This design comes from an exercise in tuning for small area on the open sky130 flow, not from production work.
Function was checked by simulation only, so behaviour that the tests miss may differ from the original.
Some runs may be left out. An edit can pass the tests and still lose a function that they never use.
In runs 5 to 8 the design's own scripts or RTL, not TritonCTS, make the clock network.
The flow treats the clock pin as an ideal source. Dropping or thinning the clock tree relies on that and would not hold on a real chip.
Power and IR drop assume default switching activity.

## design.v

```verilog
module div_clk #(
    parameter DIVISOR = 100
)(
    input wire clk_in,
    input wire rst,          
    output reg clk_out       
);
    reg [9:0] counter;
    always @(posedge clk_in) begin
        if (rst) begin
            counter <= 0;
            clk_out <= 0;
        end else begin
            if (counter == (DIVISOR/2 - 1)) begin
                clk_out <= ~clk_out;
                counter <= 0;
            end else begin
                counter <= counter + 1;
            end
        end
    end
endmodule
module debounce(
    input clk,
    input rst,
    input key,
    output reg key_pulse,
    output key_rise
);
    reg [3:0] cnt;
    reg flag ;
    reg key_pulse_d;
always @(posedge clk) begin
    if (rst) begin
        cnt <= 4'b0000;
        key_pulse <= 1'b0;
        flag <= 1'b0;
    end else if (key) begin
        if (cnt == 4'b1111 && flag == 1'b0 ) begin
            key_pulse <= 1'b1;
            flag <= 1'b1;
            cnt <= 4'b0000;
        end else if (cnt != 4'b1111) begin
            cnt <= cnt + 4'b0001;
            key_pulse <= 1'b0;
        end else begin
            key_pulse <= 1'b0;
            flag <= 1'b1;
        end
    end else begin
        flag <= 1'b0;
    end
end
always @(posedge clk) begin
    if (rst)
        key_pulse_d <= 1'b0;
    else
        key_pulse_d <= key_pulse;
end
assign key_rise = key_pulse & ~key_pulse_d;
endmodule
module key_input(
    input wire clk,
    input wire rst,
    input wire [3:0] row,
    output reg [3:0] col,
    output reg [3:0] key  
);
    reg [3:0] key_unconfirmed;
    reg [31:0] counter;
    reg [3:0] key_pre;
always @(posedge clk) begin
    if (rst)
        col <= 4'b1110;
    else
        col <= {col[2:0],col[3]};
end
always @(posedge clk) begin
    if (rst) begin
        key_unconfirmed <= 4'b1111;
    end else begin
    case(row)
        4'b1110: begin
            case(col)
                4'b1110: key_unconfirmed <= 4'b0000;
                4'b1101: key_unconfirmed <= 4'b0001;
                4'b1011: key_unconfirmed <= 4'b0010;
                4'b0111: key_unconfirmed <= 4'b0011;
            endcase
        end
        4'b1101: begin
            case(col)
                4'b1110: key_unconfirmed <= 4'b0100;
                4'b1101: key_unconfirmed <= 4'b0101;
                4'b1011: key_unconfirmed <= 4'b0110;
                4'b0111: key_unconfirmed <= 4'b0111;
            endcase
        end
        4'b1011: begin
            case(col)
                4'b1110: key_unconfirmed <= 4'b1000;
                4'b1101: key_unconfirmed <= 4'b1001;
                4'b1011: key_unconfirmed <= 4'b1010;
                4'b0111: key_unconfirmed <= 4'b1011;
            endcase
        end
        4'b0111: begin
            case(col)
                4'b1110: key_unconfirmed <= 4'b1100;
                4'b1101: key_unconfirmed <= 4'b1101;
                4'b1011: key_unconfirmed <= 4'b1110;
                4'b0111: key_unconfirmed <= 4'b1111;
            endcase
        end
        default: key_unconfirmed <= 4'b1111;
    endcase
    end
end
always @(posedge clk) begin
    if (rst) begin
        counter <= 0;
        key_pre <= 4'b1111;
        key <= 4'b1111;
    end else if (key_unconfirmed != 4'b1111) begin
        if (key_pre == key_unconfirmed) begin
            if (counter == 60) begin
                key <= key_unconfirmed;
                counter <= 0;
            end else begin
                counter <= counter + 1;
            end
        end else begin
            counter <= 0;
            key_pre <= key_unconfirmed;
        end
    end else begin
        key <= 4'b1111;
    end
end
endmodule
module kv_map(
    input [3:0] key,
    output reg [3:0] value   
);
always @(*) begin
    case(key)
        4'b0000: value = 4'b0000;  
        4'b1100: value = 4'b0001;  
        4'b1101: value = 4'b0010;  
        4'b1110: value = 4'b0011;  
        4'b1000: value = 4'b0100;  
        4'b1001: value = 4'b0101;  
        4'b1010: value = 4'b0110;  
        4'b0100: value = 4'b0111;  
        4'b0101: value = 4'b1000;  
        4'b0110: value = 4'b1001;  
        4'b0001: value = 4'b1010;  
        4'b0010: value = 4'b1011;  
        default: value = 4'b1111;
    endcase
end
endmodule
module select_disp (     
    input wire clk,
    input wire rst,        
    output reg [3:0] out
);
always @(posedge clk) begin
    if (rst) begin
        out <= 4'b0111;
    end else begin
        out <= {out[2:0], out[3]};  
    end
end
endmodule
module segment7(
	input [3:0] num,
    input dp_in,
	output reg [6:0] seg7,
    output reg dp
);
	always @(num) begin
		case(num)
			4'b0000:seg7=7'b1111110;
			4'b0001:seg7=7'b0110000;
			4'b0010:seg7=7'b1101101;
			4'b0011:seg7=7'b1111001;
			4'b0100:seg7=7'b0110011;
			4'b0101:seg7=7'b1011011;
			4'b0110:seg7=7'b1011111;
			4'b0111:seg7=7'b1110000;
			4'b1000:seg7=7'b1111111;
			4'b1001:seg7=7'b1111011;
			default:seg7=7'b0000001;
		endcase
	end
    always @(dp_in) begin
        dp = dp_in;
    end
endmodule
module led_disp(
    input clk,
    input rst,
    input [3:0] key,
    output [7:0] select,
    output [6:0] segment7x,
    output [7:0] number_out,
    output dp,
    input [1:0] Anime_state,
    input [2:0] state
);
    reg [3:0] num;
    reg [11:0] number;
    reg dp_in;
    wire [3:0] select_n;
    always @(posedge clk) begin
        if (rst) begin
            number <= 12'hfff;
        end else if (key != 4'b1111) begin
            if (key == 4'b1011) begin
                number <= 12'hfff;
            end else begin
                number <= {number[7:0],key};
            end
        end
    end
    select_disp slct(
        .clk(clk),
        .rst(rst),
        .out(select_n)
    );
    segment7 decoder(
        .dp_in(dp_in),
        .num(num),
        .seg7(segment7x),
        .dp(dp)
    );
    assign number_out = number[11:4];
    assign select = {select_n[3],4'b1111,select_n[2:0]};
    always @(*) begin
        case(select_n)
        4'b1110:begin
            num = number[3:0];
            dp_in = 1'b0;
        end
        4'b1101:begin
            num = number[7:4];
            dp_in = 1'b1;
        end
        4'b1011:begin
            num = number[11:8];
            dp_in = 1'b0;
        end
        4'b0111:begin
            if (state == 3'b111) begin
                case(Anime_state)
                2'b00:begin num = 4'b0001; dp_in = 1'b0;end
                2'b01:begin num = 4'b0010; dp_in = 1'b0;end
                2'b10:begin num = 4'b0011; dp_in = 1'b0;end
                default:begin num = 4'b1111; dp_in = 1'b0;end
                endcase
            end else begin
                num = 4'b1111;
                dp_in = 1'b0;
            end
        end
        default: begin num = 4'b1111; dp_in = 1'b0;end
        endcase
    end
endmodule
module controller(
    input wire clk,
    input wire rst,
    input [7:0] number,
    input wire btn0,
    output reg [2:0] state
);
    wire key;
    reg [6:0] integer_value;
    reg mode;  
    debounce dbs (
        .clk(clk),
        .rst(rst),
        .key(btn0),
        .key_pulse(),
        .key_rise(key)
    );
    always @(posedge clk) begin
        if (rst)
            mode <= 1'b0;
        else if (key)
            mode <= ~mode;
    end
    always @(*) begin
        integer_value = number[7:4] * 10 + number[3:0];
        if (mode && integer_value >= 14) begin
            state = 3'b111;
        end else begin
            if (integer_value < 6) begin
                state = 3'b000;
            end else if (integer_value < 8) begin
                state = 3'b001;
            end else if (integer_value < 10) begin
                state = 3'b010;
            end else if (integer_value < 12) begin
                state = 3'b011;
            end else if (integer_value < 13) begin
                state = 3'b100;
            end else if (integer_value < 14) begin
                state = 3'b101;
            end else begin
                state = 3'b110;
            end
        end
    end
endmodule
module digi_screen
(
    input wire clk,
    input wire rst,
    input [63:0] PICTURE_G,  
    input [63:0] PICTURE_R,  
    output reg [7:0] row,
    output reg [7:0] col_r,
    output reg [7:0] col_g
);
    always@(posedge clk) begin  
        if (rst)
            row <= 8'b0111_1111;
        else
            row <= {row[6:0], row[7]};
    end
    always@(posedge clk) begin  
        if (rst) begin
            col_r <= 8'h00;
            col_g <= 8'h00;
        end else begin
        case(row)
        8'b1111_1110: begin
            col_r <= PICTURE_R[15:8];
            col_g <= PICTURE_G[15:8];
        end
        8'b1111_1101: begin
            col_r <= PICTURE_R[23:16];
            col_g <= PICTURE_G[23:16];
        end
        8'b1111_1011: begin
            col_r <= PICTURE_R[31:24];
            col_g <= PICTURE_G[31:24];
        end
        8'b1111_0111: begin
            col_r <= PICTURE_R[39:32];
            col_g <= PICTURE_G[39:32];
        end
        8'b1110_1111: begin
            col_r <= PICTURE_R[47:40];
            col_g <= PICTURE_G[47:40];
        end
        8'b1101_1111: begin
            col_r <= PICTURE_R[55:48];
            col_g <= PICTURE_G[55:48];
        end
        8'b1011_1111: begin
            col_r <= PICTURE_R[63:56];
            col_g <= PICTURE_G[63:56];
        end
        8'b0111_1111: begin
            col_r <= PICTURE_R[7:0];
            col_g <= PICTURE_G[7:0];
        end
        default: begin
            col_r <= 8'h00;
            col_g <= 8'h00;
        end
        endcase
        end
    end
endmodule
module led_matrix( 
    input clk,
    input rst,
    input [2:0] state,
    input btn7,
    output [7:0] red_led,
    output [7:0] green_led,
    output [7:0] row,
    output reg beeper,
    output reg [1:0] Anime_state
);
    wire clk_div_r2;
    wire clk_low;
    wire clk_middle;
    wire clk_high;
    wire key_pulse;
    div_clk #(
        .DIVISOR(1000)
    )
    div_clk_low (
        .clk_in(clk),
        .rst(rst),
        .clk_out(clk_low)
    );
    debounce dbsa(
        .clk(clk),
        .rst(rst),
        .key(btn7),
        .key_pulse(),
        .key_rise(key_pulse)
    );
    div_clk #(
        .DIVISOR(500)
    )
    div_clk_mid (
        .clk_in(clk),
        .rst(rst),
        .clk_out(clk_middle)
    );
    div_clk #(
        .DIVISOR(250)
    )
    div_clk_high (
        .clk_in(clk),
        .rst(rst),
        .clk_out(clk_high)
    );
    div_clk #(
        .DIVISOR(500)
    ) div_clk_2Hz (
        .clk_in(clk),
        .rst(rst),
        .clk_out(clk_div_r2)
    );
    reg [63:0] r_led;
    reg [63:0] g_led;
    always@(posedge clk) begin
        if (rst)
            Anime_state <= 2'b00;
        else if (key_pulse) begin
            if (Anime_state == 2'b10)
                Anime_state <= 2'b00;
            else
                Anime_state <= Anime_state + 1;
        end
    end
    digi_screen digi_screen_red (
        .PICTURE_G(g_led),
        .PICTURE_R(r_led),
        .clk(clk),
        .rst(rst),
        .row(row),
        .col_r(red_led),
        .col_g(green_led)
    );
    always@(posedge clk)begin
        if (rst) begin
            g_led <= 64'h0; r_led <= 64'h0; beeper <= 1'b0;
        end else
        case(state)
            3'b000:begin g_led <=64'hffff000000000000;r_led <= 64'h0000000000000000; beeper <= 1'b0;end
            3'b001:begin g_led <=64'hffffff0000000000;r_led <= 64'hffffff0000000000; beeper <= 1'b1;end
            3'b010:begin g_led <=64'hffffffff00000000;r_led <= 64'hffffffff00000000; beeper <= 1'b1;end
            3'b011:begin g_led <=64'hffffffffff000000;r_led <= 64'hffffffffff000000; beeper <= 1'b1;end
            3'b100:begin g_led <=64'h0000000000000000;r_led <= 64'hffffffffffff0000; beeper <= 1'b1;end
            3'b101:begin g_led <=64'h0000000000000000;r_led <= 64'hffffffffffffff00; beeper <= 1'b1;end
            3'b110:begin 
                case(clk_div_r2)
                1'b0:begin g_led <=64'h0000000000000000;r_led <= 64'h0000000000000000; end
                1'b1:begin g_led <=64'h0000000000000000;r_led <= 64'hffffffffffffffff; end
                endcase
                beeper <= 1'b1;
                end
            3'b111:begin
                case(Anime_state)
                2'b00:begin 
                case(clk_low)
                    1'b0:begin g_led <=64'h0000000000000000;r_led <= 64'ha4e4ffe4e4bf1e3f; end
                    1'b1:begin g_led <=64'h0000000000000000;r_led <= 64'hb1eae4eaf1bf1e3f; end
                endcase
                beeper <= 1'b1;
                end
                2'b01:begin
                case(clk_middle)
                    1'b0:begin g_led <=64'h0000000000000000;r_led <= 64'ha4e4ffe4e4bf1e3f; end
                    1'b1:begin g_led <=64'h0000000000000000;r_led <= 64'hb1eae4eaf1bf1e3f; end
                endcase
                beeper <= 1'b1;
                end
                2'b10:begin
                case(clk_high)
                    1'b0:begin g_led <=64'h0000000000000000;r_led <= 64'ha4e4ffe4e4bf1e3f; end
                    1'b1:begin g_led <=64'h0000000000000000;r_led <= 64'hb1eae4eaf1bf1e3f; end
                endcase
                beeper <= 1'b1;
                end
                endcase
             end
        endcase
    end          
endmodule
module beep(
    input clk,
    input rst,
    input beep_en,
    input [2:0] state,
    output beep_out
);
wire beep_out_state0,beep_out_state1,beep_out_state2,beep_out_state3,beep_out_state4,beep_out_state5;
div_clk #(.DIVISOR(12)) div_clk_beep1 (.clk_in(clk),.rst(rst),.clk_out(beep_out_state0));
div_clk #(.DIVISOR(10)) div_clk_beep2 (.clk_in(clk),.rst(rst),.clk_out(beep_out_state1));
div_clk #(.DIVISOR(8)) div_clk_beep3 (.clk_in(clk),.rst(rst),.clk_out(beep_out_state2));
div_clk #(.DIVISOR(6)) div_clk_beep4 (.clk_in(clk),.rst(rst),.clk_out(beep_out_state3));
div_clk #(.DIVISOR(4)) div_clk_beep5 (.clk_in(clk),.rst(rst),.clk_out(beep_out_state4));
div_clk #(.DIVISOR(2)) div_clk_beep6 (.clk_in(clk),.rst(rst),.clk_out(beep_out_state5));
assign beep_out = (state == 3'b000) ? 1'b0 :
                  (state == 3'b001) ? beep_out_state0 :
                  (state == 3'b010) ? beep_out_state1 :
                  (state == 3'b011) ? beep_out_state2 :
                  (state == 3'b100) ? beep_out_state3 :
                  (state == 3'b101) ? beep_out_state4 :
                  (state == 3'b110) ? beep_out_state5 :
                  (state == 3'b111) ? beep_out_state5 :
                  1'b0;
endmodule
module water_detection(
    input wire clk,
    input wire rst,
    input btn7,
    input btn0,
    input [3:0] row_in,
    output [3:0] col,
    output [6:0] segment7,
    output [7:0] row,
    output [7:0] green_led,
    output [7:0] red_led,
    output [7:0] select,
    output beep,
	output dp
);
    wire [3:0] key;
    wire [3:0] value;
    wire [7:0] number;
    wire [2:0] state;
    wire [1:0] Anime_state;
    wire beeper;
key_input key_input1(
    .clk(clk),
    .rst(rst),
    .row(row_in),
    .col(col),
    .key(key)
);
kv_map kv_map1(
    .key(key),
    .value(value)
);
led_disp led_disp1(
    .clk(clk),
    .rst(rst),
    .key(value),
    .select(select),
    .segment7x(segment7),
    .number_out(number),
	.dp(dp),
    .Anime_state(Anime_state),
    .state(state)
);
controller controller1(
    .clk(clk),
    .rst(rst),
    .number(number),
    .btn0(btn0),
    .state(state)
);
led_matrix led_matrix1(
    .clk(clk),
    .rst(rst),
    .state(state),
    .btn7(btn7),
    .red_led(red_led),
    .green_led(green_led),
    .row(row),
    .beeper(beeper),
    .Anime_state(Anime_state)
);
beep beep1(
    .clk(clk),
    .rst(rst),
    .beep_en(beeper),
    .state(state),
    .beep_out(beep)
);
endmodule
```

## run.sh

```bash
#!/bin/bash
# synth_recipe.tcl (not shown) runs the flow's synth.tcl, then flattens the netlist and writes it again
# the make line also repeats each setting of config.mk as NAME=value (left out here)
make -C /OpenROAD-flow-scripts/flow DESIGN_CONFIG=/design/flow/config.mk WORK_HOME=/design/flow/orfs CLKGATE_MAP_FILE= SYNTH_SCRIPT=/design/flow/synth_recipe.tcl finish
```

## config.mk

```make
export PLATFORM = sky130hd
export DESIGN_NAME = water_detection
export DESIGN_NICKNAME = water_detection
export VERILOG_FILES = /design/flow/design.v
export SDC_FILE = /design/flow/constraint.sdc
export NUM_CORES = 4
export LEC_CHECK = 0
export CAP_MARGIN = 20
export CORE_MARGIN = 2
export CORE_UTILIZATION = 40
export SLEW_MARGIN = 20
```

## constraint.sdc

```tcl
create_clock -name core_clock -period 10.0 [get_ports {clk}]
set_input_delay 2.0000 -clock core_clock [delete_from_list [all_inputs] [get_ports {clk}]]
set_output_delay 2.0000 -clock core_clock [all_outputs]
set_load 0.01 [all_outputs]
```

==> run_1/metal_stack.png <==
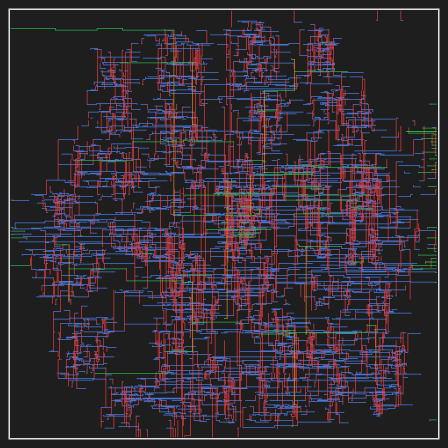
layer	colour	wire length
met2	red	9,130 um
met4	orange	340 um
met1	blue	11,200 um
met3	green	925 um

==> run_1/cts_layout.png <==
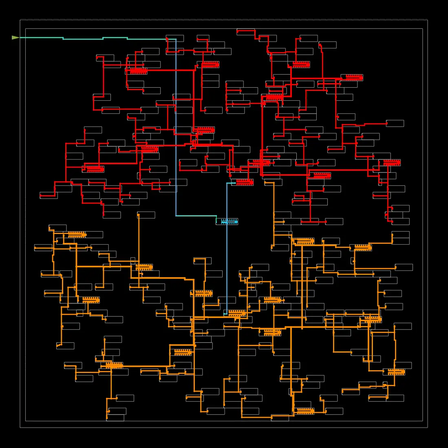
cts bufs inserted: 27
FFs & Latches: 233
Clock Sinks: 233
root buffer cell: clkbuf_16
H-Tree Depth: 1

==> results.toml, run 1 <==
[pwr]
max-vdd-ir-drop_mv = 0.1040
intPower_mw = 1.527
switchingPower_mw = 0.4615
p_leak_nw = 4.578
pwr.group.clock_mw = 0.895
seq_power_mw = 0.974
pwr-share-comb_pct = 6.0

[logic_synthesis]
synth-compound-area-share_pct = 11.27
ys.flop_type = "dfxtp_1"
yosysMostFrequentCell = "dfxtp_1"
synth_top_area_share_pct = 42.58
yosysSeqAreaShare_pct = 42.58

[sta]
finalHoldViolations = 0
rsz0062_at_grt = "false"
fin_skew_ps = 17.90
slew_viol_final = 0
hold-worst-slack_ps = 448.8

[outcome]
status = "complete, no violations"

[setup_path]
critPathMostFrequentCell = "ha_1"
cp_slowest_stage_delay_ps = 620
r2r_slack_ps = 6790
reg2regPathDepth = 10
cp_cell_sequence = "ha_1, ha_1, fa_1, xor2_1, or3_1, o31ai_1, nor3b_1, o21ai_0, inv_1, ha_1, a21o_1, a21oi_1, clkdlybuf4s50_1"
crit_path_start = "led_disp1.number[9]"
worstSetupPathType = "flip-flop to output port"
crit_path_end_kind = "output port"

[detailed_routing]
routedWlPerCell_um = 13.08
drt.antenna.violating_nets = 0

[die]
die_w_um = 169.5

[final_layout]
area_growth_pct = 13.48
multi_input_area_sq_mm = 0.005836
inverters = 54
clkbuf_count = 39
final_net_count = 1351

[clocking]
clockBufferDepth = 3

[global_route]
grt_overflow = 0

[placement]
gp_congestion = 0.7755
==> run_1/hierarchy.png <==
Other sequential cells in the stronger grey, the rest of the logic in the fainter grey.
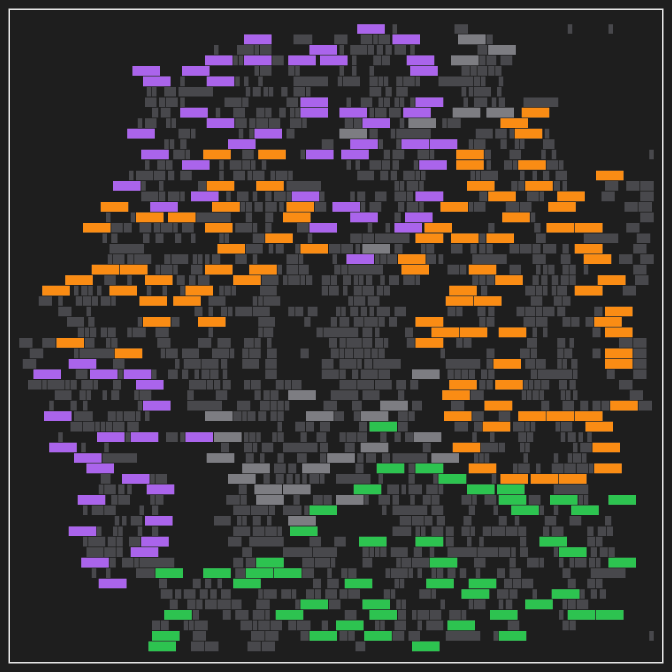
scope	colour	sequential cells
key_input1	green	48
beep1	purple	66
led_matrix1	orange	91
Die ar.: 0.02873 sq mm
final cell count without fillers: 1,652
Final Util: 46.13%

==> run_1/met2.png <==
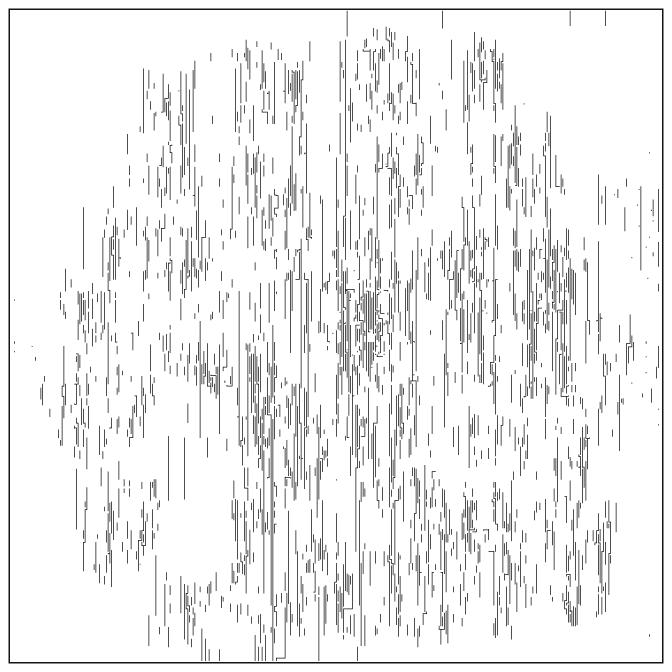
longest straight run	62.7 um
main direction	vertical
nets with wire on the layer	1,055
routing usage on met2: 23.55%
drt total wl: 21,610 um

==> run 2: a larger rewrite; changed files in full <==
==> design.v <==
module debounce(
    input  clk,
    input  rst,
    input  key,
    output rise
);
    reg [3:0] cnt;
    reg flag;
    always @(posedge clk) begin
        if (rst) begin
            cnt  <= 4'd0;
            flag <= 1'b0;
        end else if (key) begin
            if (&cnt) begin
                if (!flag) cnt <= 4'd0;
                flag <= 1'b1;
            end else begin
                cnt <= cnt + 4'd1;
            end
        end else begin
            flag <= 1'b0;
        end
    end
    assign rise = flag & (cnt == 4'd0);
endmodule
module water_detection(
    input wire clk,
    input wire rst,
    input btn7,
    input btn0,
    input [3:0] row_in,
    output [3:0] col,
    output [6:0] segment7,
    output [7:0] row,
    output [7:0] green_led,
    output [7:0] red_led,
    output [7:0] select,
    output beep,
    output dp
);
    reg [2:0] k;
    reg [1:0] m3;
    reg [2:0] r5;
    reg [4:0] q25;
    reg [2:0] j;
    wire r5_wrap = (r5 == 3'd4);
    wire q_wrap  = (q25 == 5'd24);
    always @(posedge clk) begin
        if (rst) begin
            k   <= 3'd0;
            m3  <= 2'd0;
            r5  <= 3'd0;
            q25 <= 5'd0;
            j   <= 3'd0;
        end else begin
            k  <= k + 3'd1;
            m3 <= (m3 == 2'd2) ? 2'd0 : m3 + 2'd1;
            r5 <= r5_wrap ? 3'd0 : r5 + 3'd1;
            if (r5_wrap) begin
                q25 <= q_wrap ? 5'd0 : q25 + 5'd1;
                if (q_wrap) j <= j + 3'd1;
            end
        end
    end
    wire [1:0] km1 = k[1:0] - 2'd1;
    wire [2:0] m   = k - 3'd1;           
    assign col = ~(4'b0001 << k[1:0]);
    wire [3:0] sel_n = ~(4'b0001 << km1);
    assign select = {sel_n[3], 4'b1111, sel_n[2:0]};
    assign row = ~(8'b0000_0001 << m);
    reg [3:0] ku;                        
    reg [2:0] rdec;
    always @(*) begin
        case (row_in)
            4'b1110: rdec = 3'b100;
            4'b1101: rdec = 3'b101;
            4'b1011: rdec = 3'b110;
            4'b0111: rdec = 3'b111;
            default: rdec = 3'b011;
        endcase
    end
    always @(posedge clk) begin
        if (rst)
            ku <= 4'hf;
        else
            ku <= rdec[2] ? {rdec[1:0], k[1:0]} : 4'hf;
    end
    reg [3:0] kv;
    always @(*) begin
        case (ku)
            4'b0000: kv = 4'd0;
            4'b1100: kv = 4'd1;
            4'b1101: kv = 4'd2;
            4'b1110: kv = 4'd3;
            4'b1000: kv = 4'd4;
            4'b1001: kv = 4'd5;
            4'b1010: kv = 4'd6;
            4'b0100: kv = 4'd7;
            4'b0101: kv = 4'd8;
            4'b0110: kv = 4'd9;
            4'b0001: kv = 4'd10;
            4'b0010: kv = 4'd11;
            default: kv = 4'd15;
        endcase
    end
    reg [3:0] kpre;
    reg [5:0] kcnt;
    reg [3:0] val;                       
    always @(posedge clk) begin
        if (rst) begin
            kcnt <= 6'd0;
            kpre <= 4'hf;
            val  <= 4'hf;
        end else if (ku != 4'hf) begin
            if (kpre == ku) begin
                if (kcnt == 6'd60) begin
                    val  <= kv;
                    kcnt <= 6'd0;
                end else begin
                    kcnt <= kcnt + 6'd1;
                end
            end else begin
                kcnt <= 6'd0;
                kpre <= ku;
            end
        end else begin
            val <= 4'hf;
        end
    end
    reg [11:0] number;
    always @(posedge clk) begin
        if (rst)
            number <= 12'hfff;
        else if (val != 4'hf)
            number <= (val == 4'hb) ? 12'hfff : {number[7:0], val};
    end
    wire b0_rise, b7_rise;
    debounce dbs0 (.clk(clk), .rst(rst), .key(btn0), .rise(b0_rise));
    debounce dbs7 (.clk(clk), .rst(rst), .key(btn7), .rise(b7_rise));
    reg mode;
    reg [1:0] anim;
    always @(posedge clk) begin
        if (rst) begin
            mode <= 1'b0;
            anim <= 2'd0;
        end else begin
            if (b0_rise) mode <= ~mode;
            if (b7_rise) anim <= (anim == 2'd2) ? 2'd0 : anim + 2'd1;
        end
    end
    wire [6:0] level = number[11:8] * 7'd10 + number[7:4];
    reg [2:0] state;
    always @(*) begin
        if (mode && level >= 14)      state = 3'd7;
        else if (level < 6)           state = 3'd0;
        else if (level < 8)           state = 3'd1;
        else if (level < 10)          state = 3'd2;
        else if (level < 12)          state = 3'd3;
        else if (level < 13)          state = 3'd4;
        else if (level < 14)          state = 3'd5;
        else                          state = 3'd6;
    end
    reg [3:0] digit;
    always @(*) begin
        case (k[1:0])
            2'd0: digit = (state == 3'd7 && anim != 2'd3) ? {2'b00, anim} + 4'd1 : 4'hf;
            2'd1: digit = number[3:0];
            2'd2: digit = number[7:4];
            default: digit = number[11:8];
        endcase
    end
    assign dp = (k[1:0] == 2'd2);
    reg [6:0] seg;
    always @(*) begin
        case (digit)
            4'd0: seg = 7'b1111110;
            4'd1: seg = 7'b0110000;
            4'd2: seg = 7'b1101101;
            4'd3: seg = 7'b1111001;
            4'd4: seg = 7'b0110011;
            4'd5: seg = 7'b1011011;
            4'd6: seg = 7'b1011111;
            4'd7: seg = 7'b1110000;
            4'd8: seg = 7'b1111111;
            4'd9: seg = 7'b1111011;
            default: seg = 7'b0000001;
        endcase
    end
    assign segment7 = seg;
    reg frame;
    always @(*) begin
        if (state[0]) begin
            case (anim)
                2'd0: frame = j[2];
                2'd1: frame = j[1];
                default: frame = j[0];
            endcase
        end else begin
            frame = j[1];
        end
    end
    reg [3:0] p1, p2;
    always @(posedge clk) begin
        if (rst) begin
            p1 <= 4'b1100;               
            p2 <= 4'b1100;
        end else begin
            p1 <= {state, frame};
            p2 <= p1;
        end
    end
    wire [2:0] ps = p2[3:1];
    wire pf = p2[0];
    reg [7:0] rbyte, gbyte;
    always @(*) begin
        gbyte = 8'h00;
        rbyte = 8'h00;
        case (ps)
            3'd0: gbyte = {8{m >= 3'd6}};
            3'd1: begin gbyte = {8{m >= 3'd5}}; rbyte = gbyte; end
            3'd2: begin gbyte = {8{m >= 3'd4}}; rbyte = gbyte; end
            3'd3: begin gbyte = {8{m >= 3'd3}}; rbyte = gbyte; end
            3'd4: rbyte = {8{m >= 3'd2}};
            3'd5: rbyte = {8{m >= 3'd1}};
            3'd6: rbyte = {8{pf}};
            default: begin
                if (!pf) begin
                    case (m)
                        3'd0: rbyte = 8'h3f;
                        3'd1: rbyte = 8'h1e;
                        3'd2: rbyte = 8'hbf;
                        3'd3: rbyte = 8'he4;
                        3'd4: rbyte = 8'he4;
                        3'd5: rbyte = 8'hff;
                        3'd6: rbyte = 8'he4;
                        default: rbyte = 8'ha4;
                    endcase
                end else begin
                    case (m)
                        3'd0: rbyte = 8'h3f;
                        3'd1: rbyte = 8'h1e;
                        3'd2: rbyte = 8'hbf;
                        3'd3: rbyte = 8'hf1;
                        3'd4: rbyte = 8'hea;
                        3'd5: rbyte = 8'he4;
                        3'd6: rbyte = 8'hea;
                        default: rbyte = 8'hb1;
                    endcase
                end
            end
        endcase
    end
    assign red_led = rbyte;
    assign green_led = gbyte;
    reg f3, f6;                          
    always @(*) begin
        case ({m3, k[1:0]})
            4'b00_00: {f6, f3} = 2'b00;    
            4'b01_01: {f6, f3} = 2'b00;    
            4'b10_10: {f6, f3} = 2'b00;    
            4'b00_11: {f6, f3} = 2'b01;    
            4'b01_00: {f6, f3} = 2'b01;    
            4'b10_01: {f6, f3} = 2'b01;    
            4'b00_10: {f6, f3} = 2'b10;    
            4'b01_11: {f6, f3} = 2'b10;    
            4'b10_00: {f6, f3} = 2'b10;    
            4'b00_01: {f6, f3} = 2'b11;    
            4'b01_10: {f6, f3} = 2'b11;    
            default:  {f6, f3} = 2'b11;    
        endcase
    end
    wire f5 = r5[0] ^ k[0];              
    reg bp;
    always @(*) begin
        case (state)
            3'd0: bp = 1'b0;
            3'd1: bp = f6;
            3'd2: bp = f5;
            3'd3: bp = k[2];
            3'd4: bp = f3;
            3'd5: bp = k[1];
            default: bp = k[0];
        endcase
    end
    assign beep = bp;
endmodule
==> run_2/met2.png <==
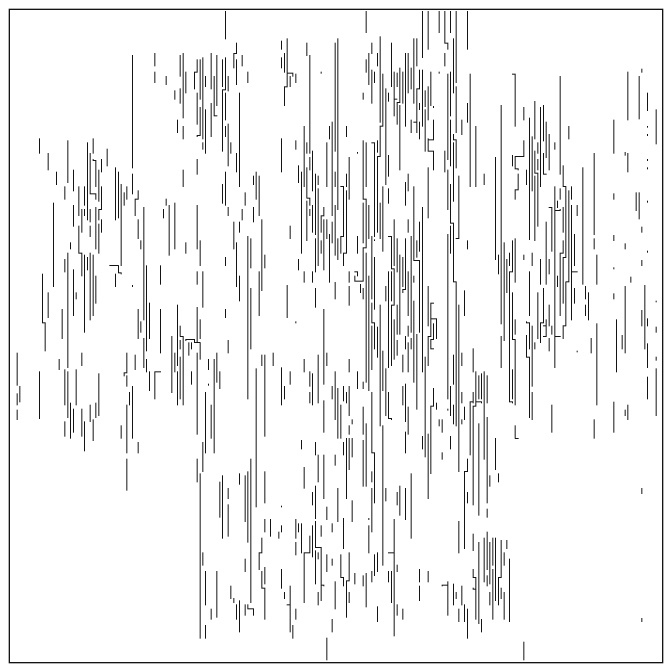
main direction	vertical
share of all routed wire	45%
drt total wl: 8541 um
routed vias: 3,412
routing usage on met2: 25.96%

==> run_2/cts_layout.png <==
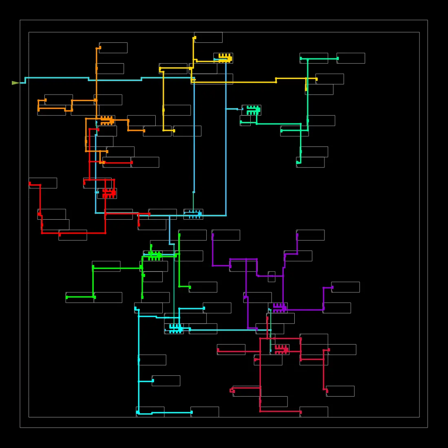
Clock Sinks: 67
root buffer cell: clkbuf_8
cts bufs inserted: 9

==> results.toml, run 2 <==
[sta]
rsz0062_at_grt = "false"
timing.final.ws_setup_ps = 3982
fin_skew_ps = 9.021
hold-worst-slack_ps = 407.8

[final_layout]
final_layout_size_suffix_gt1_share_pct = 6.865
area_growth_pct = 16.95
clkbuf_count = 12
nFillCells = 996
final_net_count = 584
clk_share_pct = 4.629
inverters = 36
multi_input_area_sq_mm = 0.002557

[die]
die_w_um = 106.6
die_area_sq_mm = 0.01135

[setup_path]
reg2regPathDepth = 10
critPathMostFrequentCell = "ha_1"
worstSetupPathType = "flip-flop to output port"
r2r_slack_ps = 7330
cp_cell_sequence = "ha_1, ha_1, fa_1, xnor2_1, nand2b_1, a21oi_4, o22ai_2, a31oi_2, inv_1, ha_1, mux2_4, o22ai_1, clkdlybuf4s50_1"
cp_slowest_stage_delay_ps = 560
crit_path_end_kind = "output port"

[detailed_routing]
routedWlPerCell_um = 12.65
drt.antenna.violating_nets = 0

[logic_synthesis]
synth_top_area_share_pct = 31.89
yosys.area_share.xor_xnor_pct = 6.038
yosys.area.top_type = "dfxtp_1"
synth_edf_count = 0
yosysMostFrequentCell = "dfxtp_1"
synth-compound-area-share_pct = 16.98
syn_avg_cell_area_sq_um = 8.363
yosysSeqAreaShare_pct = 31.89

[pwr]
max-vdd-ir-drop_mv = 0.06909
switchingPower_mw = 0.1852
pwr-share-comb_pct = 20.2
p_leak_nw = 1.924
seq_power_mw = 0.285
intPower_mw = 0.4930
pwr.group.clock_mw = 0.256

[placement]
postPlaceCellArea_sq_mm = 0.004692

[clocking]
htreeDepth = 3

[outcome]
status = "complete, no violations"
==> run_2/port_nets.png <==
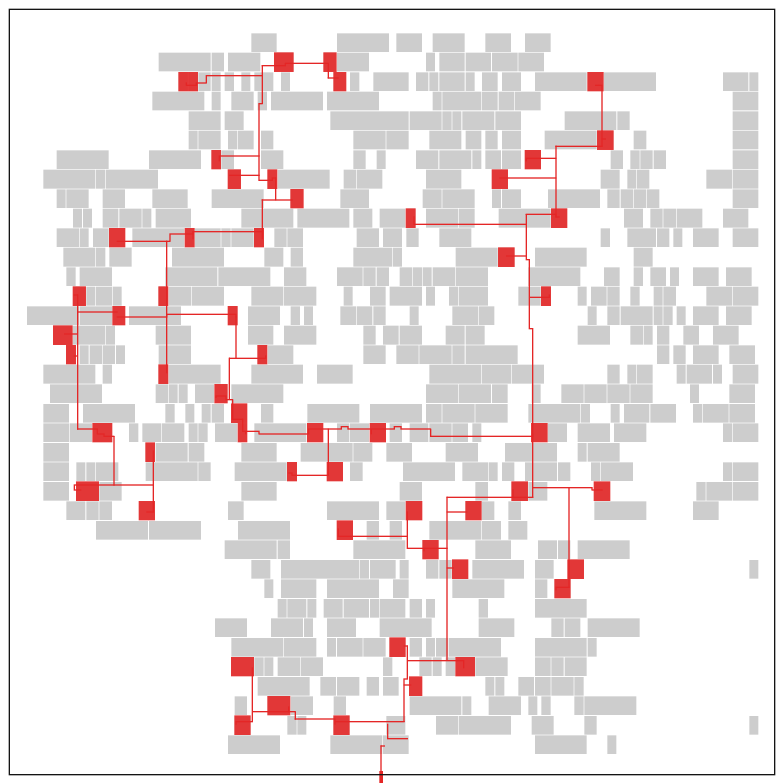
port	colour	bits	direction	end cells	buffers	wire
rst	red	1	input	56	2	528 um

==> run 3: a larger rewrite; changed files in full <==
removed: run.sh
==> design.v <==
module debounce(
    input  clk,
    input  rst,
    input  key,
    output rise
);
    reg [3:0] cnt;
    reg flag;
    wire full = &cnt;
    wire inc = key & ~(full & flag);
    always @(posedge clk) begin
        if (rst) begin
            cnt  <= 4'd0;
            flag <= 1'b0;
        end else begin
            cnt  <= cnt + {3'd0, inc};
            flag <= key & (flag | full);
        end
    end
    assign rise = flag & (cnt == 4'd0);
endmodule
module water_detection(
    input wire clk,
    input wire rst,
    input btn7,
    input btn0,
    input [3:0] row_in,
    output [3:0] col,
    output [6:0] segment7,
    output [7:0] row,
    output [7:0] green_led,
    output [7:0] red_led,
    output [7:0] select,
    output beep,
    output dp
);
    reg [2:0] k;
    reg [1:0] m3;
    reg [2:0] r5;
    reg [4:0] q25;
    reg [2:0] j;
    wire r5_wrap = r5[2];                    
    wire q_wrap  = q25[4] & q25[3];          
    wire j_en    = r5_wrap & q_wrap;
    always @(posedge clk) begin
        if (rst) begin
            k   <= 3'd0;
            m3  <= 2'd0;
            r5  <= 3'd0;
            q25 <= 5'd0;
            j   <= 3'd0;
        end else begin
            k   <= k + 3'd1;
            m3  <= {m3[0], ~(m3[1] | m3[0])};
            r5  <= {r5[1] & r5[0], r5[1] ^ r5[0], ~(r5[2] | r5[0])};
            q25 <= q_wrap & r5_wrap ? 5'd0 : q25 + {4'd0, r5_wrap};
            j   <= j + {2'd0, j_en};
        end
    end
    wire [2:0] m = k - 3'd1;                 
    assign col = ~(4'b0001 << k[1:0]);
    assign select = {col[0], 4'b1111, col[3:1]};
    assign row = ~(8'b0000_0001 << m);
    wire rv = (row_in == 4'b1110) | (row_in == 4'b1101) |
              (row_in == 4'b1011) | (row_in == 4'b0111);
    wire [1:0] rix = {~(row_in[3] & row_in[2]), ~(row_in[3] & row_in[1])};
    reg       ku_v;
    reg [1:0] ku_r;
    always @(posedge clk) begin
        ku_v <= ~rst & rv;
        ku_r <= rix;
    end
    wire [1:0] km1 = k[1:0] - 2'd1;
    wire [3:0] ku = {ku_r, km1};
    wire valid = ku_v & ~&ku;
    reg [3:0] kpre;                          
    reg [5:0] kcnt;                          
    wire match = (kpre == ku);
    wire [5:0] kcnt_nx = {kcnt[4:0], ~(kcnt[5] ^ kcnt[4])};
    localparam [5:0] S60 = 6'd40;
    wire at60 = (kcnt == S60);
    wire acc = valid & match & at60;
    reg [1:0] vt;
    always @(posedge clk) begin
        if (rst) begin
            kcnt <= 6'd0;
            kpre <= 4'hf;
            vt   <= 2'd0;
        end else begin
            if (valid) begin
                kcnt <= (match & ~at60) ? kcnt_nx : 6'd0;
                kpre <= ku;
            end
            if (~valid)
                vt <= 2'd0;
            else if (acc)
                vt <= (ku == 4'b0010) ? 2'd1 : (ku[1] & ku[0]) ? 2'd0 : 2'd2;
            else if (vt == 2'd2)
                vt <= 2'd3;
        end
    end
    reg [11:0] number;                       
    always @(posedge clk) begin
        if (rst | (vt == 2'd1))
            number <= 12'hfff;
        else if (vt[1])
            number <= {number[7:0], vt[0] ? number[3:0] : kpre};
    end
    wire b0_rise, b7_rise;
    debounce dbs0 (.clk(clk), .rst(rst), .key(btn0), .rise(b0_rise));
    debounce dbs7 (.clk(clk), .rst(rst), .key(btn7), .rise(b7_rise));
    reg mode;
    reg [1:0] anim;                          
    always @(posedge clk) begin
        if (rst) begin
            mode <= 1'b0;
            anim <= 2'd0;
        end else begin
            if (b0_rise) mode <= ~mode;
            if (b7_rise) anim <= {anim[0], ~(anim[1] | anim[0])};
        end
    end
    wire [3:0] a = number[11:8];
    wire [3:0] b = number[7:4];
    wire hi;
    wire [2:0] lo;
    assign hi = (b[1] & b[0]) | (a[0]) | (a[3] & ~a[2]) | (~a[3] & a[2]) | (a[1]) | (a[3] & ~b[3] & b[2]) | (a[2] & b[3] & ~b[2]) | (a[2] & ~b[3] & b[0]);
    assign lo[0] = (~b[3] & ~b[2] & b[0]) | (~b[3] & b[2] & ~b[1] & ~b[0]) | (~b[2] & b[1]) | (a[3] & ~b[0]);
    assign lo[1] = (~b[3] & b[0]) | (~b[3] & b[1]) | (a[3] & ~b[1] & ~b[0]);
    assign lo[2] = (a[3] & b[0]) | (a[3] & b[1]);
    wire [2:0] state = hi ? {2'b11, mode} : lo;
    wire s7 = hi & mode;
    reg [3:0] d;
    always @(*) begin
        case (k[1:0])
            2'd0: d = {2'b11, anim | {2{~s7}}};    
            2'd1: d = number[3:0];
            2'd2: d = number[7:4];
            default: d = number[11:8];
        endcase
    end
    assign dp = k[1] & ~k[0];
    wire [6:0] seg;
    assign seg[6] = (~d[3] & ~d[0]) | (d[1] & ~d[0]) | (d[3] & ~d[1] & d[0]) | (~d[3] & d[2]);
    assign seg[5] = (~d[1] & ~d[0]) | (d[2] & ~d[1]) | (d[2] & ~d[0]);
    assign seg[4] = (~d[0]) | (d[3] & ~d[2]) | (~d[3] & d[2]);
    assign seg[3] = (~d[3] & ~d[2] & ~d[0]) | (d[1] & ~d[0]) | (d[3] & ~d[2] & d[0]) | (d[2] & ~d[1] & d[0]);
    assign seg[2] = (~d[3] & ~d[2] & ~d[0]) | (~d[2] & d[1]) | (d[2] & ~d[1] & d[0]);
    assign seg[1] = (~d[2] & ~d[0]) | (d[3] & ~d[2]) | (~d[3] & d[2] & d[0]) | (~d[3] & d[1]);
    assign seg[0] = (d[0]) | (d[3] & ~d[2]) | (d[1]);
    assign segment7 = seg;
    reg frame;
    always @(*) begin
        if (state[0]) begin
            case (anim)
                2'd0: frame = j[2];
                2'd1: frame = j[1];
                default: frame = j[0];
            endcase
        end else begin
            frame = j[1];
        end
    end
    reg [3:0] p1, p2;
    always @(posedge clk) begin
        if (rst) begin
            p1 <= 4'b1100;               
            p2 <= 4'b1100;
        end else begin
            p1 <= {state, frame};
            p2 <= p1;
        end
    end
    wire [2:0] ps = p2[3:1];
    wire pf = p2[0];
    reg [7:0] rbyte;
    reg gbit;
    always @(*) begin
        gbit = 1'b0;
        rbyte = 8'h00;
        case (ps)
            3'd0: gbit = (m >= 3'd6);
            3'd1: begin gbit = (m >= 3'd5); rbyte = {8{gbit}}; end
            3'd2: begin gbit = (m >= 3'd4); rbyte = {8{gbit}}; end
            3'd3: begin gbit = (m >= 3'd3); rbyte = {8{gbit}}; end
            3'd4: rbyte = {8{m >= 3'd2}};
            3'd5: rbyte = {8{m >= 3'd1}};
            3'd6: rbyte = {8{pf}};
            default: begin
                case ({pf, m})
                    4'd0: rbyte = 8'h3f;
                    4'd1: rbyte = 8'h1e;
                    4'd2: rbyte = 8'hbf;
                    4'd3: rbyte = 8'he4;
                    4'd4: rbyte = 8'he4;
                    4'd5: rbyte = 8'hff;
                    4'd6: rbyte = 8'he4;
                    4'd7: rbyte = 8'ha4;
                    4'd8: rbyte = 8'h3f;
                    4'd9: rbyte = 8'h1e;
                    4'd10: rbyte = 8'hbf;
                    4'd11: rbyte = 8'hf1;
                    4'd12: rbyte = 8'hea;
                    4'd13: rbyte = 8'he4;
                    4'd14: rbyte = 8'hea;
                    default: rbyte = 8'hb1;
                endcase
            end
        endcase
    end
    assign red_led = rbyte;
    assign green_led = {8{gbit}};
    wire f3 = k[0] ^ m3[0];
    wire f6 = k[1] ^ m3[1] ^ (k[0] & ~m3[0]);
    wire f5 = r5[0] ^ k[0];
    reg bp;
    always @(*) begin
        case (state)
            3'd0: bp = 1'b0;
            3'd1: bp = f6;
            3'd2: bp = f5;
            3'd3: bp = k[2];
            3'd4: bp = f3;
            3'd5: bp = k[1];
            default: bp = k[0];
        endcase
    end
    assign beep = bp;
endmodule
==> flow/run.sh <==
#!/bin/bash
# Own layout flow:
#  1. the standard synthesis, unchanged (standard.sh synth);
#  2. the combinational logic between the registers is re-optimised for
#     area by ABC (the flip-flop instances are kept as they are, as black
#     boxes, so every register keeps its name and cell);
#  3. the rest of the standard ORFS flow, with the port buffers made of the
#     smallest buffer cell.
# Every tool's output goes to a log file of its own in this folder.
set -euo pipefail
HERE=$(pwd)
RES=$HERE/orfs/results/$FLOW_PLATFORM/water_detection/base
LIB=$FLOW_HOME/platforms/$FLOW_PLATFORM/lib/sky130_fd_sc_hd__tt_025C_1v80.lib
YOSYS=$(command -v yosys || echo $FLOW_HOME/../tools/install/yosys/bin/yosys)
export BUFFER_PORTS_ARGS="-buffer_cell sky130_fd_sc_hd__buf_1"
export CTS_ARGS="${CTS_ARGS_OVERRIDE:--sink_clustering_enable -repair_clock_nets -dont_use_dummy_load -root_buf sky130_fd_sc_hd__clkbuf_8 -buf_list sky130_fd_sc_hd__clkbuf_4}"

bash standard.sh synth > 1_standard_synth.log 2>&1

cp $RES/1_2_yosys.v $HERE/1_2_yosys_standard.v
python3 flow/mkmodels.py $LIB $HERE/cell_models.v > mkmodels.log 2>&1
cat > resyn.abc <<'EOA'
strash
&get -n
&deepsyn -T 20
&put
&get -n
&dch -f
&nf -R 1000
&put
topo
EOA
DU=""
for c in $(sed -n '/^export DONT_USE_CELLS/,/^$/p' $FLOW_HOME/platforms/$FLOW_PLATFORM/config.mk | tr -d '\\' | grep -o 'sky130_fd_sc_hd__[a-z0-9_]*'); do DU="$DU -dont_use $c"; done
cat > resyn.ys <<EOY
read_liberty -lib $LIB
read_verilog -overwrite $HERE/cell_models.v
read_verilog $HERE/1_2_yosys_standard.v
hierarchy -top $FLOW_TOP
flatten
opt -purge
techmap
opt -purge
abc -liberty $LIB -script $HERE/resyn.abc $DU
opt_clean -purge
hilomap -singleton -hicell sky130_fd_sc_hd__conb_1 HI -locell sky130_fd_sc_hd__conb_1 LO
splitnets
opt_clean -purge
tee -o $HERE/resyn_stat.txt stat -liberty $LIB
write_verilog -noattr -noexpr -nohex -nodec $HERE/1_2_yosys_resyn.v
EOY
$YOSYS -s resyn.ys > resyn_yosys.log 2>&1
cp $HERE/1_2_yosys_resyn.v $RES/1_2_yosys.v
rm -f $RES/1_synth.odb $RES/1_synth.sdc

bash standard.sh finish > standard_finish.log 2>&1
==> flow/mkmodels.py <==
# Writes Verilog models of the sky130hd combinational cells from the liberty
# 'function' attributes, so a mapped netlist can be re-optimised by ABC.
import re, sys
lib = open(sys.argv[1]).read()
out = []
for m in re.finditer(r'\n\s*cell\s*\(\s*"?(\w+)"?\s*\)\s*\{', lib):
    name = m.group(1)
    # find the body of the cell by brace matching
    i = m.end(); depth = 1
    while depth:
        c = lib[i]
        if c == '{': depth += 1
        elif c == '}': depth -= 1
        i += 1
    body = lib[m.end():i]
    if re.search(r'\b(ff|latch|statetable)\s*\(', body): continue
    pins = re.findall(r'\bpin\s*\(\s*"?(\w+)"?\s*\)\s*\{(.*?)\n\s*\}', body, re.S)
    ins = []; outs = []
    for pn, pb in pins:
        d = re.search(r'direction\s*:\s*"?(\w+)"?', pb)
        if not d: continue
        if d.group(1) == 'input': ins.append(pn)
        elif d.group(1) == 'output':
            f = re.search(r'function\s*:\s*"([^"]*)"', pb)
            if not f: break
            outs.append((pn, f.group(1)))
    else:
        if not outs: continue
        def conv(f):
            f = f.replace('!', '~').replace('+', '|').replace('*', '&').replace('^', '^')
            # implicit AND: "A B" -> "A & B"
            f = re.sub(r'(\w|\))\s+(?=[\w~(])', r'\1 & ', f)
            return f
        ports = ins + [o for o, _ in outs]
        s = 'module %s(%s);\n' % (name, ', '.join(ports))
        for p in ins: s += '  input %s;\n' % p
        for o, f in outs: s += '  output %s;\n  assign %s = %s;\n' % (o, o, conv(f))
        s += 'endmodule\n'
        out.append(s)
open(sys.argv[2], 'w').write('\n'.join(out))
==> standard.sh <==
#!/bin/bash
# synth_recipe.tcl (not shown) runs the flow's synth.tcl, then flattens the netlist and writes it again
# the make line also repeats each setting of config.mk as NAME=value (left out here)
make -C /OpenROAD-flow-scripts/flow DESIGN_CONFIG=/design/flow/config.mk WORK_HOME=/design/flow/orfs CLKGATE_MAP_FILE= SYNTH_SCRIPT=/design/flow/synth_recipe.tcl "${@:-finish}"
==> results.toml, run 3 <==
[outcome]
status = "complete, no violations"

[sta]
hold-worst-slack_ps = 411.9
timing.final.ws_setup_ps = 5275
finalHoldViolations = 0
rsz0062_at_grt = "false"
slew_viol_final = 0
fin_skew_ps = 8.747
max_freq_mhz = 211.6

[setup_path]
critPathMostFrequentCell = "nand2_1"
worst-path-max-fanout = 8
reg2regPathDepth = 8
cp_slowest_stage_delay_ps = 470
worstSetupPathType = "flip-flop to output port"
cp_cell_sequence = "and2_0, clkinv_1, o221ai_1, nand2_1, a21o_1, nand2_1, nand2_1, a21oi_1, buf_1"
path_depth = 9
r2r_slack_ps = 7980
crit_path_start = "k[0]"

[global_route]
grt_use_met3_pct = 3.465
grt_max_degree = 29
grt_pass1_wl_um = 10030
grt_overflow = 0
use_met2_pct = 25.92

[die]
rows = 29
die_area_sq_mm = 0.007325
die_w_um = 85.59

[pwr]
max-vdd-ir-drop_mv = 0.07149
pwr.group.clock_mw = 0.164
p_leak_nw = 1.069
seq_power_mw = 0.265
intPower_mw = 0.3514

[final_layout]
clk_share_pct = 4.019
fin_util_pct = 48.26
buf_share_pct = 6.090
final_net_count = 376
multi_input_area_sq_mm = 0.001351
inverters = 11
clkbuf_count = 9
nFillCells = 627

[placement]
dpl_worst_slack_ps = 5657
postPlaceCellArea_sq_mm = 0.002958
gp_congestion = 0.8347

[clocking]
cts.root.buffer_cell = "clkbuf_8"
clockBufferDepth = 2
cts_buffers = 9

[detailed_routing]
dr.first_iter.drc_count = 102
drt.antenna.violating_nets = 0

[run]
maxCapViolations = 0

[logic_synthesis]
syn_avg_cell_area_sq_um = 8.730
==> run_3/cts_layout.png <==
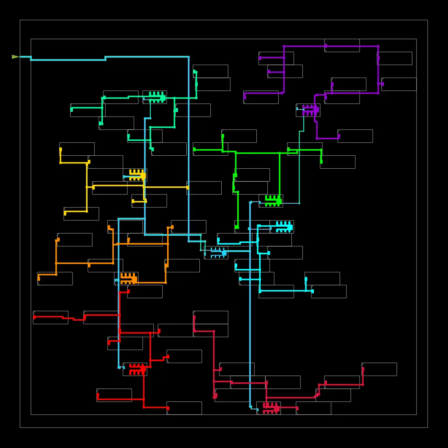
FFs & Latches: 64
H-Tree Depth: 3
Clock Sinks: 64

==> run_3/gate_families.png <==
Scale bar: 20 um.
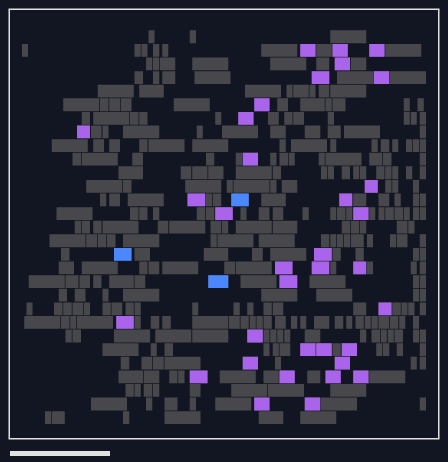
family	colour	cells	most used
multiplexers	blue	3	mux2i_1
AND-OR and OR-AND gates	purple	34	o22a_1
multi-input combinational area share: 43.85%
final cell count without fillers: 443
commonest non-fill, non-tap cell in the layout: dfxtp_1

==> run_3/metal_stack.png <==
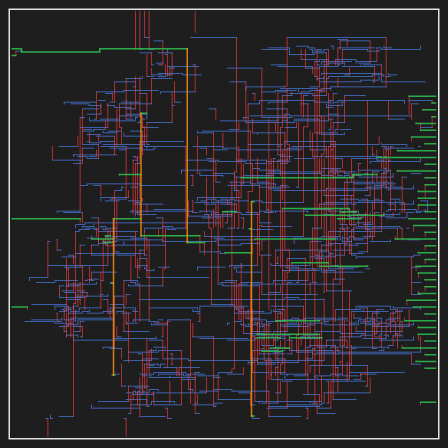
layer	colour	wire length
met1	blue	2,980 um
met4	orange	137 um
met3	green	390 um
met2	red	2,480 um
drt total wl: 5982 um
mean routed wirelength per cell: 13.50 um
routed vias: 2,440
Tot GR Track Use: 17.46%

==> run 4: changes to the inputs <==
--- a/design.v
+++ b/design.v
@@ -65,26 +65,22 @@
               (row_in == 4'b1011) | (row_in == 4'b0111);
     wire [1:0] rix = {~(row_in[3] & row_in[2]), ~(row_in[3] & row_in[1])};
-    reg       ku_v;
-    reg [1:0] ku_r;
-    always @(posedge clk) begin
-        ku_v <= ~rst & rv;
-        ku_r <= rix;
-    end
-    wire [1:0] km1 = k[1:0] - 2'd1;
-    wire [3:0] ku = {ku_r, km1};
-    wire valid = ku_v & ~&ku;
+    reg [3:0] ku;                            
+    always @(posedge clk) begin
+        ku <= (rst | ~rv) ? 4'hf : {rix, k[1:0]};
+    end
+    wire valid = ~&ku;
+    wire match = (kpre == ku);
     reg [3:0] kpre;                          
     reg [5:0] kcnt;                          
-    wire match = (kpre == ku);
+    reg [3:0] val;                           
     wire [5:0] kcnt_nx = {kcnt[4:0], ~(kcnt[5] ^ kcnt[4])};
     localparam [5:0] S60 = 6'd40;
     wire at60 = (kcnt == S60);
     wire acc = valid & match & at60;
-    reg [1:0] vt;
     always @(posedge clk) begin
         if (rst) begin
             kcnt <= 6'd0;
             kpre <= 4'hf;
-            vt   <= 2'd0;
+            val  <= 4'hf;
         end else begin
             if (valid) begin
@@ -92,18 +88,13 @@
                 kpre <= ku;
             end
-            if (~valid)
-                vt <= 2'd0;
-            else if (acc)
-                vt <= (ku == 4'b0010) ? 2'd1 : (ku[1] & ku[0]) ? 2'd0 : 2'd2;
-            else if (vt == 2'd2)
-                vt <= 2'd3;
+            if (~valid | acc) val <= ku;
         end
     end
     reg [11:0] number;                       
     always @(posedge clk) begin
-        if (rst | (vt == 2'd1))
+        if (rst | (val == 4'b0010))
             number <= 12'hfff;
-        else if (vt[1])
-            number <= {number[7:0], vt[0] ? number[3:0] : kpre};
+        else if (~(val[1] & val[0]))
+            number <= {number[7:0], val};
     end
     wire b0_rise, b7_rise;
--- a/flow/run.sh
+++ b/flow/run.sh
@@ -14,5 +14,4 @@
 YOSYS=$(command -v yosys || echo $FLOW_HOME/../tools/install/yosys/bin/yosys)
 export BUFFER_PORTS_ARGS="-buffer_cell sky130_fd_sc_hd__buf_1"
-export CTS_ARGS="${CTS_ARGS_OVERRIDE:--sink_clustering_enable -repair_clock_nets -dont_use_dummy_load -root_buf sky130_fd_sc_hd__clkbuf_8 -buf_list sky130_fd_sc_hd__clkbuf_4}"
 
 bash standard.sh synth > 1_standard_synth.log 2>&1
@@ -20,4 +19,5 @@
 cp $RES/1_2_yosys.v $HERE/1_2_yosys_standard.v
 python3 flow/mkmodels.py $LIB $HERE/cell_models.v > mkmodels.log 2>&1
+DONT_USE=$(sed -n 's/^export DONT_USE_CELLS *+\?= *//p' $FLOW_HOME/platforms/$FLOW_PLATFORM/config.mk | head -1)
 cat > resyn.abc <<'EOA'
 strash
==> run_4/port_nets.png <==
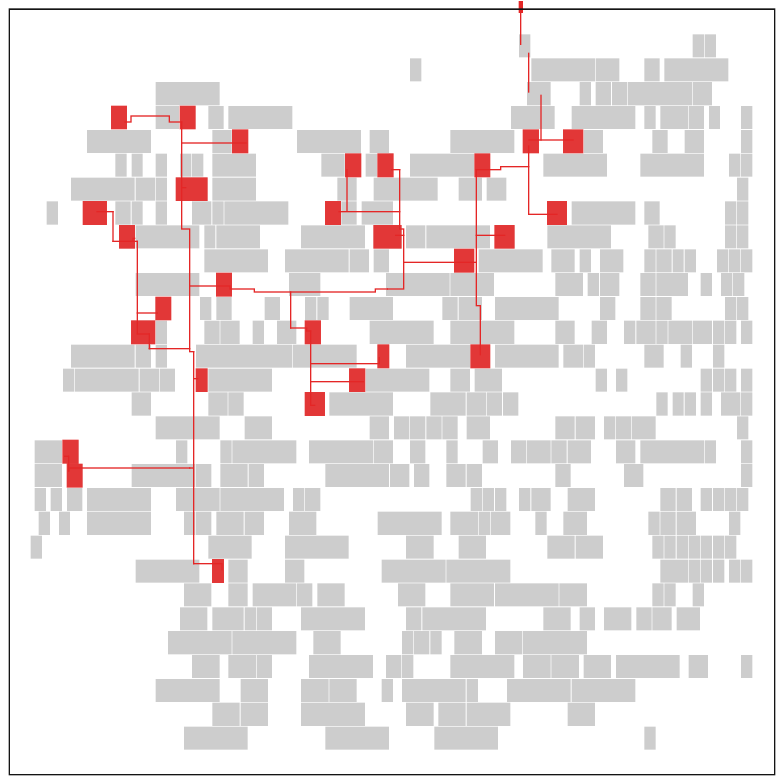
port	colour	bits	direction	end cells	buffers	wire
rst	red	1	input	28	2	269 um
PortBufs: 48
I/O pin total: 53

==> run_4/metal_stack.png <==
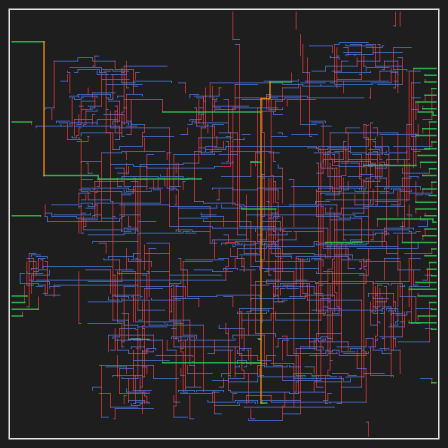
layer	colour	wire length
met1	blue	3,020 um
met3	green	257 um
met2	red	2,610 um
met4	orange	94.3 um
mean routed wirelength per cell: 12.99 um
drt total wl: 5976 um
routed vias: 2,487
Tot GR Track Use: 16.87%

==> run_4/cts_layout.png <==
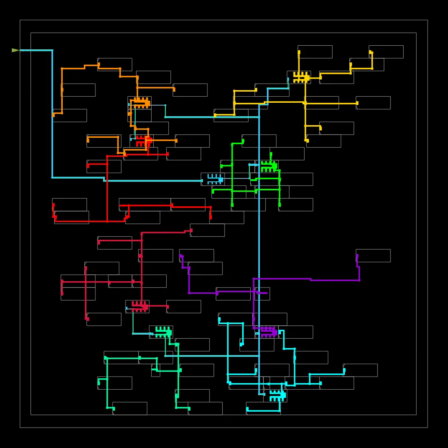
FFs & Latches: 67
Clock Sinks: 67

==> results.toml, run 4 <==
[outcome]
status = "complete, no violations"

[die]
die_area_sq_mm = 0.007578
rows = 30
die_w_um = 87.05

[final_layout]
buf_share_pct = 5.754
layout_commonest_cell = "dfxtp_1"
clk_share_pct = 6.252
nFillCells = 666
inverters = 7
multi_input_area_sq_mm = 0.001403
clkbuf_count = 12

[clocking]
htreeDepth = 3
clockBufferDepth = 2
cts.root.buffer_cell = "clkbuf_8"

[detailed_routing]
dr.first_iter.drc_count = 126
drt.antenna.violating_nets = 0

[logic_synthesis]
syn_avg_cell_area_sq_um = 8.843

[setup_path]
worstSetupPathType = "flip-flop to output port"
path_depth = 13
cp_slowest_stage_delay_ps = 430
reg2regPathDepth = 6
crit_path_end_kind = "output port"
critPathMostFrequentCell = "nor2_1"
worst-path-max-fanout = 14

[pwr]
intPower_mw = 0.4124
seq_power_mw = 0.280
max-vdd-ir-drop_mv = 0.06951
pwr.group.clock_mw = 0.228
switchingPower_mw = 0.1283
pwr-share-comb_pct = 6.2

[placement]
postPlaceCellArea_sq_mm = 0.003058
gp_congestion = 0.8462

[sta]
slew_viol_final = 0
timing.final.ws_setup_ps = 4962
max_freq_mhz = 198.5

[global_route]
use_met2_pct = 26.79
grt_overflow = 0
grt_max_degree = 29
grt_pass1_wl_um = 10190

[run]
maxCapViolations = 0
==> run_4/gate_families.png <==
Scale bar: 20 um.
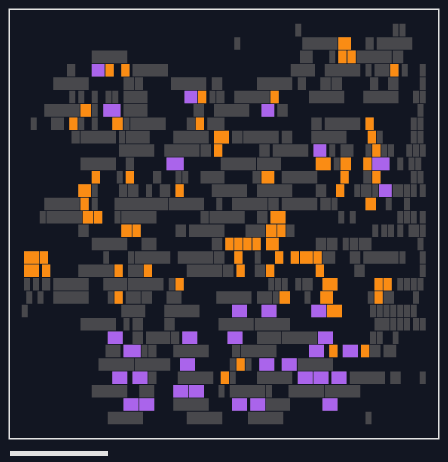

==> run 5: changes to the inputs <==
--- a/design.v
+++ b/design.v
@@ -65,22 +65,26 @@
               (row_in == 4'b1011) | (row_in == 4'b0111);
     wire [1:0] rix = {~(row_in[3] & row_in[2]), ~(row_in[3] & row_in[1])};
-    reg [3:0] ku;                            
-    always @(posedge clk) begin
-        ku <= (rst | ~rv) ? 4'hf : {rix, k[1:0]};
-    end
-    wire valid = ~&ku;
-    wire match = (kpre == ku);
+    reg       ku_v;
+    reg [1:0] ku_r;
+    always @(posedge clk) begin
+        ku_v <= ~rst & rv;
+        ku_r <= rix;
+    end
+    wire [1:0] km1 = k[1:0] - 2'd1;
+    wire [3:0] ku = {ku_r, km1};
+    wire valid = ku_v & ~&ku;
     reg [3:0] kpre;                          
     reg [5:0] kcnt;                          
-    reg [3:0] val;                           
+    wire match = (kpre == ku);
     wire [5:0] kcnt_nx = {kcnt[4:0], ~(kcnt[5] ^ kcnt[4])};
     localparam [5:0] S60 = 6'd40;
     wire at60 = (kcnt == S60);
     wire acc = valid & match & at60;
+    reg [1:0] vt;
     always @(posedge clk) begin
         if (rst) begin
             kcnt <= 6'd0;
             kpre <= 4'hf;
-            val  <= 4'hf;
+            vt   <= 2'd0;
         end else begin
             if (valid) begin
@@ -88,13 +92,18 @@
                 kpre <= ku;
             end
-            if (~valid | acc) val <= ku;
+            if (~valid)
+                vt <= 2'd0;
+            else if (acc)
+                vt <= (ku == 4'b0010) ? 2'd1 : (ku[1] & ku[0]) ? 2'd0 : 2'd2;
+            else if (vt == 2'd2)
+                vt <= 2'd3;
         end
     end
     reg [11:0] number;                       
     always @(posedge clk) begin
-        if (rst | (val == 4'b0010))
+        if (rst | (vt == 2'd1))
             number <= 12'hfff;
-        else if (~(val[1] & val[0]))
-            number <= {number[7:0], val};
+        else if (vt[1])
+            number <= {number[7:0], vt[0] ? number[3:0] : kpre};
     end
     wire b0_rise, b7_rise;
--- a/flow/run.sh
+++ b/flow/run.sh
@@ -14,4 +14,6 @@
 YOSYS=$(command -v yosys || echo $FLOW_HOME/../tools/install/yosys/bin/yosys)
 export BUFFER_PORTS_ARGS="-buffer_cell sky130_fd_sc_hd__buf_1"
+export PRE_CTS_TCL=$HERE/flow/cts_pre.tcl
+export MANUAL_CTS_DIR=$HERE/flow
 
 bash standard.sh synth > 1_standard_synth.log 2>&1
@@ -19,5 +21,4 @@
 cp $RES/1_2_yosys.v $HERE/1_2_yosys_standard.v
 python3 flow/mkmodels.py $LIB $HERE/cell_models.v > mkmodels.log 2>&1
-DONT_USE=$(sed -n 's/^export DONT_USE_CELLS *+\?= *//p' $FLOW_HOME/platforms/$FLOW_PLATFORM/config.mk | head -1)
 cat > resyn.abc <<'EOA'
 strash
==> flow/cts_pre.tcl (new file) <==
# PRE_CTS hook: build the clock tree by hand (flow/manual_cts.tcl) and turn
# the clock_tree_synthesis call that follows in cts.tcl into a no-op.
source $::env(MANUAL_CTS_DIR)/manual_cts.tcl
manual_clock_tree sky130_fd_sc_hd__clkbuf_8 2
proc clock_tree_synthesis { args } {
  puts "clock_tree_synthesis skipped: clock tree built by manual_clock_tree"
}
set_propagated_clock [all_clocks]
==> flow/manual_cts.tcl (new file) <==
# Clock distribution without TritonCTS: the flip-flops are split into
# 2^levels equal groups by recursive bisection of their positions, and each
# group gets one clock buffer at its centre, driven from the clock port.
proc mcts_split { sinks levels axis } {
  if { $levels == 0 } { return [list $sinks] }
  set idx [expr { $axis == 0 ? 1 : 2 }]
  set s [lsort -integer -index $idx $sinks]
  set h [expr { [llength $s] / 2 }]
  set a [lrange $s 0 [expr { $h - 1 }]]
  set b [lrange $s $h end]
  return [concat [mcts_split $a [expr { $levels - 1 }] [expr { 1 - $axis }]] \
                 [mcts_split $b [expr { $levels - 1 }] [expr { 1 - $axis }]]]
}
proc manual_clock_tree { cell levels } {
  set db [ord::get_db]
  set block [[$db getChip] getBlock]
  set clknet [[$block findBTerm clk] getNet]
  set master [$db findMaster $cell]
  set sinks {}
  foreach it [$clknet getITerms] {
    set inst [$it getInst]
    set box [$inst getBBox]
    set x [expr { ([$box xMin] + [$box xMax]) / 2 }]
    set y [expr { ([$box yMin] + [$box yMax]) / 2 }]
    lappend sinks [list $it $x $y]
  }
  set xspan [expr { [lindex [lsort -integer -index 1 $sinks] end 1] - [lindex [lsort -integer -index 1 $sinks] 0 1] }]
  set yspan [expr { [lindex [lsort -integer -index 2 $sinks] end 2] - [lindex [lsort -integer -index 2 $sinks] 0 2] }]
  set groups [mcts_split $sinks $levels [expr { $xspan >= $yspan ? 0 : 1 }]]
  set c 0
  foreach g $groups {
    set buf [odb::dbInst_create $block $master clkbuf_leaf_$c]
    set net [odb::dbNet_create $block clknet_leaf_$c]
    $net setSigType CLOCK
    set sx 0; set sy 0
    foreach s $g {
      set it [lindex $s 0]
      $it disconnect
      $it connect $net
      set sx [expr { $sx + [lindex $s 1] }]
      set sy [expr { $sy + [lindex $s 2] }]
    }
    set n [llength $g]
    [$buf findITerm A] connect $clknet
    [$buf findITerm X] connect $net
    $buf setLocation [expr { $sx / $n }] [expr { $sy / $n }]
    $buf setPlacementStatus PLACED
    puts "manual_clock_tree: clkbuf_leaf_$c ($cell) drives $n clock pins"
    incr c
  }
}
==> run_5/gate_families.png <==
Scale bar: 20 um.
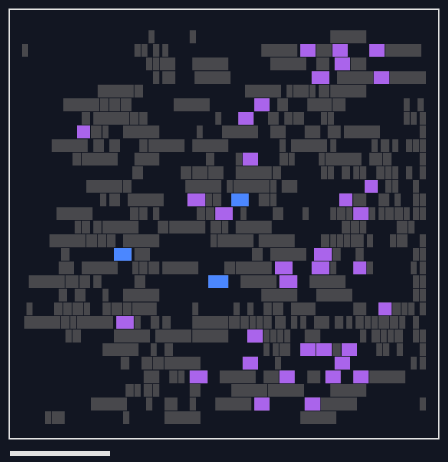
family	colour	cells	most used
AND-OR and OR-AND gates	purple	34	o22a_1
multiplexers	blue	3	mux2i_1

==> run_5/metal_stack.png <==
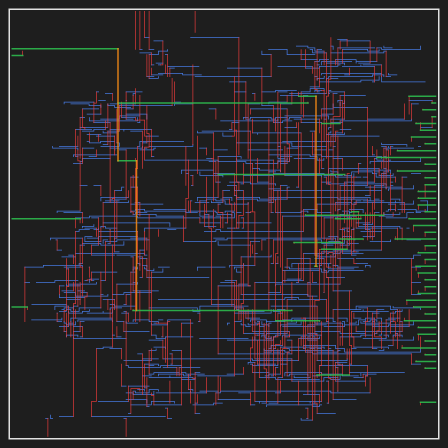
layer	colour	wire length
met4	orange	86.4 um
met1	blue	2,940 um
met3	green	358 um
met2	red	2,490 um

==> results.toml, run 5 <==
[global_route]
grt_usage_pct = 15.56
grt_use_met3_pct = 1.540
grt_overflow = 0
use_met2_pct = 25.85
grt_max_degree = 29

[die]
die_w_um = 85.59
boundaryPins = 53
die_area_sq_mm = 0.007325
rows = 29

[setup_path]
path_depth = 9
worstSetupPathType = "flip-flop to output port"
crit_path_end_kind = "output port"
crit_path_start = "k[0]"
cp_slowest_stage_delay_ps = 490
worst-path-max-fanout = 8

[final_layout]
final_net_count = 371
nFillCells = 630
multi_input_area_sq_mm = 0.001351
multi_input_area_share_pct = 44.85
fin_util_pct = 47.18
inverters = 11
seq_cell_count = 64
final_layout_size_suffix_gt1_share_pct = 1.385
area_growth_pct = 13.16
layout_commonest_cell = "dfxtp_1"

[logic_synthesis]
syn_avg_cell_area_sq_um = 8.730

[pwr]
switchingPower_mw = 0.09050
pwr.group.clock_mw = 0.100
pwr-share-comb_pct = 8.4
intPower_mw = 0.3081
max-vdd-ir-drop_mv = 0.05922

[sta]
max_freq_mhz = 218.6
timing.final.ws_setup_ps = 5426
hold-worst-slack_ps = 421.5
slew_viol_final = 0
fin_skew_ps = 4.385

[placement]
gp_congestion = 0.8347
postPlaceCellArea_sq_mm = 0.002958
dpl_worst_slack_ps = 5657
place.port_buffers = 48

[detailed_routing]
dr_total_vias = 2397
dr.first_iter.drc_count = 104
drt.antenna.violating_nets = 0
routedWlPerCell_um = 13.41

[outcome]
status = "complete, no violations"
==> run_5/port_nets.png <==
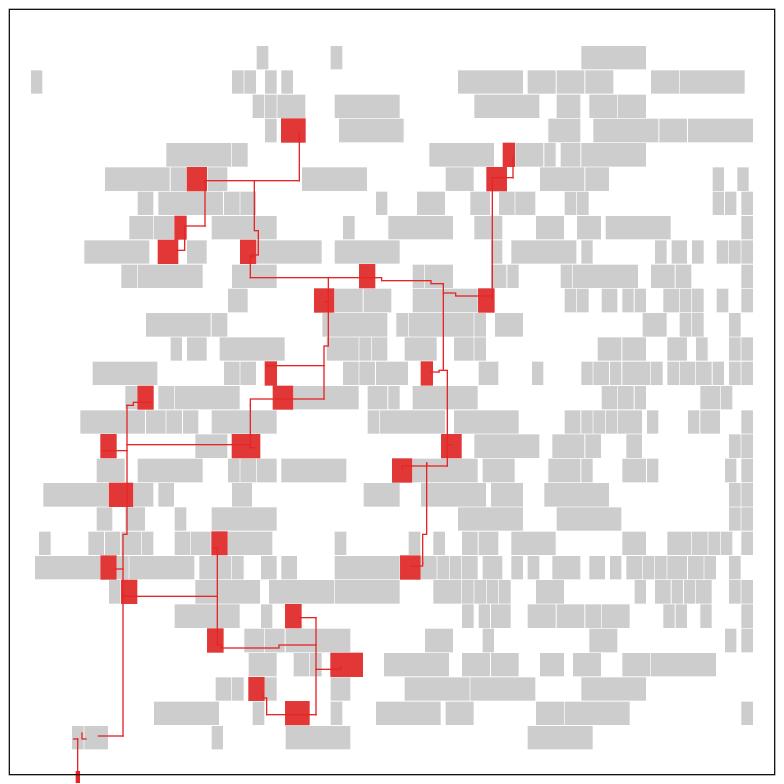
port	colour	bits	direction	end cells	buffers	wire
rst	red	1	input	28	2	288 um

==> run 6: changes to the inputs <==
--- a/flow/run.sh
+++ b/flow/run.sh
@@ -6,5 +6,6 @@
 #     boxes, so every register keeps its name and cell);
 #  3. the rest of the standard ORFS flow, with the port buffers made of the
-#     smallest buffer cell.
+#     smallest buffer cell, one tie cell for the constant outputs, and a
+#     clock tree of four buffers built by flow/manual_cts.tcl.
 # Every tool's output goes to a log file of its own in this folder.
 set -euo pipefail
@@ -16,4 +17,5 @@
 export PRE_CTS_TCL=$HERE/flow/cts_pre.tcl
 export MANUAL_CTS_DIR=$HERE/flow
+export SKIP_REPAIR_TIE_FANOUT=1
 
 bash standard.sh synth > 1_standard_synth.log 2>&1
@@ -21,8 +23,14 @@
 cp $RES/1_2_yosys.v $HERE/1_2_yosys_standard.v
 python3 flow/mkmodels.py $LIB $HERE/cell_models.v > mkmodels.log 2>&1
-cat > resyn.abc <<'EOA'
+DU=""
+for c in $(sed -n '/^export DONT_USE_CELLS/,/^$/p' $FLOW_HOME/platforms/$FLOW_PLATFORM/config.mk | tr -d '\\' | grep -o 'sky130_fd_sc_hd__[a-z0-9_]*'); do DU="$DU -dont_use $c"; done
+# ABC's deepsyn is randomised; run it with several seeds and keep the
+# smallest result.
+resyn() {
+  local S=$1
+  cat > resyn_s$S.abc <<EOA
 strash
 &get -n
-&deepsyn -T 20
+&deepsyn -T 20 -S $S
 &put
 &get -n
@@ -32,7 +40,5 @@
 topo
 EOA
-DU=""
-for c in $(sed -n '/^export DONT_USE_CELLS/,/^$/p' $FLOW_HOME/platforms/$FLOW_PLATFORM/config.mk | tr -d '\\' | grep -o 'sky130_fd_sc_hd__[a-z0-9_]*'); do DU="$DU -dont_use $c"; done
-cat > resyn.ys <<EOY
+  cat > resyn_s$S.ys <<EOY
 read_liberty -lib $LIB
 read_verilog -overwrite $HERE/cell_models.v
@@ -43,13 +49,26 @@
 techmap
 opt -purge
-abc -liberty $LIB -script $HERE/resyn.abc $DU
+abc -liberty $LIB -script $HERE/resyn_s$S.abc $DU
 opt_clean -purge
 hilomap -singleton -hicell sky130_fd_sc_hd__conb_1 HI -locell sky130_fd_sc_hd__conb_1 LO
 splitnets
 opt_clean -purge
-tee -o $HERE/resyn_stat.txt stat -liberty $LIB
-write_verilog -noattr -noexpr -nohex -nodec $HERE/1_2_yosys_resyn.v
+tee -o $HERE/resyn_s$S.stat stat -liberty $LIB
+write_verilog -noattr -noexpr -nohex -nodec $HERE/1_2_yosys_resyn_s$S.v
 EOY
-$YOSYS -s resyn.ys > resyn_yosys.log 2>&1
+  $YOSYS -s resyn_s$S.ys > resyn_s$S.log 2>&1
+}
+for batch in "0 1 2 3" "4 5 6 7"; do
+  for S in $batch; do resyn $S & done
+  wait
+done
+BEST=$(for S in 0 1 2 3 4 5 6 7; do
+  if [[ -f resyn_s$S.stat ]]; then
+    echo "$(grep 'Chip area' resyn_s$S.stat | awk '{print $NF}') $S"
+  fi
+done | sort -g | head -1 | awk '{print $2}')
+echo "best seed $BEST" > resyn_best.log
+cat resyn_s*.stat | grep "Chip area" >> resyn_best.log
+cp $HERE/1_2_yosys_resyn_s$BEST.v $HERE/1_2_yosys_resyn.v
 cp $HERE/1_2_yosys_resyn.v $RES/1_2_yosys.v
 rm -f $RES/1_synth.odb $RES/1_synth.sdc
==> run_6/port_nets.png <==
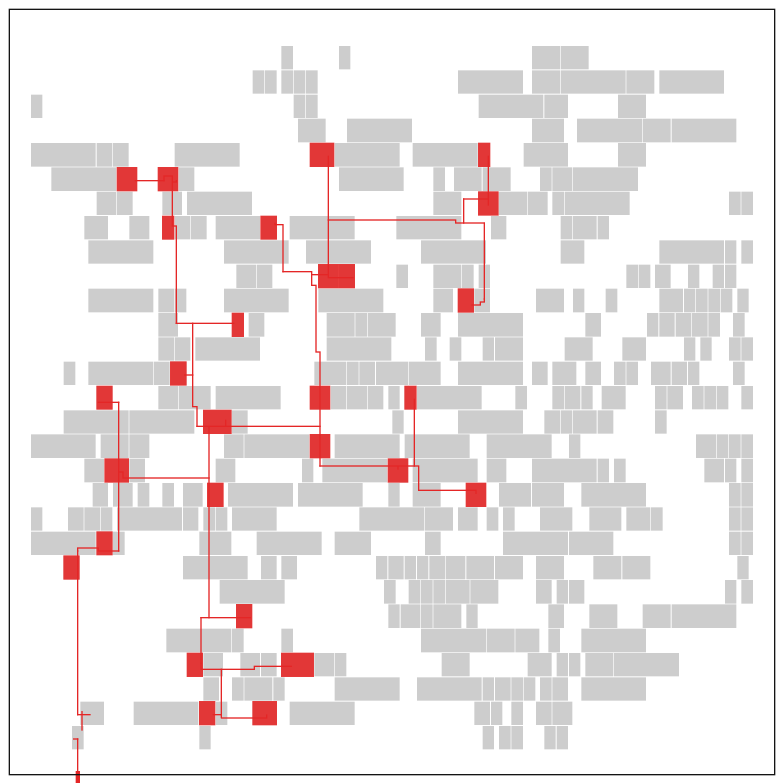
port	colour	bits	direction	end cells	buffers	wire
rst	red	1	input	28	2	290 um

==> run_6/met2.png <==
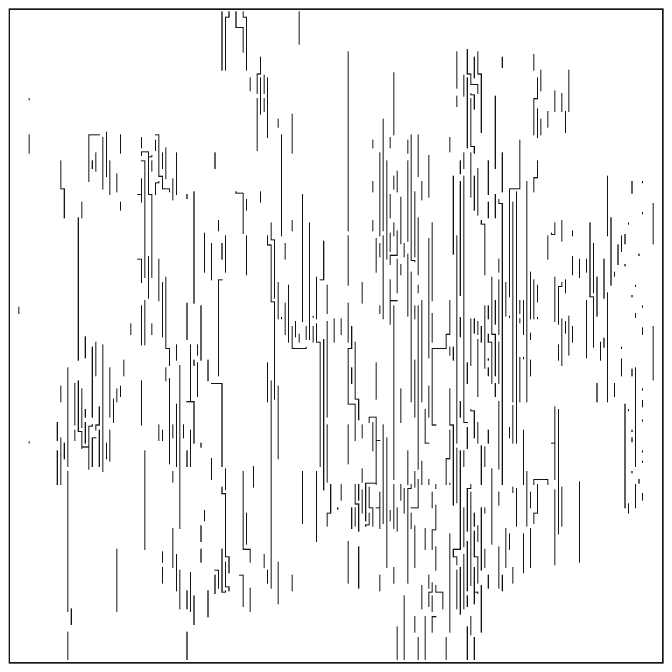
longest straight run	36.9 um
wire length on this layer	2,560 um

==> run_6/gate_families.png <==
Scale bar: 20 um.
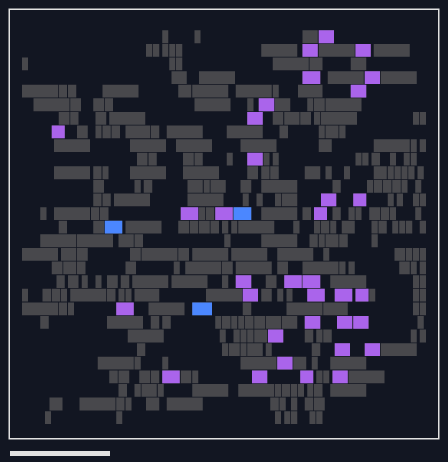
family	colour	cells	most used
multiplexers	blue	3	mux2i_1
AND-OR and OR-AND gates	purple	34	o22a_1

==> results.toml, run 6 <==
[global_route]
grt_use_met3_pct = 1.347
grt_usage_pct = 15.56
grt_pass1_wl_um = 9708
grt_max_degree = 29
grt_overflow = 0

[setup_path]
reg2regPathDepth = 8
path_depth = 7
worstSetupPathType = "flip-flop to output port"
worst-path-max-fanout = 8
r2r_slack_ps = 7970
cp_slowest_stage_delay_ps = 500
crit_path_start = "k[0]"
cp.buffers_inverters = 2
crit_path_end_kind = "output port"

[final_layout]
multi_input_area_share_pct = 44.64
nFillCells = 620
area_growth_pct = 12.73
fin_util_pct = 47.00
inverters = 11
multi_input_area_sq_mm = 0.001340
layout_commonest_cell = "dfxtp_1"
seq_cell_count = 64
final_layout_size_suffix_gt1_share_pct = 1.397

[die]
boundaryPins = 53
die_area_sq_mm = 0.007325
die_w_um = 85.59

[pwr]
switchingPower_mw = 0.09092
pwr.group.clock_mw = 0.100
seq_power_mw = 0.265
pwr-share-comb_pct = 8.4
p_leak_nw = 1.023
intPower_mw = 0.3081

[sta]
rsz0062_at_grt = "false"
fin_skew_ps = 8.494
tightest_slew_ps = 671.0
finalHoldViolations = 0
slew_viol_final = 0
hold-worst-slack_ps = 414.1
max_freq_mhz = 219.5

[placement]
gp_congestion = 0.9309
dpl_worst_slack_ps = 5662
place.port_buffers = 48

[detailed_routing]
dr_total_vias = 2369
dr.first_iter.drc_count = 138
routedWlPerCell_um = 13.42
drt.antenna.violating_nets = 0
totalWireLength_um = 5837

[logic_synthesis]
syn_avg_cell_area_sq_um = 8.730
mappedNetlistArea_sq_mm = 0.002663

[outcome]
status = "complete, no violations"
==> run_6/metal_stack.png <==
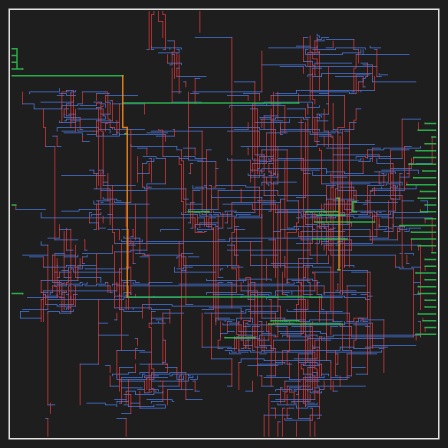

==> run 7: changes to the inputs <==
--- a/flow/run.sh
+++ b/flow/run.sh
@@ -59,9 +59,9 @@
   $YOSYS -s resyn_s$S.ys > resyn_s$S.log 2>&1
 }
-for batch in "0 1 2 3" "4 5 6 7"; do
+for batch in "0 1 2 3" "4 5 6 7" "8 9 10 11" "12 13 14 15"; do
   for S in $batch; do resyn $S & done
   wait
 done
-BEST=$(for S in 0 1 2 3 4 5 6 7; do
+BEST=$(for S in $(seq 0 15); do
   if [[ -f resyn_s$S.stat ]]; then
     echo "$(grep 'Chip area' resyn_s$S.stat | awk '{print $NF}') $S"
==> run_7/metal_stack.png <==
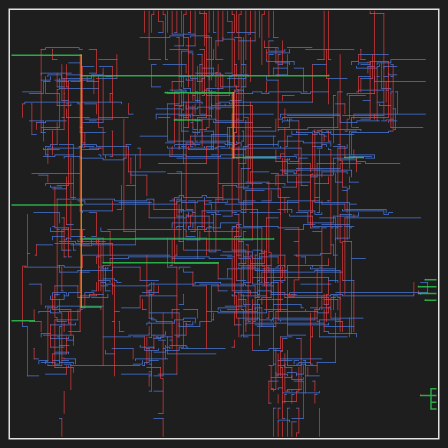
layer	colour	wire length
met4	orange	63.2 um
met2	red	2,790 um
met3	green	199 um
met1	blue	2,720 um
drt total wl: 5763 um
Tot GR Track Use: 15.38%
routed vias: 2,355
mean routed wirelength per cell: 13.43 um

==> run_7/gate_families.png <==
Scale bar: 20 um.
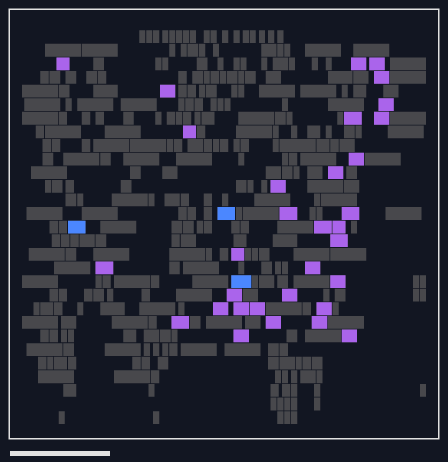
family	colour	cells	most used
AND-OR and OR-AND gates	purple	32	o22a_1
multiplexers	blue	3	mux2i_1

==> run_7/port_nets.png <==
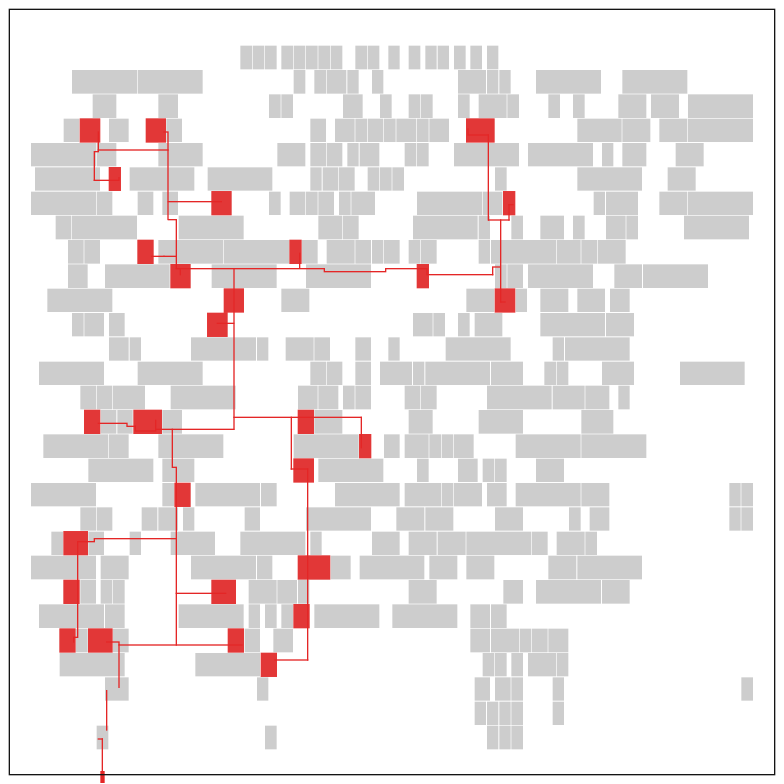
port	colour	bits	direction	end cells	buffers	wire
rst	red	1	input	28	2	279 um

==> results.toml, run 7 <==
[outcome]
status = "complete, no violations"

[global_route]
grt_overflow = 0
grt_use_met3_pct = 2.214
use_met2_pct = 27.13

[sta]
timing.final.ws_setup_ps = 5478
hold-worst-slack_ps = 429.2
max_freq_mhz = 221.1
slew_viol_final = 0
rsz0062_at_grt = "false"

[setup_path]
worstSetupPathType = "flip-flop to output port"

[placement]
place.port_buffers = 48
dpl_worst_slack_ps = 5673
gp_congestion = 0.7860

[pwr]
switchingPower_mw = 0.09174
intPower_mw = 0.3087
pwr-share-comb_pct = 8.7

[final_layout]
multi_input_area_share_pct = 44.87
seq_cell_count = 64
fin_util_pct = 46.98
area_growth_pct = 12.74
stdcell_count = 429
final_layout_size_suffix_gt1_share_pct = 1.420

[logic_synthesis]
mappedNetlistArea_sq_mm = 0.002661
syn_avg_cell_area_sq_um = 8.901

[die]
die_area_sq_mm = 0.007321
==> run 8: changes to the inputs <==
--- a/flow/run.sh
+++ b/flow/run.sh
@@ -18,4 +18,5 @@
 export MANUAL_CTS_DIR=$HERE/flow
 export SKIP_REPAIR_TIE_FANOUT=1
+export MANUAL_CTS_GROUPS=${MANUAL_CTS_GROUPS:-4}
 
 bash standard.sh synth > 1_standard_synth.log 2>&1
==> flow/cts_pre.tcl (replaced) <==
# PRE_CTS hook: build the clock tree by hand (flow/manual_cts.tcl) and turn
# the clock_tree_synthesis call that follows in cts.tcl into a no-op.
source $::env(MANUAL_CTS_DIR)/manual_cts.tcl
manual_clock_tree sky130_fd_sc_hd__clkbuf_8 $::env(MANUAL_CTS_GROUPS)
proc clock_tree_synthesis { args } {
  puts "clock_tree_synthesis skipped: clock tree built by manual_clock_tree"
}
set_propagated_clock [all_clocks]
--- a/flow/manual_cts.tcl
+++ b/flow/manual_cts.tcl
@@ -1,16 +1,17 @@
 # Clock distribution without TritonCTS: the flip-flops are split into
-# 2^levels equal groups by recursive bisection of their positions, and each
+# ngroups equal groups by recursive bisection of their positions, and each
 # group gets one clock buffer at its centre, driven from the clock port.
-proc mcts_split { sinks levels axis } {
-  if { $levels == 0 } { return [list $sinks] }
+proc mcts_split { sinks ngroups axis } {
+  if { $ngroups <= 1 } { return [list $sinks] }
   set idx [expr { $axis == 0 ? 1 : 2 }]
   set s [lsort -integer -index $idx $sinks]
-  set h [expr { [llength $s] / 2 }]
+  set na [expr { $ngroups / 2 }]
+  set h [expr { [llength $s] * $na / $ngroups }]
   set a [lrange $s 0 [expr { $h - 1 }]]
   set b [lrange $s $h end]
-  return [concat [mcts_split $a [expr { $levels - 1 }] [expr { 1 - $axis }]] \
-                 [mcts_split $b [expr { $levels - 1 }] [expr { 1 - $axis }]]]
+  return [concat [mcts_split $a $na [expr { 1 - $axis }]] \
+                 [mcts_split $b [expr { $ngroups - $na }] [expr { 1 - $axis }]]]
 }
-proc manual_clock_tree { cell levels } {
+proc manual_clock_tree { cell ngroups } {
   set db [ord::get_db]
   set block [[$db getChip] getBlock]
@@ -27,5 +28,5 @@
   set xspan [expr { [lindex [lsort -integer -index 1 $sinks] end 1] - [lindex [lsort -integer -index 1 $sinks] 0 1] }]
   set yspan [expr { [lindex [lsort -integer -index 2 $sinks] end 2] - [lindex [lsort -integer -index 2 $sinks] 0 2] }]
-  set groups [mcts_split $sinks $levels [expr { $xspan >= $yspan ? 0 : 1 }]]
+  set groups [mcts_split $sinks $ngroups [expr { $xspan >= $yspan ? 0 : 1 }]]
   set c 0
   foreach g $groups {
--- a/config.mk
+++ b/config.mk
@@ -9,3 +9,4 @@
 export CORE_MARGIN = 2
 export CORE_UTILIZATION = 40
+export PLACE_DENSITY = 0.85
 export SLEW_MARGIN = 20
==> results.toml, run 8 <==
[pwr]
p_leak_nw = 1.034
intPower_mw = 0.3086

[global_route]
grt_pass1_wl_um = 9308
grt_max_degree = 29
use_met2_pct = 25.85

[sta]
hold-worst-slack_ps = 422.7
timing.final.ws_setup_ps = 5273

[die]
die_w_um = 85.57
rows = 29

[final_layout]
multi_input_area_sq_mm = 0.001346
layout_commonest_cell = "dfxtp_1"
seq_cell_count = 64
area_growth_pct = 12.74

[placement]
postPlaceCellArea_sq_mm = 0.002945
gp_congestion = 0.9803
dpl_worst_slack_ps = 5568

[setup_path]
worst-path-max-fanout = 12
cp_slowest_stage_delay_ps = 500
crit_path_start = "k[0]"
worstSetupPathType = "flip-flop to output port"
path_depth = 10

[detailed_routing]
totalWireLength_um = 5748
drt.antenna.violating_nets = 0

[run]
maxCapViolations = 0

[outcome]
status = "complete, no violations"
==> run_8/port_nets.png <==
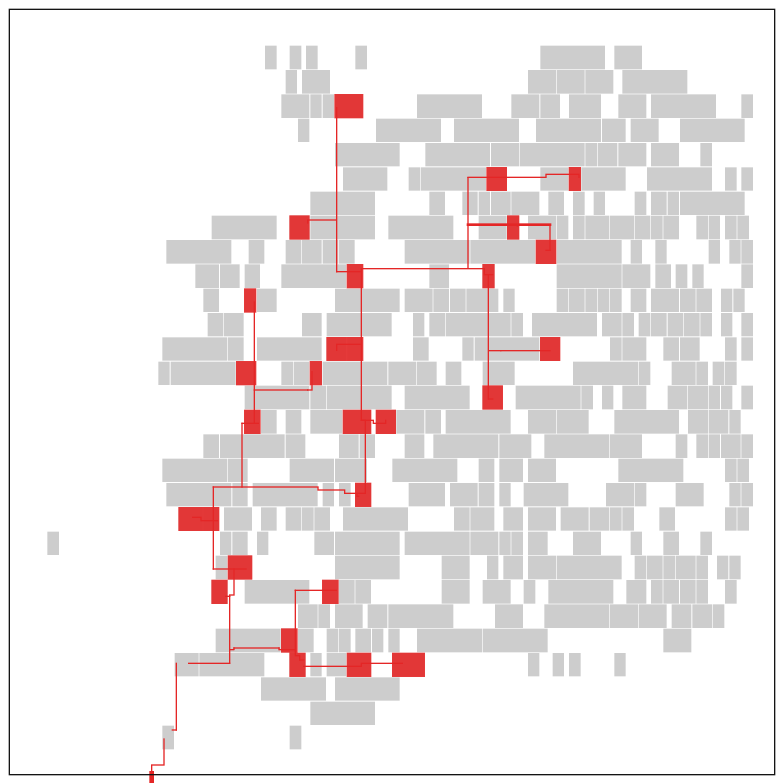
port	colour	bits	direction	end cells	buffers	wire
rst	red	1	input	28	2	256 um

==> run_8/gate_families.png <==
Scale bar: 20 um.
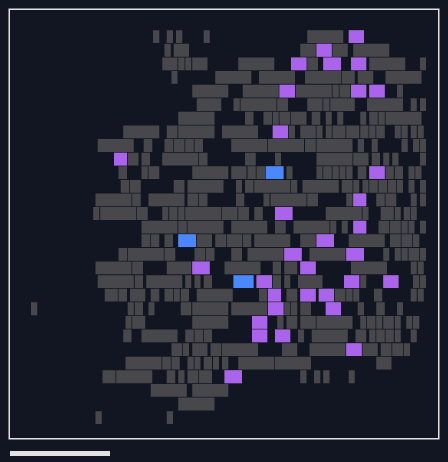
family	colour	cells	most used
AND-OR and OR-AND gates	purple	32	o22a_1
multiplexers	blue	3	mux2i_1
final cell count without fillers: 429
multi-input combinational area share: 44.87%

==> run_8/metal_stack.png <==
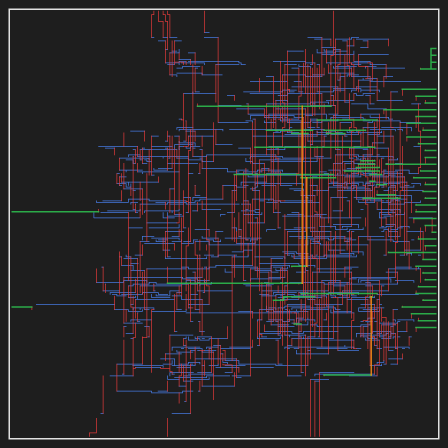
layer	colour	wire length
met1	blue	2,570 um
met3	green	385 um
met2	red	2,720 um
met4	orange	68.7 um
mean routed wirelength per cell: 13.40 um
Tot GR Track Use: 14.71%
routed vias: 2,460

## afterwards: timing with drivers on the ports
The results above use ideal ports. As a check the final layouts listed here were re-extracted and re-timed, cells and wires unchanged.
Step 1 assumes that a clkbuf_16 drives the clock port and a buf_2 every other input.
Step 2 times the ports against the registers' clock, not the clock port: input delays grow and output delays shrink by t, the midpoint of the rising clock arrivals with the driver on.
Slacks: no drivers / after step 1 / after step 2; pairs: no drivers / after step 1.
run | t (ns) | setup WS [ns] | hold WS [ns] | slew at the worst register clock pin (ns)
run 1 | 0.574 | 3.108 / 3.062 / 3.636 | 0.449 / 0.449 / 0.449 | 0.06 / 0.06
run 2 | 0.367 | 3.982 / 3.952 / 4.320 | 0.408 / 0.408 / 0.408 | 0.07 / 0.07
run 3 | 0.358 | 5.275 / 5.246 / 5.604 | 0.412 / 0.412 / 0.412 | 0.07 / 0.07
run 4 | 0.359 | 4.962 / 4.935 / 5.294 | 0.419 / 0.419 / 0.419 | 0.07 / 0.07
run 5 | 0.209 | 5.426 / 5.369 / 5.578 | 0.422 / 0.422 / 0.422 | 0.10 / 0.10
run 6 | 0.210 | 5.445 / 5.387 / 5.597 | 0.414 / 0.414 / 0.414 | 0.10 / 0.10
run 7 | 0.213 | 5.478 / 5.416 / 5.629 | 0.429 / 0.429 / 0.429 | 0.10 / 0.10
run 8 | 0.205 | 5.273 / 5.220 / 5.425 | 0.423 / 0.423 / 0.423 | 0.10 / 0.10
After both steps setup and hold are still met in every run listed.
